What follows belongs to an exercise in optimizing a design on an open flow for small area; a production flow would make more cautious choices. Function was checked by simulation only, so behaviour that the tests miss may differ from the original. Not every run is shown, and edits may drop behaviour that the tests do not exercise. No activity file was given, so power comes from the tool's default toggle rates.

--- design/flow/flow/run.sh ---
#!/bin/bash
set -euo pipefail
export BUFFER_PORTS_ARGS="-buffer_cell sky130_fd_sc_hd__buf_1"
export CTS_ARGS="-sink_clustering_enable -repair_clock_nets -dont_use_dummy_load -sink_clustering_size 24 -sink_clustering_max_diameter 100"
export REMOVE_ABC_BUFFERS=1
bash standard.sh > standard.log 2>&1
--- design/flow/standard.sh ---
#!/bin/bash
# synth_recipe.tcl (not shown) runs the flow's synth.tcl, then flattens the netlist and writes it again
# the make line also repeats each setting of config.mk as NAME=value (left out here)
make -C /OpenROAD-flow-scripts/flow DESIGN_CONFIG=/design/flow/config.mk WORK_HOME=/design/flow/orfs CLKGATE_MAP_FILE= SYNTH_SCRIPT=/design/flow/synth_recipe.tcl "${@:-finish}"
--- design/flow/config.mk ---
export PLATFORM = sky130hd
export DESIGN_NAME = PE_array
export DESIGN_NICKNAME = PE_array
export VERILOG_FILES = /design/flow/design.v
export SDC_FILE = /design/flow/constraint.sdc
export NUM_CORES = 4
export LEC_CHECK = 0
export CAP_MARGIN = 20
export CORE_MARGIN = 2
export CORE_UTILIZATION = 55
export CTS_CLUSTER_DIAMETER = 100
export CTS_CLUSTER_SIZE = 24
export GPL_TIMING_DRIVEN = 0
export SLEW_MARGIN = 20
export SYNTH_HIERARCHICAL = 1
export SYNTH_MINIMUM_KEEP_SIZE = 0
--- design/flow/constraint.sdc ---
create_clock -name core_clock -period 8.0 [get_ports {clk}]
set_input_delay 1.6000 -clock core_clock [delete_from_list [all_inputs] [get_ports {clk}]]
set_output_delay 1.6000 -clock core_clock [all_outputs]
set_load 0.01 [all_outputs]
--- design/flow/design.v ---
module PE (
    input  [7:0]  one_n ,   
    input  [7:0]  two_n ,   
    input  [7:0]  neg   ,   
    input         negp  ,   
    input  [15:0] bn    ,   
    input  [15:0] acc   ,
    input         clr   ,
    output [15:0] d
);
    wire p1;
    NR u2 (.a(one_n[0]), .b(bn[0]), .y(p1));
    wire x3;
    XR u4 (.a(p1), .b(neg[0]), .y(x3));
    wire p5;
    BSEL u6 (.one_n(one_n[0]), .two_n(two_n[0]), .bn0(bn[1]), .bn1(bn[0]), .sel(p5));
    wire x7;
    XR u8 (.a(p5), .b(neg[0]), .y(x7));
    wire p9;
    BSEL u10 (.one_n(one_n[0]), .two_n(two_n[0]), .bn0(bn[2]), .bn1(bn[1]), .sel(p9));
    wire x11;
    XR u12 (.a(p9), .b(neg[0]), .y(x11));
    wire p13;
    BSEL u14 (.one_n(one_n[0]), .two_n(two_n[0]), .bn0(bn[3]), .bn1(bn[2]), .sel(p13));
    wire x15;
    XR u16 (.a(p13), .b(neg[0]), .y(x15));
    wire p17;
    BSEL u18 (.one_n(one_n[0]), .two_n(two_n[0]), .bn0(bn[4]), .bn1(bn[3]), .sel(p17));
    wire x19;
    XR u20 (.a(p17), .b(neg[0]), .y(x19));
    wire p21;
    BSEL u22 (.one_n(one_n[0]), .two_n(two_n[0]), .bn0(bn[5]), .bn1(bn[4]), .sel(p21));
    wire x23;
    XR u24 (.a(p21), .b(neg[0]), .y(x23));
    wire p25;
    BSEL u26 (.one_n(one_n[0]), .two_n(two_n[0]), .bn0(bn[6]), .bn1(bn[5]), .sel(p25));
    wire x27;
    XR u28 (.a(p25), .b(neg[0]), .y(x27));
    wire p29;
    BSEL u30 (.one_n(one_n[0]), .two_n(two_n[0]), .bn0(bn[7]), .bn1(bn[6]), .sel(p29));
    wire x31;
    XR u32 (.a(p29), .b(neg[0]), .y(x31));
    wire p33;
    BSEL u34 (.one_n(one_n[0]), .two_n(two_n[0]), .bn0(bn[8]), .bn1(bn[7]), .sel(p33));
    wire x35;
    XR u36 (.a(p33), .b(neg[0]), .y(x35));
    wire p37;
    BSEL u38 (.one_n(one_n[0]), .two_n(two_n[0]), .bn0(bn[9]), .bn1(bn[8]), .sel(p37));
    wire x39;
    XR u40 (.a(p37), .b(neg[0]), .y(x39));
    wire p41;
    BSEL u42 (.one_n(one_n[0]), .two_n(two_n[0]), .bn0(bn[10]), .bn1(bn[9]), .sel(p41));
    wire x43;
    XR u44 (.a(p41), .b(neg[0]), .y(x43));
    wire p45;
    BSEL u46 (.one_n(one_n[0]), .two_n(two_n[0]), .bn0(bn[11]), .bn1(bn[10]), .sel(p45));
    wire x47;
    XR u48 (.a(p45), .b(neg[0]), .y(x47));
    wire p49;
    BSEL u50 (.one_n(one_n[0]), .two_n(two_n[0]), .bn0(bn[12]), .bn1(bn[11]), .sel(p49));
    wire x51;
    XR u52 (.a(p49), .b(neg[0]), .y(x51));
    wire p53;
    BSEL u54 (.one_n(one_n[0]), .two_n(two_n[0]), .bn0(bn[13]), .bn1(bn[12]), .sel(p53));
    wire x55;
    XR u56 (.a(p53), .b(neg[0]), .y(x55));
    wire p57;
    BSEL u58 (.one_n(one_n[0]), .two_n(two_n[0]), .bn0(bn[14]), .bn1(bn[13]), .sel(p57));
    wire x59;
    XR u60 (.a(p57), .b(neg[0]), .y(x59));
    wire p61;
    BSEL u62 (.one_n(one_n[0]), .two_n(two_n[0]), .bn0(bn[15]), .bn1(bn[14]), .sel(p61));
    wire p63;
    NR u64 (.a(one_n[1]), .b(bn[0]), .y(p63));
    wire x65;
    XR u66 (.a(p63), .b(neg[1]), .y(x65));
    wire p67;
    BSEL u68 (.one_n(one_n[1]), .two_n(two_n[1]), .bn0(bn[1]), .bn1(bn[0]), .sel(p67));
    wire x69;
    XR u70 (.a(p67), .b(neg[1]), .y(x69));
    wire p71;
    BSEL u72 (.one_n(one_n[1]), .two_n(two_n[1]), .bn0(bn[2]), .bn1(bn[1]), .sel(p71));
    wire x73;
    XR u74 (.a(p71), .b(neg[1]), .y(x73));
    wire p75;
    BSEL u76 (.one_n(one_n[1]), .two_n(two_n[1]), .bn0(bn[3]), .bn1(bn[2]), .sel(p75));
    wire x77;
    XR u78 (.a(p75), .b(neg[1]), .y(x77));
    wire p79;
    BSEL u80 (.one_n(one_n[1]), .two_n(two_n[1]), .bn0(bn[4]), .bn1(bn[3]), .sel(p79));
    wire x81;
    XR u82 (.a(p79), .b(neg[1]), .y(x81));
    wire p83;
    BSEL u84 (.one_n(one_n[1]), .two_n(two_n[1]), .bn0(bn[5]), .bn1(bn[4]), .sel(p83));
    wire x85;
    XR u86 (.a(p83), .b(neg[1]), .y(x85));
    wire p87;
    BSEL u88 (.one_n(one_n[1]), .two_n(two_n[1]), .bn0(bn[6]), .bn1(bn[5]), .sel(p87));
    wire x89;
    XR u90 (.a(p87), .b(neg[1]), .y(x89));
    wire p91;
    BSEL u92 (.one_n(one_n[1]), .two_n(two_n[1]), .bn0(bn[7]), .bn1(bn[6]), .sel(p91));
    wire x93;
    XR u94 (.a(p91), .b(neg[1]), .y(x93));
    wire p95;
    BSEL u96 (.one_n(one_n[1]), .two_n(two_n[1]), .bn0(bn[8]), .bn1(bn[7]), .sel(p95));
    wire x97;
    XR u98 (.a(p95), .b(neg[1]), .y(x97));
    wire p99;
    BSEL u100 (.one_n(one_n[1]), .two_n(two_n[1]), .bn0(bn[9]), .bn1(bn[8]), .sel(p99));
    wire x101;
    XR u102 (.a(p99), .b(neg[1]), .y(x101));
    wire p103;
    BSEL u104 (.one_n(one_n[1]), .two_n(two_n[1]), .bn0(bn[10]), .bn1(bn[9]), .sel(p103));
    wire x105;
    XR u106 (.a(p103), .b(neg[1]), .y(x105));
    wire p107;
    BSEL u108 (.one_n(one_n[1]), .two_n(two_n[1]), .bn0(bn[11]), .bn1(bn[10]), .sel(p107));
    wire x109;
    XR u110 (.a(p107), .b(neg[1]), .y(x109));
    wire p111;
    BSEL u112 (.one_n(one_n[1]), .two_n(two_n[1]), .bn0(bn[12]), .bn1(bn[11]), .sel(p111));
    wire x113;
    XR u114 (.a(p111), .b(neg[1]), .y(x113));
    wire p115;
    BSEL u116 (.one_n(one_n[1]), .two_n(two_n[1]), .bn0(bn[13]), .bn1(bn[12]), .sel(p115));
    wire p117;
    NR u118 (.a(one_n[2]), .b(bn[0]), .y(p117));
    wire x119;
    XR u120 (.a(p117), .b(neg[2]), .y(x119));
    wire p121;
    BSEL u122 (.one_n(one_n[2]), .two_n(two_n[2]), .bn0(bn[1]), .bn1(bn[0]), .sel(p121));
    wire x123;
    XR u124 (.a(p121), .b(neg[2]), .y(x123));
    wire p125;
    BSEL u126 (.one_n(one_n[2]), .two_n(two_n[2]), .bn0(bn[2]), .bn1(bn[1]), .sel(p125));
    wire x127;
    XR u128 (.a(p125), .b(neg[2]), .y(x127));
    wire p129;
    BSEL u130 (.one_n(one_n[2]), .two_n(two_n[2]), .bn0(bn[3]), .bn1(bn[2]), .sel(p129));
    wire x131;
    XR u132 (.a(p129), .b(neg[2]), .y(x131));
    wire p133;
    BSEL u134 (.one_n(one_n[2]), .two_n(two_n[2]), .bn0(bn[4]), .bn1(bn[3]), .sel(p133));
    wire x135;
    XR u136 (.a(p133), .b(neg[2]), .y(x135));
    wire p137;
    BSEL u138 (.one_n(one_n[2]), .two_n(two_n[2]), .bn0(bn[5]), .bn1(bn[4]), .sel(p137));
    wire x139;
    XR u140 (.a(p137), .b(neg[2]), .y(x139));
    wire p141;
    BSEL u142 (.one_n(one_n[2]), .two_n(two_n[2]), .bn0(bn[6]), .bn1(bn[5]), .sel(p141));
    wire x143;
    XR u144 (.a(p141), .b(neg[2]), .y(x143));
    wire p145;
    BSEL u146 (.one_n(one_n[2]), .two_n(two_n[2]), .bn0(bn[7]), .bn1(bn[6]), .sel(p145));
    wire x147;
    XR u148 (.a(p145), .b(neg[2]), .y(x147));
    wire p149;
    BSEL u150 (.one_n(one_n[2]), .two_n(two_n[2]), .bn0(bn[8]), .bn1(bn[7]), .sel(p149));
    wire x151;
    XR u152 (.a(p149), .b(neg[2]), .y(x151));
    wire p153;
    BSEL u154 (.one_n(one_n[2]), .two_n(two_n[2]), .bn0(bn[9]), .bn1(bn[8]), .sel(p153));
    wire x155;
    XR u156 (.a(p153), .b(neg[2]), .y(x155));
    wire p157;
    BSEL u158 (.one_n(one_n[2]), .two_n(two_n[2]), .bn0(bn[10]), .bn1(bn[9]), .sel(p157));
    wire x159;
    XR u160 (.a(p157), .b(neg[2]), .y(x159));
    wire p161;
    BSEL u162 (.one_n(one_n[2]), .two_n(two_n[2]), .bn0(bn[11]), .bn1(bn[10]), .sel(p161));
    wire p163;
    NR u164 (.a(one_n[3]), .b(bn[0]), .y(p163));
    wire x165;
    XR u166 (.a(p163), .b(neg[3]), .y(x165));
    wire p167;
    BSEL u168 (.one_n(one_n[3]), .two_n(two_n[3]), .bn0(bn[1]), .bn1(bn[0]), .sel(p167));
    wire x169;
    XR u170 (.a(p167), .b(neg[3]), .y(x169));
    wire p171;
    BSEL u172 (.one_n(one_n[3]), .two_n(two_n[3]), .bn0(bn[2]), .bn1(bn[1]), .sel(p171));
    wire x173;
    XR u174 (.a(p171), .b(neg[3]), .y(x173));
    wire p175;
    BSEL u176 (.one_n(one_n[3]), .two_n(two_n[3]), .bn0(bn[3]), .bn1(bn[2]), .sel(p175));
    wire x177;
    XR u178 (.a(p175), .b(neg[3]), .y(x177));
    wire p179;
    BSEL u180 (.one_n(one_n[3]), .two_n(two_n[3]), .bn0(bn[4]), .bn1(bn[3]), .sel(p179));
    wire x181;
    XR u182 (.a(p179), .b(neg[3]), .y(x181));
    wire p183;
    BSEL u184 (.one_n(one_n[3]), .two_n(two_n[3]), .bn0(bn[5]), .bn1(bn[4]), .sel(p183));
    wire x185;
    XR u186 (.a(p183), .b(neg[3]), .y(x185));
    wire p187;
    BSEL u188 (.one_n(one_n[3]), .two_n(two_n[3]), .bn0(bn[6]), .bn1(bn[5]), .sel(p187));
    wire x189;
    XR u190 (.a(p187), .b(neg[3]), .y(x189));
    wire p191;
    BSEL u192 (.one_n(one_n[3]), .two_n(two_n[3]), .bn0(bn[7]), .bn1(bn[6]), .sel(p191));
    wire x193;
    XR u194 (.a(p191), .b(neg[3]), .y(x193));
    wire p195;
    BSEL u196 (.one_n(one_n[3]), .two_n(two_n[3]), .bn0(bn[8]), .bn1(bn[7]), .sel(p195));
    wire x197;
    XR u198 (.a(p195), .b(neg[3]), .y(x197));
    wire p199;
    BSEL u200 (.one_n(one_n[3]), .two_n(two_n[3]), .bn0(bn[9]), .bn1(bn[8]), .sel(p199));
    wire p201;
    NR u202 (.a(one_n[4]), .b(bn[0]), .y(p201));
    wire x203;
    XR u204 (.a(p201), .b(neg[4]), .y(x203));
    wire p205;
    BSEL u206 (.one_n(one_n[4]), .two_n(two_n[4]), .bn0(bn[1]), .bn1(bn[0]), .sel(p205));
    wire x207;
    XR u208 (.a(p205), .b(neg[4]), .y(x207));
    wire p209;
    BSEL u210 (.one_n(one_n[4]), .two_n(two_n[4]), .bn0(bn[2]), .bn1(bn[1]), .sel(p209));
    wire x211;
    XR u212 (.a(p209), .b(neg[4]), .y(x211));
    wire p213;
    BSEL u214 (.one_n(one_n[4]), .two_n(two_n[4]), .bn0(bn[3]), .bn1(bn[2]), .sel(p213));
    wire x215;
    XR u216 (.a(p213), .b(neg[4]), .y(x215));
    wire p217;
    BSEL u218 (.one_n(one_n[4]), .two_n(two_n[4]), .bn0(bn[4]), .bn1(bn[3]), .sel(p217));
    wire x219;
    XR u220 (.a(p217), .b(neg[4]), .y(x219));
    wire p221;
    BSEL u222 (.one_n(one_n[4]), .two_n(two_n[4]), .bn0(bn[5]), .bn1(bn[4]), .sel(p221));
    wire x223;
    XR u224 (.a(p221), .b(neg[4]), .y(x223));
    wire p225;
    BSEL u226 (.one_n(one_n[4]), .two_n(two_n[4]), .bn0(bn[6]), .bn1(bn[5]), .sel(p225));
    wire x227;
    XR u228 (.a(p225), .b(neg[4]), .y(x227));
    wire p229;
    BSEL u230 (.one_n(one_n[4]), .two_n(two_n[4]), .bn0(bn[7]), .bn1(bn[6]), .sel(p229));
    wire p231;
    NR u232 (.a(one_n[5]), .b(bn[0]), .y(p231));
    wire x233;
    XR u234 (.a(p231), .b(neg[5]), .y(x233));
    wire p235;
    BSEL u236 (.one_n(one_n[5]), .two_n(two_n[5]), .bn0(bn[1]), .bn1(bn[0]), .sel(p235));
    wire x237;
    XR u238 (.a(p235), .b(neg[5]), .y(x237));
    wire p239;
    BSEL u240 (.one_n(one_n[5]), .two_n(two_n[5]), .bn0(bn[2]), .bn1(bn[1]), .sel(p239));
    wire x241;
    XR u242 (.a(p239), .b(neg[5]), .y(x241));
    wire p243;
    BSEL u244 (.one_n(one_n[5]), .two_n(two_n[5]), .bn0(bn[3]), .bn1(bn[2]), .sel(p243));
    wire x245;
    XR u246 (.a(p243), .b(neg[5]), .y(x245));
    wire p247;
    BSEL u248 (.one_n(one_n[5]), .two_n(two_n[5]), .bn0(bn[4]), .bn1(bn[3]), .sel(p247));
    wire x249;
    XR u250 (.a(p247), .b(neg[5]), .y(x249));
    wire p251;
    BSEL u252 (.one_n(one_n[5]), .two_n(two_n[5]), .bn0(bn[5]), .bn1(bn[4]), .sel(p251));
    wire p253;
    NR u254 (.a(one_n[6]), .b(bn[0]), .y(p253));
    wire x255;
    XR u256 (.a(p253), .b(neg[6]), .y(x255));
    wire p257;
    BSEL u258 (.one_n(one_n[6]), .two_n(two_n[6]), .bn0(bn[1]), .bn1(bn[0]), .sel(p257));
    wire x259;
    XR u260 (.a(p257), .b(neg[6]), .y(x259));
    wire p261;
    BSEL u262 (.one_n(one_n[6]), .two_n(two_n[6]), .bn0(bn[2]), .bn1(bn[1]), .sel(p261));
    wire x263;
    XR u264 (.a(p261), .b(neg[6]), .y(x263));
    wire p265;
    BSEL u266 (.one_n(one_n[6]), .two_n(two_n[6]), .bn0(bn[3]), .bn1(bn[2]), .sel(p265));
    wire p267;
    NR u268 (.a(one_n[7]), .b(bn[0]), .y(p267));
    wire x269;
    XR u270 (.a(p267), .b(neg[7]), .y(x269));
    wire p271;
    BSEL u272 (.one_n(one_n[7]), .two_n(two_n[7]), .bn0(bn[1]), .bn1(bn[0]), .sel(p271));
    wire s273, c274;
    FA u275 (.a(acc[0]), .b(neg[0]), .c(x3), .s(s273), .co(c274));
    wire s276, c277;
    FA u278 (.a(acc[1]), .b(x7), .c(c274), .s(s276), .co(c277));
    wire s279, c280;
    FA u281 (.a(acc[2]), .b(neg[1]), .c(x11), .s(s279), .co(c280));
    wire s282, c283;
    FA u284 (.a(x65), .b(s279), .c(c277), .s(s282), .co(c283));
    wire s285, c286;
    FA u287 (.a(acc[3]), .b(x15), .c(x69), .s(s285), .co(c286));
    wire s288, c289;
    FA u290 (.a(c280), .b(s285), .c(c283), .s(s288), .co(c289));
    wire s291, c292;
    FA u293 (.a(acc[4]), .b(neg[2]), .c(x119), .s(s291), .co(c292));
    wire s294, c295;
    FA u296 (.a(x19), .b(x73), .c(c286), .s(s294), .co(c295));
    wire s297, c298;
    FA u299 (.a(s291), .b(s294), .c(c289), .s(s297), .co(c298));
    wire s300, c301;
    FA u302 (.a(acc[5]), .b(x123), .c(x23), .s(s300), .co(c301));
    wire s303, c304;
    FA u305 (.a(x77), .b(c292), .c(s300), .s(s303), .co(c304));
    wire s306, c307;
    FA u308 (.a(c295), .b(s303), .c(c298), .s(s306), .co(c307));
    wire s309, c310;
    FA u311 (.a(acc[6]), .b(neg[3]), .c(x127), .s(s309), .co(c310));
    wire s312, c313;
    FA u314 (.a(x165), .b(x27), .c(x81), .s(s312), .co(c313));
    wire s315, c316;
    FA u317 (.a(c301), .b(s309), .c(s312), .s(s315), .co(c316));
    wire s318, c319;
    FA u320 (.a(c304), .b(s315), .c(c307), .s(s318), .co(c319));
    wire s321, c322;
    FA u323 (.a(acc[7]), .b(x131), .c(x169), .s(s321), .co(c322));
    wire s324, c325;
    FA u326 (.a(x31), .b(x85), .c(c310), .s(s324), .co(c325));
    wire s327, c328;
    FA u329 (.a(c313), .b(s321), .c(c316), .s(s327), .co(c328));
    wire s330, c331;
    FA u332 (.a(s324), .b(s327), .c(c319), .s(s330), .co(c331));
    wire s333, c334;
    FA u335 (.a(acc[8]), .b(neg[4]), .c(x135), .s(s333), .co(c334));
    wire s336, c337;
    FA u338 (.a(x173), .b(x203), .c(x35), .s(s336), .co(c337));
    wire s339, c340;
    FA u341 (.a(x89), .b(c322), .c(s333), .s(s339), .co(c340));
    wire s342, c343;
    FA u344 (.a(s336), .b(c325), .c(s339), .s(s342), .co(c343));
    wire s345, c346;
    FA u347 (.a(c328), .b(s342), .c(c331), .s(s345), .co(c346));
    wire s348, c349;
    FA u350 (.a(acc[9]), .b(x139), .c(x177), .s(s348), .co(c349));
    wire s351, c352;
    FA u353 (.a(x207), .b(x39), .c(x93), .s(s351), .co(c352));
    wire s354, c355;
    FA u356 (.a(c334), .b(c337), .c(s348), .s(s354), .co(c355));
    wire s357, c358;
    FA u359 (.a(s351), .b(c340), .c(s354), .s(s357), .co(c358));
    wire s360, c361;
    FA u362 (.a(c343), .b(s357), .c(c346), .s(s360), .co(c361));
    wire s363, c364;
    FA u365 (.a(acc[10]), .b(neg[5]), .c(x143), .s(s363), .co(c364));
    wire s366, c367;
    FA u368 (.a(x181), .b(x211), .c(x233), .s(s366), .co(c367));
    wire s369, c370;
    FA u371 (.a(x43), .b(x97), .c(c349), .s(s369), .co(c370));
    wire s372, c373;
    FA u374 (.a(c352), .b(s363), .c(s366), .s(s372), .co(c373));
    wire s375, c376;
    FA u377 (.a(c355), .b(s369), .c(s372), .s(s375), .co(c376));
    wire s378, c379;
    FA u380 (.a(c358), .b(s375), .c(c361), .s(s378), .co(c379));
    wire s381, c382;
    FA u383 (.a(acc[11]), .b(x101), .c(x147), .s(s381), .co(c382));
    wire s384, c385;
    FA u386 (.a(x185), .b(x215), .c(x237), .s(s384), .co(c385));
    wire s387, c388;
    FA u389 (.a(x47), .b(c364), .c(c367), .s(s387), .co(c388));
    wire s390, c391;
    FA u392 (.a(s381), .b(s384), .c(c370), .s(s390), .co(c391));
    wire s393, c394;
    FA u395 (.a(c373), .b(s387), .c(s390), .s(s393), .co(c394));
    wire x396;
    XR u397 (.a(c376), .b(s393), .y(x396));
    wire g398;
    AN u399 (.a(c376), .b(s393), .y(g398));
    wire x400;
    XR u401 (.a(x396), .b(c379), .y(x400));
    wire c402;
    AO u403 (.a1(x396), .a2(c379), .b(g398), .y(c402));
    wire s404, c405;
    FA u406 (.a(acc[12]), .b(neg[6]), .c(x105), .s(s404), .co(c405));
    wire s407, c408;
    FA u409 (.a(x151), .b(x189), .c(x219), .s(s407), .co(c408));
    wire s410, c411;
    FA u412 (.a(x241), .b(x255), .c(x51), .s(s410), .co(c411));
    wire s413, c414;
    FA u415 (.a(c382), .b(c385), .c(s404), .s(s413), .co(c414));
    wire s416, c417;
    FA u418 (.a(s407), .b(s410), .c(c388), .s(s416), .co(c417));
    wire s419, c420;
    FA u421 (.a(s413), .b(c391), .c(s416), .s(s419), .co(c420));
    wire x422;
    XR u423 (.a(c394), .b(s419), .y(x422));
    wire g424;
    AN u425 (.a(c394), .b(s419), .y(g424));
    wire x426;
    XR u427 (.a(x422), .b(c402), .y(x426));
    wire c428;
    AO u429 (.a1(x422), .a2(c402), .b(g424), .y(c428));
    wire s430, c431;
    FA u432 (.a(acc[13]), .b(x109), .c(x155), .s(s430), .co(c431));
    wire s433, c434;
    FA u435 (.a(x193), .b(x223), .c(x245), .s(s433), .co(c434));
    wire s436, c437;
    FA u438 (.a(x259), .b(x55), .c(c405), .s(s436), .co(c437));
    wire s439, c440;
    FA u441 (.a(c408), .b(c411), .c(s430), .s(s439), .co(c440));
    wire s442, c443;
    FA u444 (.a(s433), .b(c414), .c(s436), .s(s442), .co(c443));
    wire s445, c446;
    FA u447 (.a(s439), .b(c417), .c(s442), .s(s445), .co(c446));
    wire x448;
    XR u449 (.a(c420), .b(s445), .y(x448));
    wire g450;
    AN u451 (.a(c420), .b(s445), .y(g450));
    wire x452;
    XR u453 (.a(x448), .b(c428), .y(x452));
    wire c454;
    AO u455 (.a1(x448), .a2(c428), .b(g450), .y(c454));
    wire s456, c457;
    FA u458 (.a(acc[14]), .b(neg[7]), .c(x113), .s(s456), .co(c457));
    wire s459, c460;
    FA u461 (.a(x159), .b(x197), .c(x227), .s(s459), .co(c460));
    wire s462, c463;
    FA u464 (.a(x249), .b(x263), .c(x269), .s(s462), .co(c463));
    wire s465, c466;
    FA u467 (.a(x59), .b(c431), .c(c434), .s(s465), .co(c466));
    wire s468, c469;
    FA u470 (.a(s456), .b(s459), .c(s462), .s(s468), .co(c469));
    wire s471, c472;
    FA u473 (.a(c437), .b(c440), .c(s465), .s(s471), .co(c472));
    wire s474, c475;
    FA u476 (.a(s468), .b(c443), .c(s471), .s(s474), .co(c475));
    wire x477;
    XR u478 (.a(c446), .b(s474), .y(x477));
    wire g479;
    AN u480 (.a(c446), .b(s474), .y(g479));
    wire x481;
    XR u482 (.a(x477), .b(c454), .y(x481));
    wire c483;
    AO u484 (.a1(x477), .a2(c454), .b(g479), .y(c483));
    wire x485;
    XR u486 (.a(acc[15]), .b(negp), .y(x485));
    wire x487;
    XR u488 (.a(x485), .b(p115), .y(x487));
    wire x489;
    XR u490 (.a(p161), .b(p199), .y(x489));
    wire x491;
    XR u492 (.a(p229), .b(p251), .y(x491));
    wire x493;
    XR u494 (.a(p265), .b(p271), .y(x493));
    wire x495;
    XR u496 (.a(p61), .b(x487), .y(x495));
    wire x497;
    XR u498 (.a(x489), .b(x491), .y(x497));
    wire x499;
    XR u500 (.a(x493), .b(x495), .y(x499));
    wire x501;
    XR u502 (.a(x497), .b(x499), .y(x501));
    wire x503;
    XR u504 (.a(c457), .b(c460), .y(x503));
    wire x505;
    XR u506 (.a(c463), .b(x501), .y(x505));
    wire x507;
    XR u508 (.a(x503), .b(x505), .y(x507));
    wire x509;
    XR u510 (.a(c466), .b(x507), .y(x509));
    wire x511;
    XR u512 (.a(c469), .b(x509), .y(x511));
    wire x513;
    XR u514 (.a(x511), .b(c472), .y(x513));
    wire x515;
    XR u516 (.a(x513), .b(c475), .y(x515));
    wire x517;
    XR u518 (.a(x515), .b(c483), .y(x517));
    wire [15:0] sum = {x517, x481, x452, x426, x400, s378, s360, s345, s330, s318, s306, s297, s288, s282, s276, s273};
    assign d = {16{~clr}} & sum;
endmodule
module PE_F (
    input  [7:0]  one_n ,   
    input  [7:0]  two_n ,   
    input  [7:0]  neg   ,   
    input         negp  ,   
    input  [15:0] bn    ,   
    input  [15:0] acc   ,
    input         clr   ,
    output [15:0] d
);
    wire p1;
    NR u2 (.a(one_n[0]), .b(bn[0]), .y(p1));
    wire x3;
    XR u4 (.a(p1), .b(neg[0]), .y(x3));
    wire p5;
    BSEL u6 (.one_n(one_n[0]), .two_n(two_n[0]), .bn0(bn[1]), .bn1(bn[0]), .sel(p5));
    wire x7;
    XR u8 (.a(p5), .b(neg[0]), .y(x7));
    wire p9;
    BSEL u10 (.one_n(one_n[0]), .two_n(two_n[0]), .bn0(bn[2]), .bn1(bn[1]), .sel(p9));
    wire x11;
    XR u12 (.a(p9), .b(neg[0]), .y(x11));
    wire p13;
    BSEL u14 (.one_n(one_n[0]), .two_n(two_n[0]), .bn0(bn[3]), .bn1(bn[2]), .sel(p13));
    wire x15;
    XR u16 (.a(p13), .b(neg[0]), .y(x15));
    wire p17;
    BSEL u18 (.one_n(one_n[0]), .two_n(two_n[0]), .bn0(bn[4]), .bn1(bn[3]), .sel(p17));
    wire x19;
    XR u20 (.a(p17), .b(neg[0]), .y(x19));
    wire p21;
    BSEL u22 (.one_n(one_n[0]), .two_n(two_n[0]), .bn0(bn[5]), .bn1(bn[4]), .sel(p21));
    wire x23;
    XR u24 (.a(p21), .b(neg[0]), .y(x23));
    wire p25;
    BSEL u26 (.one_n(one_n[0]), .two_n(two_n[0]), .bn0(bn[6]), .bn1(bn[5]), .sel(p25));
    wire x27;
    XR u28 (.a(p25), .b(neg[0]), .y(x27));
    wire p29;
    BSEL u30 (.one_n(one_n[0]), .two_n(two_n[0]), .bn0(bn[7]), .bn1(bn[6]), .sel(p29));
    wire x31;
    XR u32 (.a(p29), .b(neg[0]), .y(x31));
    wire p33;
    BSEL u34 (.one_n(one_n[0]), .two_n(two_n[0]), .bn0(bn[8]), .bn1(bn[7]), .sel(p33));
    wire x35;
    XR u36 (.a(p33), .b(neg[0]), .y(x35));
    wire p37;
    BSEL u38 (.one_n(one_n[0]), .two_n(two_n[0]), .bn0(bn[9]), .bn1(bn[8]), .sel(p37));
    wire x39;
    XR u40 (.a(p37), .b(neg[0]), .y(x39));
    wire p41;
    BSEL u42 (.one_n(one_n[0]), .two_n(two_n[0]), .bn0(bn[10]), .bn1(bn[9]), .sel(p41));
    wire x43;
    XR u44 (.a(p41), .b(neg[0]), .y(x43));
    wire p45;
    BSEL u46 (.one_n(one_n[0]), .two_n(two_n[0]), .bn0(bn[11]), .bn1(bn[10]), .sel(p45));
    wire x47;
    XR u48 (.a(p45), .b(neg[0]), .y(x47));
    wire p49;
    BSEL u50 (.one_n(one_n[0]), .two_n(two_n[0]), .bn0(bn[12]), .bn1(bn[11]), .sel(p49));
    wire x51;
    XR u52 (.a(p49), .b(neg[0]), .y(x51));
    wire p53;
    BSEL u54 (.one_n(one_n[0]), .two_n(two_n[0]), .bn0(bn[13]), .bn1(bn[12]), .sel(p53));
    wire x55;
    XR u56 (.a(p53), .b(neg[0]), .y(x55));
    wire p57;
    BSEL u58 (.one_n(one_n[0]), .two_n(two_n[0]), .bn0(bn[14]), .bn1(bn[13]), .sel(p57));
    wire x59;
    XR u60 (.a(p57), .b(neg[0]), .y(x59));
    wire p61;
    BSEL u62 (.one_n(one_n[0]), .two_n(two_n[0]), .bn0(bn[15]), .bn1(bn[14]), .sel(p61));
    wire p63;
    NR u64 (.a(one_n[1]), .b(bn[0]), .y(p63));
    wire x65;
    XR u66 (.a(p63), .b(neg[1]), .y(x65));
    wire p67;
    BSEL u68 (.one_n(one_n[1]), .two_n(two_n[1]), .bn0(bn[1]), .bn1(bn[0]), .sel(p67));
    wire x69;
    XR u70 (.a(p67), .b(neg[1]), .y(x69));
    wire p71;
    BSEL u72 (.one_n(one_n[1]), .two_n(two_n[1]), .bn0(bn[2]), .bn1(bn[1]), .sel(p71));
    wire x73;
    XR u74 (.a(p71), .b(neg[1]), .y(x73));
    wire p75;
    BSEL u76 (.one_n(one_n[1]), .two_n(two_n[1]), .bn0(bn[3]), .bn1(bn[2]), .sel(p75));
    wire x77;
    XR u78 (.a(p75), .b(neg[1]), .y(x77));
    wire p79;
    BSEL u80 (.one_n(one_n[1]), .two_n(two_n[1]), .bn0(bn[4]), .bn1(bn[3]), .sel(p79));
    wire x81;
    XR u82 (.a(p79), .b(neg[1]), .y(x81));
    wire p83;
    BSEL u84 (.one_n(one_n[1]), .two_n(two_n[1]), .bn0(bn[5]), .bn1(bn[4]), .sel(p83));
    wire x85;
    XR u86 (.a(p83), .b(neg[1]), .y(x85));
    wire p87;
    BSEL u88 (.one_n(one_n[1]), .two_n(two_n[1]), .bn0(bn[6]), .bn1(bn[5]), .sel(p87));
    wire x89;
    XR u90 (.a(p87), .b(neg[1]), .y(x89));
    wire p91;
    BSEL u92 (.one_n(one_n[1]), .two_n(two_n[1]), .bn0(bn[7]), .bn1(bn[6]), .sel(p91));
    wire x93;
    XR u94 (.a(p91), .b(neg[1]), .y(x93));
    wire p95;
    BSEL u96 (.one_n(one_n[1]), .two_n(two_n[1]), .bn0(bn[8]), .bn1(bn[7]), .sel(p95));
    wire x97;
    XR u98 (.a(p95), .b(neg[1]), .y(x97));
    wire p99;
    BSEL u100 (.one_n(one_n[1]), .two_n(two_n[1]), .bn0(bn[9]), .bn1(bn[8]), .sel(p99));
    wire x101;
    XR u102 (.a(p99), .b(neg[1]), .y(x101));
    wire p103;
    BSEL u104 (.one_n(one_n[1]), .two_n(two_n[1]), .bn0(bn[10]), .bn1(bn[9]), .sel(p103));
    wire x105;
    XR u106 (.a(p103), .b(neg[1]), .y(x105));
    wire p107;
    BSEL u108 (.one_n(one_n[1]), .two_n(two_n[1]), .bn0(bn[11]), .bn1(bn[10]), .sel(p107));
    wire x109;
    XR u110 (.a(p107), .b(neg[1]), .y(x109));
    wire p111;
    BSEL u112 (.one_n(one_n[1]), .two_n(two_n[1]), .bn0(bn[12]), .bn1(bn[11]), .sel(p111));
    wire x113;
    XR u114 (.a(p111), .b(neg[1]), .y(x113));
    wire p115;
    BSEL u116 (.one_n(one_n[1]), .two_n(two_n[1]), .bn0(bn[13]), .bn1(bn[12]), .sel(p115));
    wire p117;
    NR u118 (.a(one_n[2]), .b(bn[0]), .y(p117));
    wire x119;
    XR u120 (.a(p117), .b(neg[2]), .y(x119));
    wire p121;
    BSEL u122 (.one_n(one_n[2]), .two_n(two_n[2]), .bn0(bn[1]), .bn1(bn[0]), .sel(p121));
    wire x123;
    XR u124 (.a(p121), .b(neg[2]), .y(x123));
    wire p125;
    BSEL u126 (.one_n(one_n[2]), .two_n(two_n[2]), .bn0(bn[2]), .bn1(bn[1]), .sel(p125));
    wire x127;
    XR u128 (.a(p125), .b(neg[2]), .y(x127));
    wire p129;
    BSEL u130 (.one_n(one_n[2]), .two_n(two_n[2]), .bn0(bn[3]), .bn1(bn[2]), .sel(p129));
    wire x131;
    XR u132 (.a(p129), .b(neg[2]), .y(x131));
    wire p133;
    BSEL u134 (.one_n(one_n[2]), .two_n(two_n[2]), .bn0(bn[4]), .bn1(bn[3]), .sel(p133));
    wire x135;
    XR u136 (.a(p133), .b(neg[2]), .y(x135));
    wire p137;
    BSEL u138 (.one_n(one_n[2]), .two_n(two_n[2]), .bn0(bn[5]), .bn1(bn[4]), .sel(p137));
    wire x139;
    XR u140 (.a(p137), .b(neg[2]), .y(x139));
    wire p141;
    BSEL u142 (.one_n(one_n[2]), .two_n(two_n[2]), .bn0(bn[6]), .bn1(bn[5]), .sel(p141));
    wire x143;
    XR u144 (.a(p141), .b(neg[2]), .y(x143));
    wire p145;
    BSEL u146 (.one_n(one_n[2]), .two_n(two_n[2]), .bn0(bn[7]), .bn1(bn[6]), .sel(p145));
    wire x147;
    XR u148 (.a(p145), .b(neg[2]), .y(x147));
    wire p149;
    BSEL u150 (.one_n(one_n[2]), .two_n(two_n[2]), .bn0(bn[8]), .bn1(bn[7]), .sel(p149));
    wire x151;
    XR u152 (.a(p149), .b(neg[2]), .y(x151));
    wire p153;
    BSEL u154 (.one_n(one_n[2]), .two_n(two_n[2]), .bn0(bn[9]), .bn1(bn[8]), .sel(p153));
    wire x155;
    XR u156 (.a(p153), .b(neg[2]), .y(x155));
    wire p157;
    BSEL u158 (.one_n(one_n[2]), .two_n(two_n[2]), .bn0(bn[10]), .bn1(bn[9]), .sel(p157));
    wire x159;
    XR u160 (.a(p157), .b(neg[2]), .y(x159));
    wire p161;
    BSEL u162 (.one_n(one_n[2]), .two_n(two_n[2]), .bn0(bn[11]), .bn1(bn[10]), .sel(p161));
    wire p163;
    NR u164 (.a(one_n[3]), .b(bn[0]), .y(p163));
    wire x165;
    XR u166 (.a(p163), .b(neg[3]), .y(x165));
    wire p167;
    BSEL u168 (.one_n(one_n[3]), .two_n(two_n[3]), .bn0(bn[1]), .bn1(bn[0]), .sel(p167));
    wire x169;
    XR u170 (.a(p167), .b(neg[3]), .y(x169));
    wire p171;
    BSEL u172 (.one_n(one_n[3]), .two_n(two_n[3]), .bn0(bn[2]), .bn1(bn[1]), .sel(p171));
    wire x173;
    XR u174 (.a(p171), .b(neg[3]), .y(x173));
    wire p175;
    BSEL u176 (.one_n(one_n[3]), .two_n(two_n[3]), .bn0(bn[3]), .bn1(bn[2]), .sel(p175));
    wire x177;
    XR u178 (.a(p175), .b(neg[3]), .y(x177));
    wire p179;
    BSEL u180 (.one_n(one_n[3]), .two_n(two_n[3]), .bn0(bn[4]), .bn1(bn[3]), .sel(p179));
    wire x181;
    XR u182 (.a(p179), .b(neg[3]), .y(x181));
    wire p183;
    BSEL u184 (.one_n(one_n[3]), .two_n(two_n[3]), .bn0(bn[5]), .bn1(bn[4]), .sel(p183));
    wire x185;
    XR u186 (.a(p183), .b(neg[3]), .y(x185));
    wire p187;
    BSEL u188 (.one_n(one_n[3]), .two_n(two_n[3]), .bn0(bn[6]), .bn1(bn[5]), .sel(p187));
    wire x189;
    XR u190 (.a(p187), .b(neg[3]), .y(x189));
    wire p191;
    BSEL u192 (.one_n(one_n[3]), .two_n(two_n[3]), .bn0(bn[7]), .bn1(bn[6]), .sel(p191));
    wire x193;
    XR u194 (.a(p191), .b(neg[3]), .y(x193));
    wire p195;
    BSEL u196 (.one_n(one_n[3]), .two_n(two_n[3]), .bn0(bn[8]), .bn1(bn[7]), .sel(p195));
    wire x197;
    XR u198 (.a(p195), .b(neg[3]), .y(x197));
    wire p199;
    BSEL u200 (.one_n(one_n[3]), .two_n(two_n[3]), .bn0(bn[9]), .bn1(bn[8]), .sel(p199));
    wire p201;
    NR u202 (.a(one_n[4]), .b(bn[0]), .y(p201));
    wire x203;
    XR u204 (.a(p201), .b(neg[4]), .y(x203));
    wire p205;
    BSEL u206 (.one_n(one_n[4]), .two_n(two_n[4]), .bn0(bn[1]), .bn1(bn[0]), .sel(p205));
    wire x207;
    XR u208 (.a(p205), .b(neg[4]), .y(x207));
    wire p209;
    BSEL u210 (.one_n(one_n[4]), .two_n(two_n[4]), .bn0(bn[2]), .bn1(bn[1]), .sel(p209));
    wire x211;
    XR u212 (.a(p209), .b(neg[4]), .y(x211));
    wire p213;
    BSEL u214 (.one_n(one_n[4]), .two_n(two_n[4]), .bn0(bn[3]), .bn1(bn[2]), .sel(p213));
    wire x215;
    XR u216 (.a(p213), .b(neg[4]), .y(x215));
    wire p217;
    BSEL u218 (.one_n(one_n[4]), .two_n(two_n[4]), .bn0(bn[4]), .bn1(bn[3]), .sel(p217));
    wire x219;
    XR u220 (.a(p217), .b(neg[4]), .y(x219));
    wire p221;
    BSEL u222 (.one_n(one_n[4]), .two_n(two_n[4]), .bn0(bn[5]), .bn1(bn[4]), .sel(p221));
    wire x223;
    XR u224 (.a(p221), .b(neg[4]), .y(x223));
    wire p225;
    BSEL u226 (.one_n(one_n[4]), .two_n(two_n[4]), .bn0(bn[6]), .bn1(bn[5]), .sel(p225));
    wire x227;
    XR u228 (.a(p225), .b(neg[4]), .y(x227));
    wire p229;
    BSEL u230 (.one_n(one_n[4]), .two_n(two_n[4]), .bn0(bn[7]), .bn1(bn[6]), .sel(p229));
    wire p231;
    NR u232 (.a(one_n[5]), .b(bn[0]), .y(p231));
    wire x233;
    XR u234 (.a(p231), .b(neg[5]), .y(x233));
    wire p235;
    BSEL u236 (.one_n(one_n[5]), .two_n(two_n[5]), .bn0(bn[1]), .bn1(bn[0]), .sel(p235));
    wire x237;
    XR u238 (.a(p235), .b(neg[5]), .y(x237));
    wire p239;
    BSEL u240 (.one_n(one_n[5]), .two_n(two_n[5]), .bn0(bn[2]), .bn1(bn[1]), .sel(p239));
    wire x241;
    XR u242 (.a(p239), .b(neg[5]), .y(x241));
    wire p243;
    BSEL u244 (.one_n(one_n[5]), .two_n(two_n[5]), .bn0(bn[3]), .bn1(bn[2]), .sel(p243));
    wire x245;
    XR u246 (.a(p243), .b(neg[5]), .y(x245));
    wire p247;
    BSEL u248 (.one_n(one_n[5]), .two_n(two_n[5]), .bn0(bn[4]), .bn1(bn[3]), .sel(p247));
    wire x249;
    XR u250 (.a(p247), .b(neg[5]), .y(x249));
    wire p251;
    BSEL u252 (.one_n(one_n[5]), .two_n(two_n[5]), .bn0(bn[5]), .bn1(bn[4]), .sel(p251));
    wire p253;
    NR u254 (.a(one_n[6]), .b(bn[0]), .y(p253));
    wire x255;
    XR u256 (.a(p253), .b(neg[6]), .y(x255));
    wire p257;
    BSEL u258 (.one_n(one_n[6]), .two_n(two_n[6]), .bn0(bn[1]), .bn1(bn[0]), .sel(p257));
    wire x259;
    XR u260 (.a(p257), .b(neg[6]), .y(x259));
    wire p261;
    BSEL u262 (.one_n(one_n[6]), .two_n(two_n[6]), .bn0(bn[2]), .bn1(bn[1]), .sel(p261));
    wire x263;
    XR u264 (.a(p261), .b(neg[6]), .y(x263));
    wire p265;
    BSEL u266 (.one_n(one_n[6]), .two_n(two_n[6]), .bn0(bn[3]), .bn1(bn[2]), .sel(p265));
    wire p267;
    NR u268 (.a(one_n[7]), .b(bn[0]), .y(p267));
    wire x269;
    XR u270 (.a(p267), .b(neg[7]), .y(x269));
    wire p271;
    BSEL u272 (.one_n(one_n[7]), .two_n(two_n[7]), .bn0(bn[1]), .bn1(bn[0]), .sel(p271));
    wire s273, c274;
    FA u275 (.a(acc[0]), .b(neg[0]), .c(x3), .s(s273), .co(c274));
    wire s276, c277;
    FA u278 (.a(acc[1]), .b(x7), .c(c274), .s(s276), .co(c277));
    wire s279, c280;
    FA u281 (.a(acc[2]), .b(neg[1]), .c(x11), .s(s279), .co(c280));
    wire s282, c283;
    FA u284 (.a(x65), .b(s279), .c(c277), .s(s282), .co(c283));
    wire s285, c286;
    FA u287 (.a(acc[3]), .b(x15), .c(x69), .s(s285), .co(c286));
    wire s288, c289;
    FA u290 (.a(c280), .b(s285), .c(c283), .s(s288), .co(c289));
    wire s291, c292;
    FA u293 (.a(acc[4]), .b(neg[2]), .c(x119), .s(s291), .co(c292));
    wire s294, c295;
    FA u296 (.a(x19), .b(x73), .c(c286), .s(s294), .co(c295));
    wire s297, c298;
    FA u299 (.a(s291), .b(s294), .c(c289), .s(s297), .co(c298));
    wire s300, c301;
    FA u302 (.a(acc[5]), .b(x123), .c(x23), .s(s300), .co(c301));
    wire s303, c304;
    FA u305 (.a(x77), .b(c292), .c(s300), .s(s303), .co(c304));
    wire s306, c307;
    FA u308 (.a(c295), .b(s303), .c(c298), .s(s306), .co(c307));
    wire s309, c310;
    FA u311 (.a(acc[6]), .b(neg[3]), .c(x127), .s(s309), .co(c310));
    wire s312, c313;
    FA u314 (.a(x165), .b(x27), .c(x81), .s(s312), .co(c313));
    wire s315, c316;
    FA u317 (.a(c301), .b(s309), .c(s312), .s(s315), .co(c316));
    wire s318, c319;
    FA u320 (.a(c304), .b(s315), .c(c307), .s(s318), .co(c319));
    wire s321, c322;
    FA u323 (.a(acc[7]), .b(x131), .c(x169), .s(s321), .co(c322));
    wire s324, c325;
    FA u326 (.a(x31), .b(x85), .c(c310), .s(s324), .co(c325));
    wire s327, c328;
    FA u329 (.a(c313), .b(s321), .c(c316), .s(s327), .co(c328));
    wire s330, c331;
    FA u332 (.a(s324), .b(s327), .c(c319), .s(s330), .co(c331));
    wire s333, c334;
    FA u335 (.a(acc[8]), .b(neg[4]), .c(x135), .s(s333), .co(c334));
    wire s336, c337;
    FA u338 (.a(x173), .b(x203), .c(x35), .s(s336), .co(c337));
    wire s339, c340;
    FA u341 (.a(x89), .b(c322), .c(s333), .s(s339), .co(c340));
    wire s342, c343;
    FA u344 (.a(s336), .b(c325), .c(s339), .s(s342), .co(c343));
    wire x345;
    XR u346 (.a(c328), .b(s342), .y(x345));
    wire g347;
    AN u348 (.a(c328), .b(s342), .y(g347));
    wire x349;
    XR u350 (.a(x345), .b(c331), .y(x349));
    wire c351;
    AO u352 (.a1(x345), .a2(c331), .b(g347), .y(c351));
    wire s353, c354;
    FA u355 (.a(acc[9]), .b(x139), .c(x177), .s(s353), .co(c354));
    wire s356, c357;
    FA u358 (.a(x207), .b(x39), .c(x93), .s(s356), .co(c357));
    wire s359, c360;
    FA u361 (.a(c334), .b(c337), .c(s353), .s(s359), .co(c360));
    wire s362, c363;
    FA u364 (.a(s356), .b(c340), .c(s359), .s(s362), .co(c363));
    wire x365;
    XR u366 (.a(c343), .b(s362), .y(x365));
    wire g367;
    AN u368 (.a(c343), .b(s362), .y(g367));
    wire x369;
    XR u370 (.a(x365), .b(c351), .y(x369));
    wire c371;
    AO u372 (.a1(x365), .a2(c351), .b(g367), .y(c371));
    wire s373, c374;
    FA u375 (.a(acc[10]), .b(neg[5]), .c(x143), .s(s373), .co(c374));
    wire s376, c377;
    FA u378 (.a(x181), .b(x211), .c(x233), .s(s376), .co(c377));
    wire s379, c380;
    FA u381 (.a(x43), .b(x97), .c(c354), .s(s379), .co(c380));
    wire s382, c383;
    FA u384 (.a(c357), .b(s373), .c(s376), .s(s382), .co(c383));
    wire s385, c386;
    FA u387 (.a(c360), .b(s379), .c(s382), .s(s385), .co(c386));
    wire x388;
    XR u389 (.a(c363), .b(s385), .y(x388));
    wire g390;
    AN u391 (.a(c363), .b(s385), .y(g390));
    wire x392;
    XR u393 (.a(x388), .b(c371), .y(x392));
    wire c394;
    AO u395 (.a1(x388), .a2(c371), .b(g390), .y(c394));
    wire s396, c397;
    FA u398 (.a(acc[11]), .b(x101), .c(x147), .s(s396), .co(c397));
    wire s399, c400;
    FA u401 (.a(x185), .b(x215), .c(x237), .s(s399), .co(c400));
    wire s402, c403;
    FA u404 (.a(x47), .b(c374), .c(c377), .s(s402), .co(c403));
    wire s405, c406;
    FA u407 (.a(s396), .b(s399), .c(c380), .s(s405), .co(c406));
    wire s408, c409;
    FA u410 (.a(c383), .b(s402), .c(s405), .s(s408), .co(c409));
    wire x411;
    XR u412 (.a(c386), .b(s408), .y(x411));
    wire g413;
    AN u414 (.a(c386), .b(s408), .y(g413));
    wire x415;
    XR u416 (.a(x411), .b(c394), .y(x415));
    wire c417;
    AO u418 (.a1(x411), .a2(c394), .b(g413), .y(c417));
    wire s419, c420;
    FA u421 (.a(acc[12]), .b(neg[6]), .c(x105), .s(s419), .co(c420));
    wire s422, c423;
    FA u424 (.a(x151), .b(x189), .c(x219), .s(s422), .co(c423));
    wire s425, c426;
    FA u427 (.a(x241), .b(x255), .c(x51), .s(s425), .co(c426));
    wire s428, c429;
    FA u430 (.a(c397), .b(c400), .c(s419), .s(s428), .co(c429));
    wire s431, c432;
    FA u433 (.a(s422), .b(s425), .c(c403), .s(s431), .co(c432));
    wire s434, c435;
    FA u436 (.a(s428), .b(c406), .c(s431), .s(s434), .co(c435));
    wire x437;
    XR u438 (.a(c409), .b(s434), .y(x437));
    wire g439;
    AN u440 (.a(c409), .b(s434), .y(g439));
    wire x441;
    XR u442 (.a(x437), .b(c417), .y(x441));
    wire c443;
    AO u444 (.a1(x437), .a2(c417), .b(g439), .y(c443));
    wire s445, c446;
    FA u447 (.a(acc[13]), .b(x109), .c(x155), .s(s445), .co(c446));
    wire s448, c449;
    FA u450 (.a(x193), .b(x223), .c(x245), .s(s448), .co(c449));
    wire s451, c452;
    FA u453 (.a(x259), .b(x55), .c(c420), .s(s451), .co(c452));
    wire s454, c455;
    FA u456 (.a(c423), .b(c426), .c(s445), .s(s454), .co(c455));
    wire s457, c458;
    FA u459 (.a(s448), .b(c429), .c(s451), .s(s457), .co(c458));
    wire s460, c461;
    FA u462 (.a(s454), .b(c432), .c(s457), .s(s460), .co(c461));
    wire x463;
    XR u464 (.a(c435), .b(s460), .y(x463));
    wire g465;
    AN u466 (.a(c435), .b(s460), .y(g465));
    wire x467;
    XR u468 (.a(x463), .b(c443), .y(x467));
    wire c469;
    AO u470 (.a1(x463), .a2(c443), .b(g465), .y(c469));
    wire s471, c472;
    FA u473 (.a(acc[14]), .b(neg[7]), .c(x113), .s(s471), .co(c472));
    wire s474, c475;
    FA u476 (.a(x159), .b(x197), .c(x227), .s(s474), .co(c475));
    wire s477, c478;
    FA u479 (.a(x249), .b(x263), .c(x269), .s(s477), .co(c478));
    wire s480, c481;
    FA u482 (.a(x59), .b(c446), .c(c449), .s(s480), .co(c481));
    wire s483, c484;
    FA u485 (.a(s471), .b(s474), .c(s477), .s(s483), .co(c484));
    wire s486, c487;
    FA u488 (.a(c452), .b(c455), .c(s480), .s(s486), .co(c487));
    wire s489, c490;
    FA u491 (.a(s483), .b(c458), .c(s486), .s(s489), .co(c490));
    wire x492;
    XR u493 (.a(c461), .b(s489), .y(x492));
    wire g494;
    AN u495 (.a(c461), .b(s489), .y(g494));
    wire x496;
    XR u497 (.a(x492), .b(c469), .y(x496));
    wire c498;
    AO u499 (.a1(x492), .a2(c469), .b(g494), .y(c498));
    wire x500;
    XR u501 (.a(acc[15]), .b(negp), .y(x500));
    wire x502;
    XR u503 (.a(x500), .b(p115), .y(x502));
    wire x504;
    XR u505 (.a(p161), .b(p199), .y(x504));
    wire x506;
    XR u507 (.a(p229), .b(p251), .y(x506));
    wire x508;
    XR u509 (.a(p265), .b(p271), .y(x508));
    wire x510;
    XR u511 (.a(p61), .b(x502), .y(x510));
    wire x512;
    XR u513 (.a(x504), .b(x506), .y(x512));
    wire x514;
    XR u515 (.a(x508), .b(x510), .y(x514));
    wire x516;
    XR u517 (.a(x512), .b(x514), .y(x516));
    wire x518;
    XR u519 (.a(c472), .b(c475), .y(x518));
    wire x520;
    XR u521 (.a(c478), .b(x516), .y(x520));
    wire x522;
    XR u523 (.a(x518), .b(x520), .y(x522));
    wire x524;
    XR u525 (.a(c481), .b(x522), .y(x524));
    wire x526;
    XR u527 (.a(c484), .b(x524), .y(x526));
    wire x528;
    XR u529 (.a(x526), .b(c487), .y(x528));
    wire x530;
    XR u531 (.a(x528), .b(c490), .y(x530));
    wire x532;
    XR u533 (.a(x530), .b(c498), .y(x532));
    wire [15:0] sum = {x532, x496, x467, x441, x415, x392, x369, x349, s330, s318, s306, s297, s288, s282, s276, s273};
    assign d = {16{~clr}} & sum;
endmodule
module ENC (
    input  [15:0] a ,
    output [7:0]  one_n ,
    output [7:0]  two_n ,
    output [7:0]  neg ,
    output        negp    
);
    assign one_n[0] = ~a[0] ;
    assign two_n[0] = ~(a[1] & ~a[0]) ;
    genvar r ;
    generate
        for (r = 1; r < 8; r = r + 1) begin : g_digit
            BENC u_enc (.hi(a[2*r+1]), .mid(a[2*r]), .lo(a[2*r-1]), .one_n(one_n[r]), .two_n(two_n[r]));
        end
        for (r = 0; r < 8; r = r + 1) begin : g_neg
            assign neg[r] = a[2*r+1] ;
        end
    endgenerate
    wire [6:0] p ;
    XR u_p0 (.a(a[1]),  .b(a[3]),  .y(p[0]));
    XR u_p1 (.a(a[5]),  .b(a[7]),  .y(p[1]));
    XR u_p2 (.a(a[9]),  .b(a[11]), .y(p[2]));
    XR u_p3 (.a(a[13]), .b(a[15]), .y(p[3]));
    XR u_p4 (.a(p[0]),  .b(p[1]),  .y(p[4]));
    XR u_p5 (.a(p[2]),  .b(p[3]),  .y(p[5]));
    XR u_p6 (.a(p[4]),  .b(p[5]),  .y(negp));
endmodule
module BENC (
    input  hi ,
    input  mid ,
    input  lo ,
    output one_n ,
    output two_n
);
    wire d ;
    XNR u_one (.a(mid), .b(lo), .y(one_n));
    XR  u_d   (.a(hi), .b(mid), .y(d));
    ND  u_two (.a(d), .b(one_n), .y(two_n));
endmodule
module BSEL (
    input  one_n ,
    input  two_n ,
    input  bn0 ,    
    input  bn1 ,    
    output sel
);
    assign sel = ~((one_n | bn0) & (two_n | bn1)) ;
endmodule
module XR (input a, input b, output y);
    assign y = a ^ b ;
endmodule
module XNR (input a, input b, output y);
    assign y = ~(a ^ b) ;
endmodule
module ND (input a, input b, output y);
    assign y = ~(a & b) ;
endmodule
module NR (input a, input b, output y);
    assign y = ~(a | b) ;
endmodule
module AN (input a, input b, output y);
    assign y = a & b ;
endmodule
module AO (input a1, input a2, input b, output y);
    assign y = (a1 & a2) | b ;
endmodule
module HA (input a, input b, output s, output co);
    assign s  = a ^ b ;
    assign co = a & b ;
endmodule
module FA (input a, input b, input c, output s, output co);
    assign s  = a ^ b ^ c ;
    assign co = (a & b) | (a & c) | (b & c) ;
endmodule
module PE_array #(
    parameter DATA_WIDTH    = 16 ,
    parameter SYSTOLIC_SIZE = 8
) (
    input                                       clk          ,
    input                                       rst_n        ,
    input                                       reset_pe     ,
    input                                       write_out_en ,
    input  [SYSTOLIC_SIZE * DATA_WIDTH - 1 : 0] wgt_in       ,
    input  [SYSTOLIC_SIZE * DATA_WIDTH - 1 : 0] ifm_in       ,
    output [SYSTOLIC_SIZE * DATA_WIDTH - 1 : 0] ofm_out
);
    localparam S  = SYSTOLIC_SIZE ;
    localparam DW = DATA_WIDTH ;
    reg  [2 : 0]     cnt ;
    reg  [S - 1 : 1] mac_ok ;
    wire             acc_ok = (cnt != 3'd0) ;
    always @(posedge clk or negedge rst_n) begin
        if (!rst_n) begin
            cnt    <= 3'd0 ;
            mac_ok <= {(S - 1){1'b0}} ;
        end
        else begin
            if (cnt != 3'd7) cnt <= cnt + 3'd1 ;
            mac_ok <= write_out_en ? {1'b1, mac_ok[S - 1 : 2]} : {(S - 1){acc_ok}} ;
        end
    end
    wire [S - 1 : 0] clr_m ;
    genvar i, j, k;
    generate
        for (i = 0; i < S; i = i + 1) begin : g_clr
            assign clr_m[i] = reset_pe | (cnt < i) ;
        end
    endgenerate
    wire sel_mac  = write_out_en ;
    wire sel_acc  = ~write_out_en ;
    wire sel_mac0 = write_out_en & mac_ok[1] ;
    wire sel_acc0 = ~write_out_en & acc_ok ;
    localparam EW = 25 ;   
    wire [S * S * EW - 1 : 0] bottom_q ;
    wire [S * S * DW - 1 : 0] right_q  ;
    wire [S * S * DW - 1 : 0] mac_q    ;
    generate
        for (i = 0; i < S; i = i + 1) begin : row
            for (j = 0; j < S; j = j + 1) begin : col
                reg  [EW - 1 : 0] bottom ;
                reg  [DW - 1 : 0] right ;
                reg  [DW - 1 : 0] acc ;
                reg  [DW - 1 : 0] mac ;
                wire [DW - 1 : 0] acc_d ;
                wire [DW - 1 : 0] mac_d ;
                wire [EW - 1 : 0] enc ;
                if (i == 0) begin : g_enc
                    ENC u_enc (.a (wgt_in[j*DW +: DW]), .one_n (enc[7:0]), .two_n (enc[15:8]), .neg (enc[23:16]), .negp (enc[24]));
                end else begin : g_enc_q
                    assign enc = bottom_q[((i-1)*S + j)*EW +: EW] ;
                end
                wire [DW - 1 : 0] bn     = (j == 0)     ? ~ifm_in[i*DW +: DW] : right_q[(i*S + j-1)*DW +: DW] ;
                assign bottom_q[(i*S + j)*EW +: EW] = bottom ;
                assign right_q[(i*S + j)*DW +: DW]  = right ;
                assign mac_q[(i*S + j)*DW +: DW]    = mac ;
                if (i == 0 || j == 0) begin : g_fast
                    PE_F pe_inst (.one_n (enc[7:0]), .two_n (enc[15:8]), .neg (enc[23:16]), .negp (enc[24]), .bn (bn), .acc (acc), .clr (clr_m[(i > j) ? i : j]), .d (acc_d));
                end else begin : g_pe
                    PE   pe_inst (.one_n (enc[7:0]), .two_n (enc[15:8]), .neg (enc[23:16]), .negp (enc[24]), .bn (bn), .acc (acc), .clr (clr_m[(i > j) ? i : j]), .d (acc_d));
                end
                if (j == S - 1) begin : g_sel_last
                    assign mac_d = {DW{sel_acc}} & acc ;
                end else begin : g_sel
                    wire [DW - 1 : 0] mac_in = mac_q[(i*S + j+1)*DW +: DW] ;
                    for (k = 0; k < DW; k = k + 1) begin : g_bit
                        MS u_ms (
                            .s1 ( (j == 0) ? sel_mac0 : sel_mac ) ,
                            .a1 ( mac_in[k] ) ,
                            .s2 ( (j == 0) ? sel_acc0 : sel_acc ) ,
                            .a2 ( acc[k] ) ,
                            .y  ( mac_d[k] )
                        );
                    end
                end
                always @(posedge clk) begin
                    bottom <= enc ;
                    right  <= bn ;
                end
                if (i == 0 && j == 0) begin : g_acc_rst
                    always @(posedge clk or negedge rst_n)
                        if (!rst_n) acc <= {DW{1'b0}} ;
                        else        acc <= acc_d ;
                end else begin : g_acc
                    always @(posedge clk)
                        acc <= acc_d ;
                end
                if (j == 0) begin : g_mac_rst
                    always @(posedge clk or negedge rst_n)
                        if (!rst_n) mac <= {DW{1'b0}} ;
                        else        mac <= mac_d ;
                end else begin : g_mac
                    always @(posedge clk)
                        mac <= mac_d ;
                end
            end
        end
    endgenerate
    generate
        for (i = 0; i < S; i = i + 1) begin : ofm
            assign ofm_out[i*DW +: DW] = mac_q[i*S*DW +: DW] ;
        end
    endgenerate
endmodule
module MS (
    input  s1 ,
    input  a1 ,
    input  s2 ,
    input  a2 ,
    output y
);
    assign y = (s1 & a1) | (s2 & a2) ;
endmodule
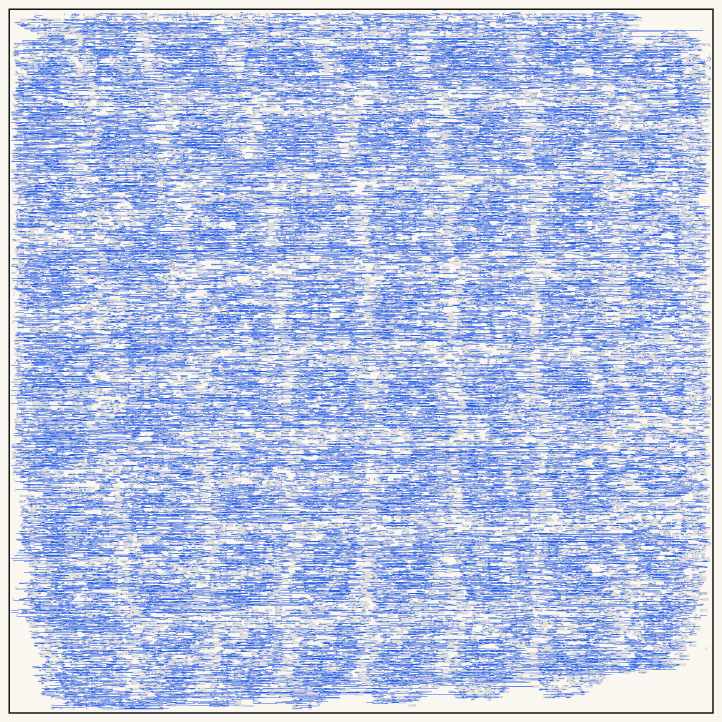
Run 1: metal 1
Scale: 1 px per um. Cells faint in the background.
The wires run mostly horizontal. The layer holds 41% of the routed length. 24373 nets have wire on it.
WL final: 772100 um
grt met1 use: 0.4226
vias: 176500

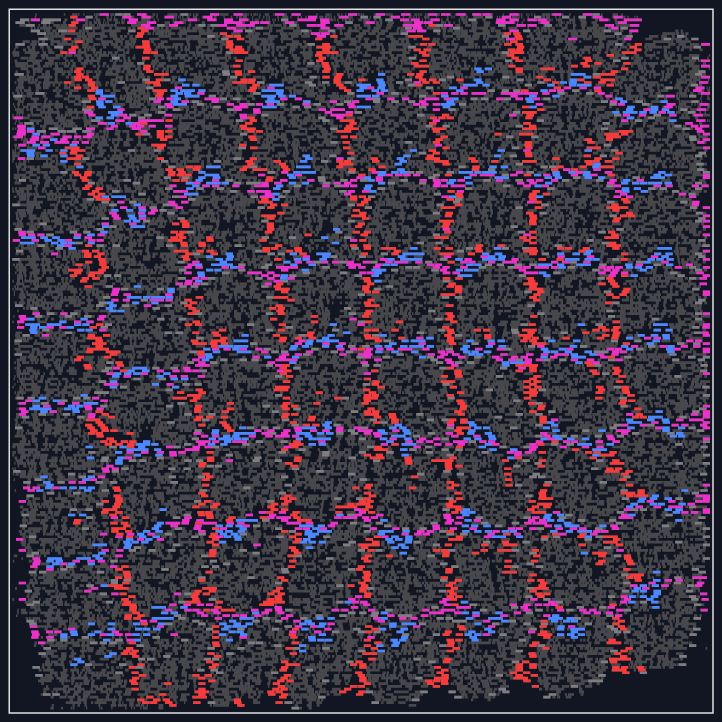
Run 1: where the registers sit
Scale: 1 px per um. Other sequential cells in the stronger grey, the rest of the logic in the fainter grey.
Blue marks `row.col.right`, sequential cells 896, where spread over the die. Magenta marks `row.col.mac`, sequential cells 1024, where spread over the die. Red marks `row.col.bottom`, sequential cells 1400, where spread over the die.
sequential share of cell area: 0.3100
P_seq: 33900 uW
register area: 87930 um^2

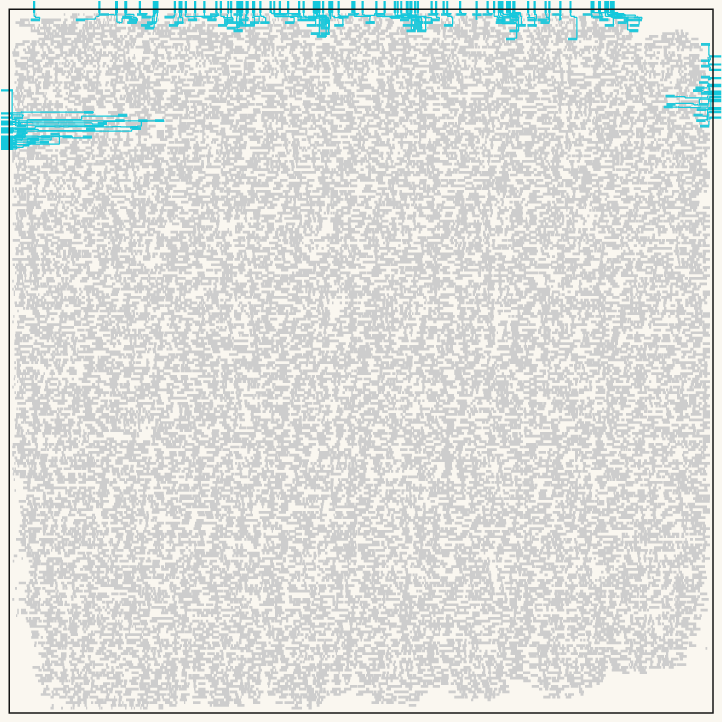
Run 1: I/O nets highlighted
Scale: 1 px per um.
Cyan marks `ofm_out`, bits 128, direction output, end cells 128, buffers 128, wire 3740 um.
I/O pin count: 388
Buffers on Ports: 387

==> impl_results.md, run 1 <==
- Max Buffers Root-to-Sink: 4
- Synth Area in Compound Gates: 0.1335
- Crit path from: wgt_in[81]
- Hold-fix buffers, CTS: 0
- CTS root buf: clkbuf_16
- Finished Cell Area: 283700 um^2
- Post-Syn Area: 268100 um^2
- Combinational power share: 0.687
- Slew Viols, Final: 0
- Leading area contributor after synthesis: dfxtp_1
- All-Layer GR Usage: 0.3115
- Worst r2r src: row[0].col[3].bottom[16]
- Adder-Cell Fraction of Synth Area: 0.2835
- Post-synthesis mux area share: 0.00008400
- P_int: 85090 uW
- F_max: 0.1401 GHz
- XOR/XNOR Fraction of Synth Area: 0.1945
- GP Congestion: 0.9155
- First-pass GRT wire length: 1186000 um
- Max-Cap Viols: 0
- Detailed placement HPWL: 569100 um
- Yosys warns: 7
- Share of layout cells above drive strength 1: 0.05487
- Die ar.: 493100 um^2
- Status: no timing/DRC/antenna violations
- Initial antenna violation count: 24
- Setup CP Type: input port to flip-flop
- Placed inst area: 277900 um^2
- Die W: 702.2 um
- Slew margin rel.: 0.2139
- Clock transition at path regs: 90 ps
- Synth Register Bits: 4354
- Hold_ws: 312.3 ps
- Area contributors post-synth: dfxtp_1, fa_1, xor2_1
- P&R area growth vs syn: 5.812%
- Clock sink count: 4354
- CP max FO: 20
- Core area: 485900 um^2
- Flop pwr share: 0.231
- Psw: 61830 uW
- CTS HTree Levels: 4
- Worst VDD drop: 0.6498 mV
- Critical Path RT: 8840 ps
- Starting density of the core: 0.5518
- Routed Antenna Nets: 0
- Router iterations before antenna repair: 5
- Yosys cell types: 30
- Post-layout util: 0.5838
- Rows: 256
- Via density: 6.135
- Largest net degree at the start of global routing: 98
- Mean post-synth cell area: 12.26 um^2
- Pwr Total: 146900 uW
- Final period util: 0.8925
- Sequential area share after synthesis: 0.3280
- Iter 0 DRT Violations: 16120
- Total CTS buffers: 228
- Worst min path class: flip-flop to flip-flop
- Cells after synthesis: 21870
- Critical path launch point type: input port
- Data arrival, critical path: 7980 ps
- Worst-margin pin slew: 1171 ps
- Clock Latency Late Sink: 1010 ps
- Routed len/inst: 26.83 um
- Die extent in y: 702.2 um
- CTS tree: yes
- Top cell type's share of synthesized area: 0.3136
- Postcts setup bufs: 0
- Crit path capture type: flip-flop
- Final hold violation count: 0
- Post-layout net count: 26370
- Resized cells post-CTS: 0
- Hold Path Origin: row[0].col[7].bottom[15]
- Clk pwr share: 0.082
- Switching Share: 0.4208
- DR DRC count: 0
- Main combinational cell family by area after synthesis: adder cells
- Endpoints failing setup: 0
- Number of global-route vias before repair: 186100
- Clock period minus worst slack: 7140 ps
- Leak: 0.1163 uW
- Clock skew: 118.0 ps
- Pwr Density: 517.9 nW/um^2
- RSZ-0062 raised after global routing: no
## run 1: metrics by stage
stage | std cells | worst slack, ps | setup TNS, ps
5_1_grt | 28770 | 589.3 | 0
3_3_place_gp | 28430 | -273320 | -
2_1_floorplan | 21600 | -5411 | -4862280
3_5_place_dp | 28530 | -46.81 | -76.98
6_report | 28780 | 859.9 | 0
4_1_cts | 28760 | 984.3 | 0
## run 1: metal layers
metal | global-route usage | up-vias | wire length [um]
met5 | 0 | - | 0
met4 | 0.1169 | 0 | 32940
met3 | 0.03000 | 1339 | 41570
met2 | 0.5202 | 7051 | 379200
met1 | 0.4226 | 91200 | 318400
li1 | - | 76940 | -
## run 1: sequential cells by signal, summed over array words and instances, names as in the netlist
signal	cells
mac_ok	7
row.col.acc	1024
row.col.bottom	1400
row.col.mac	1024
cnt	3
row.col.right	896
## run 1: critical path, cell delays in order
cell     delay [ps]
buf_2           320
xnor2_2         630
nand2_1         650
o22ai_1         340
xor2_1          200
fa_1            460
fa_1            420
fa_1            390
fa_1            400
fa_1            420
fa_1            430
a21o_1          200
a21o_1          180
a21o_1          190
a21o_1          190
a21o_1          180
a21o_1          220
a21o_1          180
xor2_1          160
and2b_2         190
## run 1: placed cells by master (no fill, tap or decap), drive strengths merged
cell type  netlist  final
a31o             1      1
nor2b          759    759
o21ai            1      1
a22o           896    896
and2b          394    394
nand2b           8      8
buf            268    477
nand3            1      1
mux2             2      2
or2              1      1
xor2          5898   5898
a21oi            8      8
o21bai           1      1
o22ai         4096   4096
nor2           512    512
and2           302    302
a21o           301    301
dfrtp          154    154
clkbuf           3    235
dfxtp         4200   4200
fa            3795   3795
diode            0     19
inv            148    148
nor3b            1      1
xnor2           57     57
ha               3      3
nand2           57     57
## run 1: Yosys cell counts, drive strengths merged
| master | count |
|---|---|
| a21o | 301 |
| a21oi | 8 |
| a22o | 896 |
| a31o | 1 |
| and2 | 302 |
| and2b | 394 |
| buf | 268 |
| clkbuf | 3 |
| dfrtp | 154 |
| dfxtp | 4200 |
| fa | 3795 |
| ha | 3 |
| inv | 148 |
| mux2 | 2 |
| nand2 | 57 |
| nand2b | 8 |
| nand3 | 1 |
| nor2 | 512 |
| nor2b | 759 |
| nor3b | 1 |
| o21ai | 1 |
| o21bai | 1 |
| o22ai | 4096 |
| or2 | 1 |
| xnor2 | 57 |
| xor2 | 5898 |
## run 1: Yosys stat by module (local to each module, per instance), excerpt
module | flip-flops and latches | area (um^2)
AO | 0 | 7.507
MS | 0 | 8.758
XR | 0 | 8.758
ENC | 0 | 70.07
PE_F | 0 | 143.9
AN | 0 | 6.256
XNR | 0 | 8.758
PE_array | 4354 | 90470
BSEL | 0 | 6.256
PE | 0 | 143.9
FA | 0 | 20.02
NR | 0 | 3.754
ND | 0 | 3.754
## run 1: power by group through the flow
| stage | logic (uW) | registers [uW] | clock network [uW] |
|---|---|---|---|
| after detailed placement | 99700 | 34300 | 0 |
| after global placement | 98200 | 34700 | 0 |
| after global routing | 114000 | 34500 | 13100 |
| after floorplan | 81700 | 31600 | 0 |
| after CTS | 101000 | 33900 | 12500 |
| final | 101000 | 33900 | 12100 |
## run 1: worst paths after layout
path,cells after the start,end,slack (ps)
setup / recovery,20,row[0].col[5].acc[15],860
hold / removal,0,row[1].col[7].bottom[15],310
setup reg to reg,18,row[1].col[3].acc[15],1020
hold reg to reg,0,row[1].col[7].bottom[15],310
max in group asynchronous,6,row[0].col[0].acc[10],6220
min in group asynchronous,1,row[7].col[0].mac[0],430
## run 1: final cells by class
type / instances / area [um^2]
Antenna cell: 19 / 47.55
Clock buffer: 228 / 5705
Fill cell: 40470 / 202200
Inverter: 148 / 570.5
Multi-Input combinational cell: 17090 / 177600
Sequential cell: 4354 / 87930
Tap cell: 6450 / 8070
Timing Repair Buffer: 484 / 3739
## run 1: kinds of logic (layout without fill, tap and decap cells)
kind of cell | count (synthesis) | in the layout
compound gates | 5304 | 5304
xor+xnor | 5955 | 5955
fa+ha+maj | 3798 | 3798
buf+inv | 419 | 860
flops | 4354 | 4354
mux | 2 | 2
other cells | 0 | 19
simple gates | 2035 | 2035
==> run 2: changes to the inputs <==
--- a/design/flow/design.v
+++ b/design/flow/design.v
@@ -6,5 +6,5 @@
     input  [15:0] bn    ,   
     input  [15:0] acc   ,
-    input         clr   ,
+    input         keep  ,   
     output [15:0] d
 );
@@ -468,5 +468,10 @@
     XR u518 (.a(x515), .b(c483), .y(x517));
     wire [15:0] sum = {x517, x481, x452, x426, x400, s378, s360, s345, s330, s318, s306, s297, s288, s282, s276, s273};
-    assign d = {16{~clr}} & sum;
+    genvar k;
+    generate
+        for (k = 0; k < 16; k = k + 1) begin : g_d
+            AN u_d (.a(sum[k]), .b(keep), .y(d[k]));
+        end
+    endgenerate
 endmodule
 module PE_F (
@@ -477,5 +482,5 @@
     input  [15:0] bn    ,   
     input  [15:0] acc   ,
-    input         clr   ,
+    input         keep  ,   
     output [15:0] d
 );
@@ -957,5 +962,10 @@
     XR u533 (.a(x530), .b(c498), .y(x532));
     wire [15:0] sum = {x532, x496, x467, x441, x415, x392, x369, x349, s330, s318, s306, s297, s288, s282, s276, s273};
-    assign d = {16{~clr}} & sum;
+    genvar k;
+    generate
+        for (k = 0; k < 16; k = k + 1) begin : g_d
+            AN u_d (.a(sum[k]), .b(keep), .y(d[k]));
+        end
+    endgenerate
 endmodule
 module ENC (
@@ -1060,9 +1070,9 @@
         end
     end
-    wire [S - 1 : 0] clr_m ;
+    wire [S - 1 : 0] keep_m ;
     genvar i, j, k;
     generate
         for (i = 0; i < S; i = i + 1) begin : g_clr
-            assign clr_m[i] = reset_pe | (cnt < i) ;
+            assign keep_m[i] = ~(reset_pe | (cnt < i)) ;
         end
     endgenerate
@@ -1095,7 +1105,7 @@
                 assign mac_q[(i*S + j)*DW +: DW]    = mac ;
                 if (i == 0 || j == 0) begin : g_fast
-                    PE_F pe_inst (.one_n (enc[7:0]), .two_n (enc[15:8]), .neg (enc[23:16]), .negp (enc[24]), .bn (bn), .acc (acc), .clr (clr_m[(i > j) ? i : j]), .d (acc_d));
+                    PE_F pe_inst (.one_n (enc[7:0]), .two_n (enc[15:8]), .neg (enc[23:16]), .negp (enc[24]), .bn (bn), .acc (acc), .keep (keep_m[(i > j) ? i : j]), .d (acc_d));
                 end else begin : g_pe
-                    PE   pe_inst (.one_n (enc[7:0]), .two_n (enc[15:8]), .neg (enc[23:16]), .negp (enc[24]), .bn (bn), .acc (acc), .clr (clr_m[(i > j) ? i : j]), .d (acc_d));
+                    PE   pe_inst (.one_n (enc[7:0]), .two_n (enc[15:8]), .neg (enc[23:16]), .negp (enc[24]), .bn (bn), .acc (acc), .keep (keep_m[(i > j) ? i : j]), .d (acc_d));
                 end
                 if (j == S - 1) begin : g_sel_last
==> run 2 against run 1 <==
- still clean on timing, DRC and antenna
- clock-buffer cell count fell by 4
- routed wire length hardly changed
- setup slack lost 53 ps
- sequential share of layout area is 0.24 points higher
- clock power barely moved
- core utilization up 0.097 points
- synthesized cell count is 0.29% lower
- design area decreased by 0.75%
- critical endpoint is now row[0].col[6].acc[15]
==> impl_results.md, run 2 <==
- Status: no timing/DRC/antenna violations
- Number of global-route vias before repair: 185000
- Leading area contributor after synthesis: dfxtp_1
- Clock skew: 82.79 ps
- CP max FO: 20
- Clock transition at path regs: 100 ps
- Pwr Density: 506.1 nW/um^2
- Pwr Total: 142500 uW
- F_max: 0.1390 GHz
- Worst min path class: flip-flop to flip-flop
- Max-Cap Viols: 0
- DR DRC count: 0
- Die W: 698.5 um
- P&R area growth vs syn: 6.127%
- Postcts setup bufs: 0
- Worst-margin pin slew: 1228 ps
- I/O pin count: 388
- Die extent in y: 698.5 um
- Setup WS post-layout: 806.9 ps
- Initial antenna violation count: 20
- Slew Viols, Final: 0
- Yosys cell types: 26
- Area contributors post-synth: dfxtp_1, fa_1, xor2_1
- Starting density of the core: 0.5510
- Top cell type's share of synthesized area: 0.3169
- Routed Antenna Nets: 0
- Critical Path RT: 8850 ps
- Pre-CTS WS: -69.58 ps
- Crit path capture type: flip-flop
- Largest net degree at the start of global routing: 97
- Number of flops mapped to enable cells by yosys: 0
- All-Layer GR Usage: 0.3136
- GP Congestion: 0.9037
- First-pass GRT wire length: 1186000 um
- Total CTS buffers: 224
- Post-Syn Area: 265300 um^2
- GRT overflow: 0
- Cells after synthesis: 21800
- Max FFs per register: 1400
- Detailed placement HPWL: 571400 um
- Via density: 6.138
- Synth Register Bits: 4354
- Endpoints failing setup: 0
- Clock sink count: 4354
- Routed len/inst: 26.85 um
- Clock Latency Late Sink: 990 ps
- Core area: 481500 um^2
- CTS tree: yes
- RSZ-0062 raised after global routing: no
- Max Buffers Root-to-Sink: 4
- Rows: 255
- CTS HTree Levels: 4
- Final period util: 0.8991
- Critical path launch point type: input port
- Iter 0 DRT Violations: 15720
- Leak: 0.1152 uW
- Buffers on Ports: 387
- Sequential area share after synthesis: 0.3314
- Mean post-synth cell area: 12.17 um^2
- Most frequent cells in the layout: xor2_1, dfxtp_1, o22ai_1
- Yosys warns: 7
- Largest Register: row.col.bottom
- Worst VDD drop: 0.7197 mV
- CTS root buf: clkbuf_16
- Die ar.: 487900 um^2
- Data arrival, critical path: 8040 ps
- Setup CP Type: input port to flip-flop
- Biggest regs: row.col.bottom (1400), row.col.acc (1024), row.col.mac (1024)
- Post-layout net count: 26390
- Most common cell after layout, fill and taps aside: xor2_1
- Hold-fix buffers, CTS: 0
- Router iterations before antenna repair: 6
- Vias: 176600
- Share of layout cells above drive strength 1: 0.01810
- Final hold violation count: 0
- Most used DFF post-synth: dfxtp_1
- Asr flop ratio synth: 0.03537
- Number of fill cells in the layout: 40100
- Synth top cells by count: xor2_1, dfxtp_1, o22ai_1
- Dpl cells: 28530
- Slew margin rel.: 0.1757
- WL final: 772500 um
- Resized cells post-CTS: 0
- Most numerous cell in the Yosys netlist: xor2_1
run 2: changes by cell type in the layout (fill, tap and decap cells not counted), sizes merged, moves of 3 or more:
cell / change
diode: +3
and2b: -384
nor2b: -640
buf: +25
clkbuf: -8
and2: +1024
run 2: area by class of cell:
class                           instances  area [um^2]  share of cell area
Inverter                              148        563.0            0.002000
Sequential cell                      4354        87940              0.3123
Tap cell                             6425         8039             0.02855
Timing Repair Buffer                  505         3807             0.01352
Antenna cell                           22        55.05           0.0001955
Multi-Input combinational cell      17090       175600              0.6235
Clock buffer                          224         5605             0.01991
run 2: worst paths after layout:
kind	from	end	cells past startpoint	slack, ps
worst max-delay path	wgt_in[97]	row[0].col[6].acc[15]	20	810
worst min-delay path	row[0].col[7].bottom[15]	row[1].col[7].bottom[15]	0	310
worst max register to register	row[3].col[3].bottom[16]	row[4].col[3].acc[15]	18	1010
worst min register to register	row[0].col[7].bottom[15]	row[1].col[7].bottom[15]	0	310
max in group asynchronous	rst_n	row[1].col[0].mac[14]	6	5940
min in group asynchronous	rst_n	row[7].col[0].mac[10]	1	510
run 2: critical path: stages:
cell and delay, ps:
buf_2 320, xnor2_2 690, nand2_1 680, o22ai_1 340, xor2_1 210, fa_1 470, fa_1 410, fa_1 390
fa_1 400, fa_1 410, fa_1 430, a21o_1 200, a21o_1 180, a21o_1 180, a21o_1 180, a21o_1 180
a21o_1 220, a21o_1 180, xor2_1 150, and2_1 160
run 2: cells by family after synthesis:
logic type               share of synthesized area
XOR/XNOR                                    0.1966
AO/OA/AOI/OAI                               0.1349
flip-flops                                  0.3314
adder cells (fa/ha/maj)                     0.2865
AND/OR/NAND/NOR                            0.04267
buffers and inverters                     0.007805
multiplexers                            0.00008488
run 2: power breakdown:
group          switching, uW  leakage, uW  total (uW)  internal, uW
clock network           7000      0.00276       12000          4970
logic                  48300       0.0753       96600         48300
registers               6290       0.0371       33900         27600
run 2: modules after synthesis, one instance, submodules excluded, a selection:
module    cells inside  flops+latches
AN                   1              0
AO                   1              0
BSEL                 1              0
ENC                 10              0
FA                   1              0
MS                   1              0
ND                   1              0
NR                   1              0
PE_array          4788           4354
XNR                  1              0
XR                   1              0
run 2: per-layer routing:
layer | global-route usage | part of all wire | vias up
li1 | - | - | 77000
met1 | 0.4271 | 0.42 | 91580
met2 | 0.5278 | 0.49 | 6733
met3 | 0.02705 | 0.051 | 1278
met4 | 0.1111 | 0.041 | 2
met5 | 0 | 0.000017 | -
run 2: stage by stage:
step	util	area, um^2	hold WS (ps)	TNS (ps)
global placement	0.5676	273300	342.4	-
floorplan	-	263800	331.1	-4742570
finish	0.5848	281600	312.3	0
CTS	0.5846	281500	310.3	0
global route	0.5847	281500	323.6	0
detailed placement	0.5730	275900	338.7	-150.0
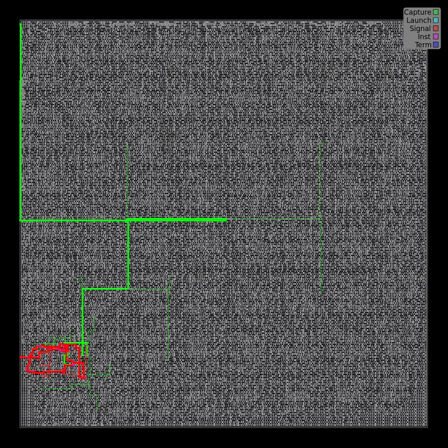
Run 2: critical path on the layout
clock period minus worst slack: 7193 ps
post-route setup TNS: 0 ps
final non-filler cell total: 28770
post-layout util: 0.5848

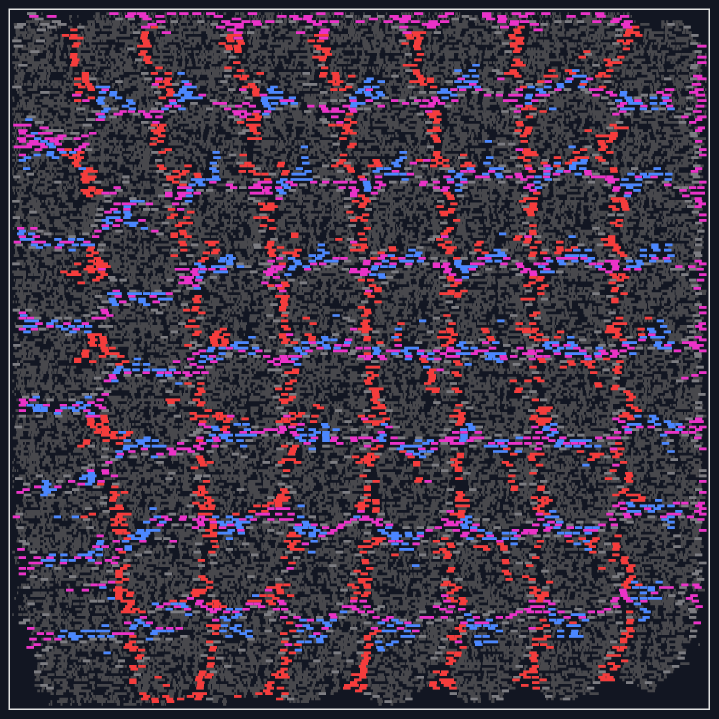
Run 2: where the registers sit
Scale: 1 px per um. Other sequential cells in the stronger grey, the rest of the logic in the fainter grey.
Blue marks `row.col.right`, sequential cells 896, where spread over the die. Red marks `row.col.bottom`, sequential cells 1400, where spread over the die. Magenta marks `row.col.mac`, sequential cells 1024, where spread over the die.
Another 1034 sequential cells are not coloured.
register area: 87940 um^2
sequential share of cell area: 0.3123

==> run 3: changes to the inputs <==
==> design/flow/run.sh (new file) <==
#!/bin/bash
# synth_recipe.tcl (not shown) runs the flow's synth.tcl, then flattens the netlist and writes it again
# the make line also repeats each setting of config.mk as NAME=value (left out here)
make -C /OpenROAD-flow-scripts/flow DESIGN_CONFIG=/design/flow/config.mk WORK_HOME=/design/flow/orfs CLKGATE_MAP_FILE= SYNTH_SCRIPT=/design/flow/synth_recipe.tcl finish
removed: design/flow/flow/run.sh
removed: design/flow/standard.sh
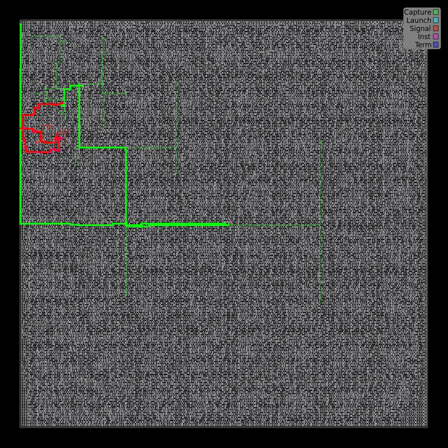
Run 3: critical path on the layout
final non-filler cell total: 29060
clock period minus worst slack: 7305 ps
post-layout util: 0.5946
Setup WS post-layout: 694.9 ps

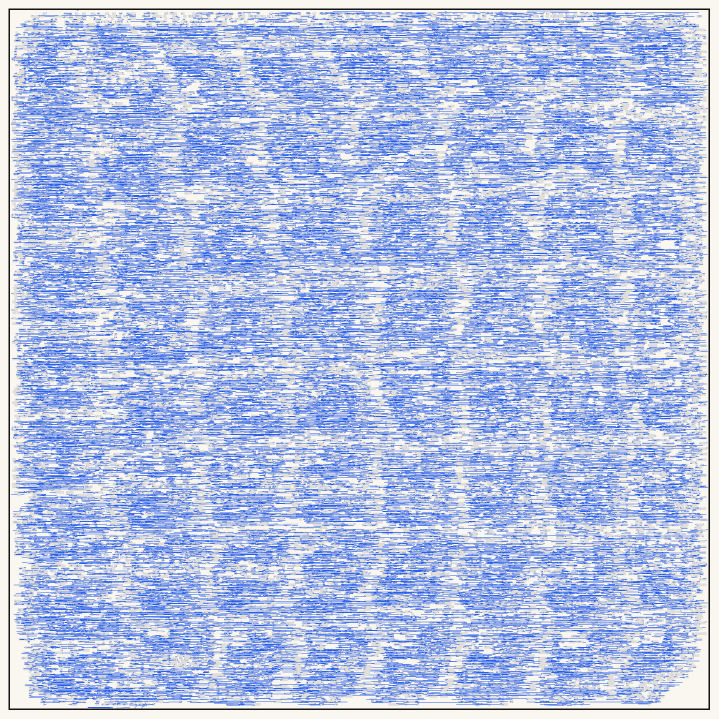
Run 3: metal 1
Scale: 1 px per um. Cells faint in the background.
24686 nets have wire on it. The layer carries 325 mm of wire.
WL final: 778700 um
grt met1 use: 0.4315
vias: 177700

==> run 3 against run 2 <==
- highest routed layer is now met4
- synthesized area unchanged
- global-route usage increased by 0.32 points
- power increased by 1.1%
==> impl_results.md, run 3 <==
- Asr flop ratio synth: 0.03537
- GP Congestion: 0.9086
- Clock sink count: 4354
- Yosys cell types: 26
- Most common cell after layout, fill and taps aside: xor2_1
- Pwr Density: 503.4 nW/um^2
- Max Buffers Root-to-Sink: 4
- Routed len/inst: 26.80 um
- Initial antenna violation count: 20
- Status: no timing/DRC/antenna violations
- Setup CP Type: input port to flip-flop
- I/O pin count: 388
- Starting density of the core: 0.5510
- Share of layout cells above drive strength 1: 0.02852
- Core area: 481500 um^2
- Slew Viols, Final: 0
- Die ar.: 487900 um^2
- Die W: 698.5 um
- Iter 0 DRT Violations: 15000
- Postcts setup bufs: 0
- Biggest regs: row.col.bottom (1400), row.col.acc (1024), row.col.mac (1024)
- Final hold violation count: 0
- Worst-margin pin slew: 1285 ps
- Largest Register: row.col.bottom
- Mean post-synth cell area: 12.17 um^2
- Max FFs per register: 1400
- Router iterations before antenna repair: 8
- Total CTS buffers: 226
- First-pass GRT wire length: 1196000 um
- Area contributors post-synth: dfxtp_1, fa_1, xor2_1
- Clock transition at path regs: 90 ps
- All-Layer GR Usage: 0.3168
- CTS tree: yes
- Routed Antenna Nets: 0
- Register area: 87930 um^2
- Endpoints failing setup: 0
- CTS root buf: clkbuf_16
- Data arrival, critical path: 8200 ps
- CTS HTree Levels: 4
- Leading area contributor after synthesis: dfxtp_1
- Critical path launch point type: input port
- Clock Latency Late Sink: 1000 ps
- Most used DFF post-synth: dfxtp_1
- Slew margin rel.: 0.1374
- Clock skew: 36.81 ps
- Number of global-route vias before repair: 186800
- Final period util: 0.9131
- Critical Path RT: 8890 ps
- Top cell type's share of synthesized area: 0.3169
- P&R area growth vs syn: 7.898%
- Die extent in y: 698.5 um
- Hold-fix buffers, CTS: 0
- Post-layout net count: 26580
- RSZ-0062 raised after global routing: no
- Yosys warns: 7
- Number of flops mapped to enable cells by yosys: 0
- DR DRC count: 0
- Via density: 6.113
- GRT overflow: 0
- Detailed placement HPWL: 579300 um
- Sequential area share after synthesis: 0.3314
- Buffers on Ports: 387
- Synth top cells by count: xor2_1, dfxtp_1, o22ai_1
- Post-route setup TNS: 0 ps
- Crit path capture type: flip-flop
- Post-Syn Area: 265300 um^2
- Worst VDD drop: 0.4706 mV
- Rows: 255
- F_max: 0.1369 GHz
- Leak: 0.1176 uW
- Multi-input logic area: 175500 um^2
- Number of fill cells in the layout: 39730
- Largest net degree at the start of global routing: 128
- Cells after synthesis: 21800
- Max-Cap Viols: 0
- Worst min path class: flip-flop to flip-flop
- Most frequent cells in the layout: xor2_1, dfxtp_1, o22ai_1
- Synth Register Bits: 4354
- CP max FO: 16
- Resized cells post-CTS: 0
- Pre-CTS WS: -216.5 ps
- Most numerous cell in the Yosys netlist: xor2_1
-- run 3: cell counts after synthesis --
No cell type changed its count.
-- run 3: final cells by class --
class,instances,share of cell area
Multi-Input combinational cell,17090,0.6133
Clock inverter,63,0.002732
Tap cell,6425,0.02808
Clock buffer,258,0.02050
Sequential cell,4354,0.3072
Timing Repair Buffer,495,0.02081
Buffer,207,0.005341
Inverter,148,0.001954
Antenna cell,16,0.0001399
-- run 3: Yosys stat by module, one instance, submodules excluded, excerpt --
module	area [um^2]	flops+latches	cells	times used
MS	8.758	0	1	896
XNR	8.758	0	1	56
BSEL	6.256	0	1	4096
XR	8.758	0	1	5898
ENC	70.07	0	10	8
FA	20.02	0	1	3795
NR	3.754	0	1	512
ND	3.754	0	1	56
AN	6.256	0	1	1325
PE_array	90470	4354	4788	1
-- run 3: cells by family (layout without fill, tap and decap cells) --
kind of cell             after synthesis  after routing  synth area share
flip-flops                          4354           4354            0.3314
adder cells (fa/ha/maj)             3798           3798            0.2865
buffers and inverters                355           1171          0.007805
AND/OR/NAND/NOR                     2035           2035           0.04267
XOR/XNOR                            5955           5955            0.1966
AO/OA/AOI/OAI                       5304           5304            0.1349
multiplexers                           2              2        0.00008488
other                                  0             16                 0
-- run 3: layer usage --
metal	share of wire	up-vias	GRT usage
li1	-	77510	-
met1	0.42	91950	0.4315
met2	0.49	6845	0.5315
met3	0.050	1349	0.02803
met4	0.042	0	0.1149
met5	0	-	0
-- run 3: critical path, cell delays in order --
cell             delay, ps
clkdlybuf4s50_1        530
xnor2_2                770
nand2_1                610
o22ai_1                320
xor2_1                 200
fa_1                   460
fa_1                   430
fa_1                   390
fa_1                   390
fa_1                   400
fa_1                   430
a21o_1                 200
a21o_1                 180
a21o_1                 200
a21o_1                 210
a21o_1                 190
a21o_1                 200
a21o_1                 170
xor2_1                 150
and2_1                 150
-- run 3: final timing paths --
| kind | startpoint | to | slack [ps] | cells past startpoint |
|---|---|---|---|---|
| setup / recovery | wgt_in[17] | row[0].col[1].acc[15] | 690 | 20 |
| hold reg to reg | row[0].col[7].bottom[15] | row[1].col[7].bottom[15] | 350 | 0 |
| setup reg to reg | row[3].col[4].bottom[16] | row[4].col[4].acc[15] | 1030 | 18 |
| min in group asynchronous | rst_n | row[7].col[0].mac[15] | 450 | 1 |
| max in group asynchronous | rst_n | row[0].col[0].acc[8] | 6440 | 3 |
| hold / removal | row[0].col[7].bottom[15] | row[1].col[7].bottom[15] | 350 | 0 |
-- run 3: power by group --
group          leakage (uW)  switching (uW)  internal, uW
combinational        0.0772           48300         48900
sequential           0.0371            6290         27600
clock               0.00325            7520          5470
total                 0.118           62100         82000
-- run 3: stage by stage --
step / instance area [um^2] / hold slack [ps] / instances / power [uW] / utilization
floorplan: 265300 / 331.1 / 21800 / 109400 / -
global placement: 277200 / 340.9 / 28620 / 128900 / 0.5758
detailed placement: 279600 / 344.1 / 28720 / 130400 / 0.5806
CTS: 286200 / 347.7 / 29040 / 144500 / 0.5945
global route: 286200 / 346.6 / 29050 / 158400 / 0.5945
finish: 286300 / 352.7 / 29060 / 144100 / 0.5946
Run 3, I/O nets highlighted:
Scale: 1 px per um.
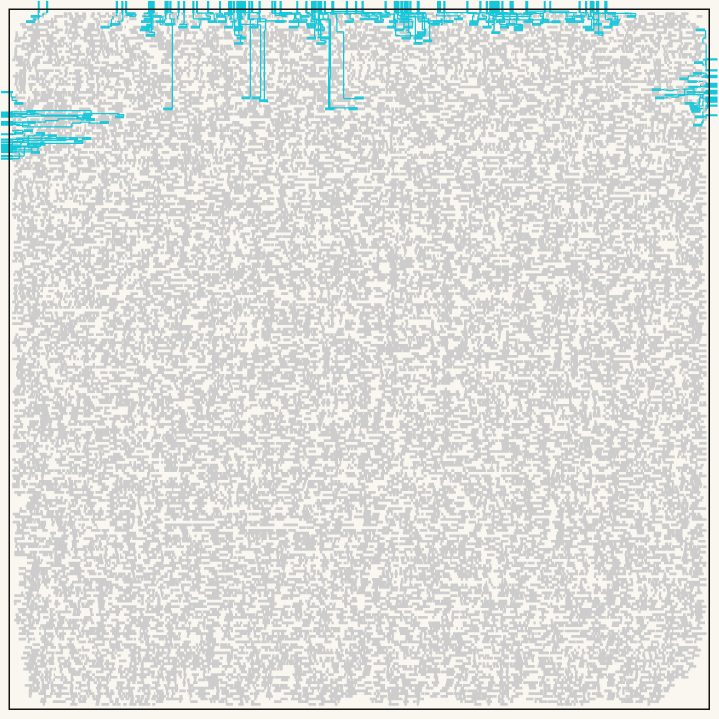

==> run 4: changes to the inputs <==
--- a/design/flow/design.v
+++ b/design/flow/design.v
@@ -363,109 +363,103 @@
     wire s393, c394;
     FA u395 (.a(c373), .b(s387), .c(s390), .s(s393), .co(c394));
-    wire x396;
-    XR u397 (.a(c376), .b(s393), .y(x396));
-    wire g398;
-    AN u399 (.a(c376), .b(s393), .y(g398));
-    wire x400;
-    XR u401 (.a(x396), .b(c379), .y(x400));
-    wire c402;
-    AO u403 (.a1(x396), .a2(c379), .b(g398), .y(c402));
-    wire s404, c405;
-    FA u406 (.a(acc[12]), .b(neg[6]), .c(x105), .s(s404), .co(c405));
-    wire s407, c408;
-    FA u409 (.a(x151), .b(x189), .c(x219), .s(s407), .co(c408));
-    wire s410, c411;
-    FA u412 (.a(x241), .b(x255), .c(x51), .s(s410), .co(c411));
-    wire s413, c414;
-    FA u415 (.a(c382), .b(c385), .c(s404), .s(s413), .co(c414));
-    wire s416, c417;
-    FA u418 (.a(s407), .b(s410), .c(c388), .s(s416), .co(c417));
-    wire s419, c420;
-    FA u421 (.a(s413), .b(c391), .c(s416), .s(s419), .co(c420));
-    wire x422;
-    XR u423 (.a(c394), .b(s419), .y(x422));
-    wire g424;
-    AN u425 (.a(c394), .b(s419), .y(g424));
-    wire x426;
-    XR u427 (.a(x422), .b(c402), .y(x426));
-    wire c428;
-    AO u429 (.a1(x422), .a2(c402), .b(g424), .y(c428));
-    wire s430, c431;
-    FA u432 (.a(acc[13]), .b(x109), .c(x155), .s(s430), .co(c431));
-    wire s433, c434;
-    FA u435 (.a(x193), .b(x223), .c(x245), .s(s433), .co(c434));
-    wire s436, c437;
-    FA u438 (.a(x259), .b(x55), .c(c405), .s(s436), .co(c437));
-    wire s439, c440;
-    FA u441 (.a(c408), .b(c411), .c(s430), .s(s439), .co(c440));
-    wire s442, c443;
-    FA u444 (.a(s433), .b(c414), .c(s436), .s(s442), .co(c443));
-    wire s445, c446;
-    FA u447 (.a(s439), .b(c417), .c(s442), .s(s445), .co(c446));
-    wire x448;
-    XR u449 (.a(c420), .b(s445), .y(x448));
-    wire g450;
-    AN u451 (.a(c420), .b(s445), .y(g450));
-    wire x452;
-    XR u453 (.a(x448), .b(c428), .y(x452));
-    wire c454;
-    AO u455 (.a1(x448), .a2(c428), .b(g450), .y(c454));
-    wire s456, c457;
-    FA u458 (.a(acc[14]), .b(neg[7]), .c(x113), .s(s456), .co(c457));
-    wire s459, c460;
-    FA u461 (.a(x159), .b(x197), .c(x227), .s(s459), .co(c460));
-    wire s462, c463;
-    FA u464 (.a(x249), .b(x263), .c(x269), .s(s462), .co(c463));
-    wire s465, c466;
-    FA u467 (.a(x59), .b(c431), .c(c434), .s(s465), .co(c466));
-    wire s468, c469;
-    FA u470 (.a(s456), .b(s459), .c(s462), .s(s468), .co(c469));
-    wire s471, c472;
-    FA u473 (.a(c437), .b(c440), .c(s465), .s(s471), .co(c472));
-    wire s474, c475;
-    FA u476 (.a(s468), .b(c443), .c(s471), .s(s474), .co(c475));
-    wire x477;
-    XR u478 (.a(c446), .b(s474), .y(x477));
-    wire g479;
-    AN u480 (.a(c446), .b(s474), .y(g479));
-    wire x481;
-    XR u482 (.a(x477), .b(c454), .y(x481));
-    wire c483;
-    AO u484 (.a1(x477), .a2(c454), .b(g479), .y(c483));
-    wire x485;
-    XR u486 (.a(acc[15]), .b(negp), .y(x485));
-    wire x487;
-    XR u488 (.a(x485), .b(p115), .y(x487));
-    wire x489;
-    XR u490 (.a(p161), .b(p199), .y(x489));
-    wire x491;
-    XR u492 (.a(p229), .b(p251), .y(x491));
-    wire x493;
-    XR u494 (.a(p265), .b(p271), .y(x493));
-    wire x495;
-    XR u496 (.a(p61), .b(x487), .y(x495));
-    wire x497;
-    XR u498 (.a(x489), .b(x491), .y(x497));
-    wire x499;
-    XR u500 (.a(x493), .b(x495), .y(x499));
-    wire x501;
-    XR u502 (.a(x497), .b(x499), .y(x501));
-    wire x503;
-    XR u504 (.a(c457), .b(c460), .y(x503));
-    wire x505;
-    XR u506 (.a(c463), .b(x501), .y(x505));
-    wire x507;
-    XR u508 (.a(x503), .b(x505), .y(x507));
-    wire x509;
-    XR u510 (.a(c466), .b(x507), .y(x509));
-    wire x511;
-    XR u512 (.a(c469), .b(x509), .y(x511));
-    wire x513;
-    XR u514 (.a(x511), .b(c472), .y(x513));
-    wire x515;
-    XR u516 (.a(x513), .b(c475), .y(x515));
-    wire x517;
-    XR u518 (.a(x515), .b(c483), .y(x517));
-    wire [15:0] sum = {x517, x481, x452, x426, x400, s378, s360, s345, s330, s318, s306, s297, s288, s282, s276, s273};
+    wire s396, c397;
+    FA u398 (.a(c376), .b(s393), .c(c379), .s(s396), .co(c397));
+    wire s399, c400;
+    FA u401 (.a(acc[12]), .b(neg[6]), .c(x105), .s(s399), .co(c400));
+    wire s402, c403;
+    FA u404 (.a(x151), .b(x189), .c(x219), .s(s402), .co(c403));
+    wire s405, c406;
+    FA u407 (.a(x241), .b(x255), .c(x51), .s(s405), .co(c406));
+    wire s408, c409;
+    FA u410 (.a(c382), .b(c385), .c(s399), .s(s408), .co(c409));
+    wire s411, c412;
+    FA u413 (.a(s402), .b(s405), .c(c388), .s(s411), .co(c412));
+    wire s414, c415;
+    FA u416 (.a(s408), .b(c391), .c(s411), .s(s414), .co(c415));
+    wire x417;
+    XR u418 (.a(c394), .b(s414), .y(x417));
+    wire g419;
+    AN u420 (.a(c394), .b(s414), .y(g419));
+    wire x421;
+    XR u422 (.a(x417), .b(c397), .y(x421));
+    wire c423;
+    AO u424 (.a1(x417), .a2(c397), .b(g419), .y(c423));
+    wire s425, c426;
+    FA u427 (.a(acc[13]), .b(x109), .c(x155), .s(s425), .co(c426));
+    wire s428, c429;
+    FA u430 (.a(x193), .b(x223), .c(x245), .s(s428), .co(c429));
+    wire s431, c432;
+    FA u433 (.a(x259), .b(x55), .c(c400), .s(s431), .co(c432));
+    wire s434, c435;
+    FA u436 (.a(c403), .b(c406), .c(s425), .s(s434), .co(c435));
+    wire s437, c438;
+    FA u439 (.a(s428), .b(c409), .c(s431), .s(s437), .co(c438));
+    wire s440, c441;
+    FA u442 (.a(s434), .b(c412), .c(s437), .s(s440), .co(c441));
+    wire x443;
+    XR u444 (.a(c415), .b(s440), .y(x443));
+    wire g445;
+    AN u446 (.a(c415), .b(s440), .y(g445));
+    wire x447;
+    XR u448 (.a(x443), .b(c423), .y(x447));
+    wire c449;
+    AO u450 (.a1(x443), .a2(c423), .b(g445), .y(c449));
+    wire s451, c452;
+    FA u453 (.a(acc[14]), .b(neg[7]), .c(x113), .s(s451), .co(c452));
+    wire s454, c455;
+    FA u456 (.a(x159), .b(x197), .c(x227), .s(s454), .co(c455));
+    wire s457, c458;
+    FA u459 (.a(x249), .b(x263), .c(x269), .s(s457), .co(c458));
+    wire s460, c461;
+    FA u462 (.a(x59), .b(c426), .c(c429), .s(s460), .co(c461));
+    wire s463, c464;
+    FA u465 (.a(s451), .b(s454), .c(s457), .s(s463), .co(c464));
+    wire s466, c467;
+    FA u468 (.a(c432), .b(c435), .c(s460), .s(s466), .co(c467));
+    wire s469, c470;
+    FA u471 (.a(s463), .b(c438), .c(s466), .s(s469), .co(c470));
+    wire x472;
+    XR u473 (.a(c441), .b(s469), .y(x472));
+    wire g474;
+    AN u475 (.a(c441), .b(s469), .y(g474));
+    wire x476;
+    XR u477 (.a(x472), .b(c449), .y(x476));
+    wire c478;
+    AO u479 (.a1(x472), .a2(c449), .b(g474), .y(c478));
+    wire x480;
+    XR u481 (.a(acc[15]), .b(negp), .y(x480));
+    wire x482;
+    XR u483 (.a(x480), .b(p115), .y(x482));
+    wire x484;
+    XR u485 (.a(p161), .b(p199), .y(x484));
+    wire x486;
+    XR u487 (.a(p229), .b(p251), .y(x486));
+    wire x488;
+    XR u489 (.a(p265), .b(p271), .y(x488));
+    wire x490;
+    XR u491 (.a(p61), .b(x482), .y(x490));
+    wire x492;
+    XR u493 (.a(x484), .b(x486), .y(x492));
+    wire x494;
+    XR u495 (.a(x488), .b(x490), .y(x494));
+    wire x496;
+    XR u497 (.a(x492), .b(x494), .y(x496));
+    wire x498;
+    XR u499 (.a(c452), .b(c455), .y(x498));
+    wire x500;
+    XR u501 (.a(c458), .b(x496), .y(x500));
+    wire x502;
+    XR u503 (.a(x498), .b(x500), .y(x502));
+    wire x504;
+    XR u505 (.a(c461), .b(x502), .y(x504));
+    wire x506;
+    XR u507 (.a(c464), .b(x504), .y(x506));
+    wire x508;
+    XR u509 (.a(x506), .b(c467), .y(x508));
+    wire x510;
+    XR u511 (.a(x508), .b(c470), .y(x510));
+    wire x512;
+    XR u513 (.a(x510), .b(c478), .y(x512));
+    wire [15:0] sum = {x512, x476, x447, x421, s396, s378, s360, s345, s330, s318, s306, s297, s288, s282, s276, s273};
     genvar k;
     generate
==> design/flow/flow/run.sh (new file) <==
#!/bin/bash
set -euo pipefail
export BUFFER_PORTS_ARGS="-buffer_cell sky130_fd_sc_hd__buf_1"
export CTS_ARGS="-sink_clustering_enable -repair_clock_nets -dont_use_dummy_load -sink_clustering_size 24 -sink_clustering_max_diameter 100"
export REMOVE_ABC_BUFFERS=1
bash standard.sh > standard.log 2>&1
==> design/flow/standard.sh (new file) <==
#!/bin/bash
# synth_recipe.tcl (not shown) runs the flow's synth.tcl, then flattens the netlist and writes it again
# the make line also repeats each setting of config.mk as NAME=value (left out here)
make -C /OpenROAD-flow-scripts/flow DESIGN_CONFIG=/design/flow/config.mk WORK_HOME=/design/flow/orfs CLKGATE_MAP_FILE= SYNTH_SCRIPT=/design/flow/synth_recipe.tcl "${@:-finish}"
removed: design/flow/run.sh
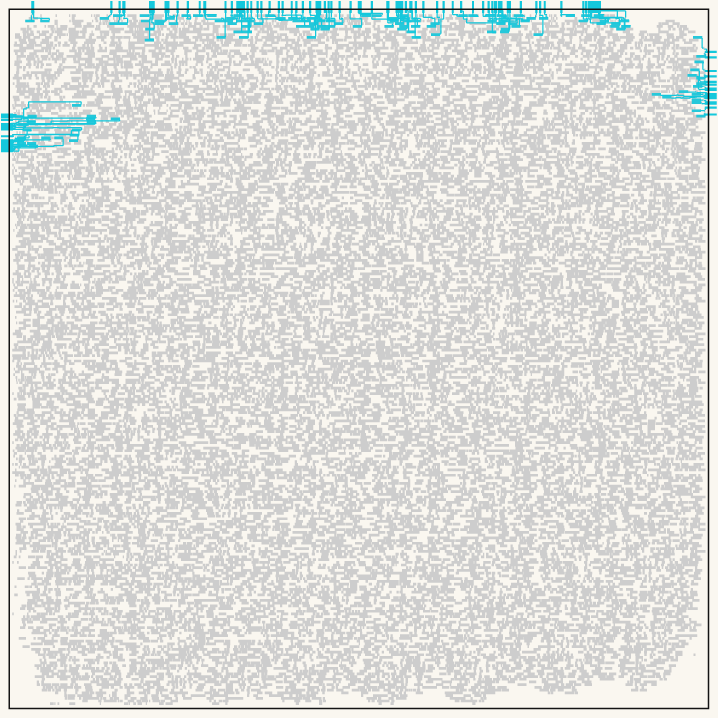
Run 4: I/O nets highlighted
Scale: 1 px per um.
Cyan marks `ofm_out`, bits 128, direction output, end cells 128, buffers 128, wire 3420 um.

==> run 4 against run 3 <==
- sequential share of layout area increased by 0.57 points
- largest cell class unchanged
- design area decreased by 1.8%
- cell count decreased by 1.6%
==> impl_results.md, run 4 <==
- Endpoints failing setup: 0
- Slew margin rel.: 0.2129
- Clock sink count: 4354
- Die extent in y: 697.8 um
- Initial antenna violation count: 24
- Buffers on Ports: 387
- Synth Register Bits: 4354
- Hold-fix buffers, CTS: 0
- R2R depth: 18
- Resized cells post-CTS: 0
- Cells after synthesis: 21660
- Final period util: 0.9057
- Worst path slowest cell: xnor2_2
- Leading area contributor after synthesis: dfxtp_1
- Setup WS post-layout: 754.2 ps
- Data arrival, critical path: 8070 ps
- Biggest regs: row.col.bottom (1400), row.col.acc (1024), row.col.mac (1024)
- Leak: 0.1147 uW
- Hold_ws: 338.8 ps
- Post-Syn Area: 264800 um^2
- Crit path capture type: flip-flop
- Synth top cells by count: xor2_1, dfxtp_1, o22ai_1
- First-pass GRT wire length: 1179000 um
- Critical path cell sequence: buf_2, xnor2_2, nand2_1, o22ai_1, xor2_1, fa_1, fa_1, fa_1, fa_1, fa_1, fa_1, a21o_1, a21o_1, a21o_1, a21o_1, a21o_1, a21o_1, a21o_1, xor2_1, and2_1
- Max-Cap Viols: 0
- Starting density of the core: 0.5528
- CP peak stage delay: 810 ps
- Die W: 697.8 um
- Worst VDD drop: 0.7023 mV
- R2R setup slack: 800 ps
- CTS root buf: clkbuf_16
- Pwr Density: 499.1 nW/um^2
- Worst r2r src: row[5].col[1].bottom[16]
- Final hold violation count: 0
- Number of fill cells in the layout: 39930
- Hold Path Origin: row[5].col[7].bottom[24]
- Most used DFF post-synth: dfxtp_1
- Share of layout cells above drive strength 1: 0.01853
- Critical path launch point type: input port
- Routed len/inst: 26.80 um
- Clock Latency Late Sink: 1000 ps
- Register area: 87930 um^2
- Number of flops mapped to enable cells by yosys: 0
- CP max FO: 20
- Clock period minus worst slack: 7246 ps
- Worst-margin pin slew: 1172 ps
- Rows: 254
- Number of global-route vias before repair: 184600
- I/O pin count: 388
- Sequential area share after synthesis: 0.3321
- Core area: 478900 um^2
- Pre-CTS WS: -160.3 ps
- Detailed placement HPWL: 568600 um
- CTS HTree Levels: 4
- Most numerous cell in the Yosys netlist: xor2_1
- Total CTS buffers: 224
- Hold-critical path endpoint: row[6].col[7].bottom[24]
- Max Buffers Root-to-Sink: 4
- Postcts setup bufs: 0
- Yosys cell types: 26
- Setup CP Type: input port to flip-flop
- F_max: 0.1380 GHz
- Pwr Total: 140300 uW
- Routed Antenna Nets: 0
- Router iterations before antenna repair: 6
- DR DRC count: 0
- RSZ-0062 raised after global routing: no
- Area contributors post-synth: dfxtp_1, fa_1, xor2_1
- Clock skew: 76.93 ps
- GRT overflow: 0
- Slew Viols, Final: 0
- Top cell type's share of synthesized area: 0.3176
- Largest Register: row.col.bottom
- Critical Path RT: 8830 ps
- Most frequent cell on the critical path: a21o_1
- Worst min path class: flip-flop to flip-flop
- R2r endpoint: row[6].col[1].acc[15]
- Die ar.: 486900 um^2
- Clock transition at path regs: 90 ps
- Asr flop ratio synth: 0.03537
- GP Congestion: 0.9092
- Max FFs per register: 1400
- Most frequent cells in the layout: xor2_1, dfxtp_1, o22ai_1
- Yosys warns: 7
- Mean post-synth cell area: 12.23 um^2
- P&R area growth vs syn: 6.145%
- Multi-input logic area: 175000 um^2
- Most common cell after layout, fill and taps aside: xor2_1
- Via density: 6.150
- Hold Crit Depth: 0
- Status: no timing/DRC/antenna violations
- Iter 0 DRT Violations: 15800
- CTS tree: yes
- Post-layout net count: 26290
- Largest net degree at the start of global routing: 89
- All-Layer GR Usage: 0.3117
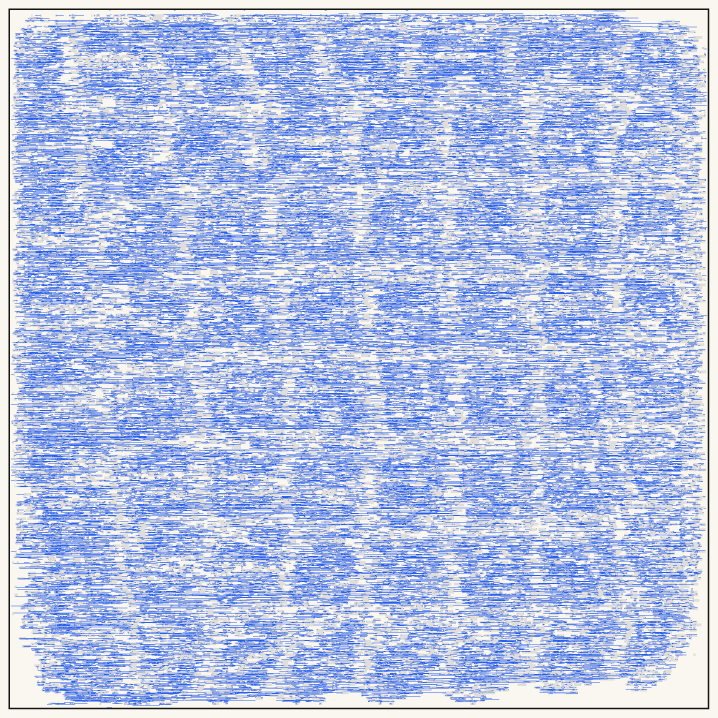
Run 4: metal 1
Scale: 1 px per um. Cells faint in the background.
The layer carries 318 mm of wire. The layer holds 41% of the routed length.
WL final: 766400 um
vias: 175900
grt met1 use: 0.4249

==> run 4: cell count changes after synthesis, sizes merged <==
| cell | before | now |
|---|---|---|
| fa | 3795 | 3844 |
| xor2 | 5898 | 5800 |
| a21o | 301 | 252 |
| and2 | 1326 | 1277 |
==> run 4: kinds of logic after synthesis <==
kind of cell               synth area share
xor gates and xnor gates             0.1938
AOI/OAI and AO/OA                    0.1338
and+or+nand+nor                     0.04160
DFF                                  0.3321
muxes                            0.00008506
buffers and inverters              0.007821
adders and majority gates            0.2908
==> run 4: area by class of cell <==
class	count	area share
Tap cell	6400	0.02849
Sequential cell	4354	0.3129
Clock buffer	224	0.01995
Multi-Input combinational cell	16950	0.6227
Inverter	148	0.002004
Antenna cell	16	0.0001425
Timing Repair Buffer	509	0.01380
==> run 4: modules after synthesis, one instance, submodules excluded, a selection <==
module	cells inside	cell area [um^2]	times used
PE_array	4788	90470	1
AN	1	6.256	1276
XR	1	8.758	5800
NR	1	3.754	512
ND	1	3.754	56
MS	1	8.758	896
FA	1	20.02	3844
XNR	1	8.758	56
AO	1	7.507	252
BSEL	1	6.256	4096
ENC	10	70.07	8
==> run 4: critical path, delay by kind of cell <==
kind            cells  cell delay (ps)
simple gates        2              800
xor+xnor            3             1160
fa+ha+maj           6             2500
compound gates      8             1660
buf+inv             1              300
==> run 4: per-layer routing <==
metal | share of wire | up-vias | GRT usage
met4 | 0.043 | 0 | 0.1170
met1 | 0.41 | 91070 | 0.4249
li1 | - | 76470 | -
met3 | 0.052 | 1361 | 0.02824
met5 | 0 | - | 0
met2 | 0.49 | 6986 | 0.5203
==> run 4: report_power, final <==
group / leakage, uW / total, uW / switching, uW / internal [uW]
clock network: 0.00276 / 12000 / 7020 / 4970
registers: 0.0371 / 33800 / 6240 / 27600
logic: 0.0748 / 94500 / 47100 / 47300
==> run 4: how the worst max path moves through the flow <==
stage,start,end
5_1_grt,row[0].col[2].bottom[16],row[1].col[2].acc[15]
3_5_place_dp,wgt_in[113],row[0].col[7].acc[15]
4_1_cts,row[5].col[1].bottom[16],row[6].col[1].acc[15]
6_report,wgt_in[113],row[0].col[7].acc[15]
3_3_place_gp,write_out_en,row[7].col[4].mac[7]
2_1_floorplan,write_out_en,row[0].col[1].mac[0]
==> run 4: per-stage QoR <==
stage               utilization  area (um^2)  setup TNS [ps]  instances
finish                   0.5868       281000               0      28600
global placement         0.5694       272700               -      28240
detailed placement       0.5749       275300          -162.5      28360
global route             0.5867       281000               0      28590
floorplan                     -       263200        -4742570      21450
CTS                      0.5866       280900               0      28580

-- separate check: timing with driven ports --
In the flow no input, the clock included, has a driving cell. The finished layouts below were timed again as built, in two steps. Step 1 assumes that a clkbuf_16 drives the clock port and a buf_2 every other input. Step 2 adds t to the input delays and takes it off the output delays; t is the mean of the earliest and latest rising clock arrival at the registers after step 1. Input paths then give back, and output paths get back, about the clock's delay inside the block. Three values: ideal ports, drivers, drivers and shift; two values: the first two.
run	shift t [ns]	setup WS [ns]	latest minus earliest clock arrival (ns)
run 1	1.086	0.860 / 0.964 / -0.122	0.146 / 0.146
run 2	1.093	0.807 / 0.914 / -0.178	0.112 / 0.113
run 3	1.108	0.695 / 0.799 / -0.310	0.047 / 0.047
run 4	1.088	0.754 / 0.797 / -0.234	0.091 / 0.091
With both steps, setup timing fails in every run listed, where it was met with ideal ports. For run 3, which loses most, drivers alone change the setup slack by +0.104 ns; drivers and shift together by -1.005 ns.
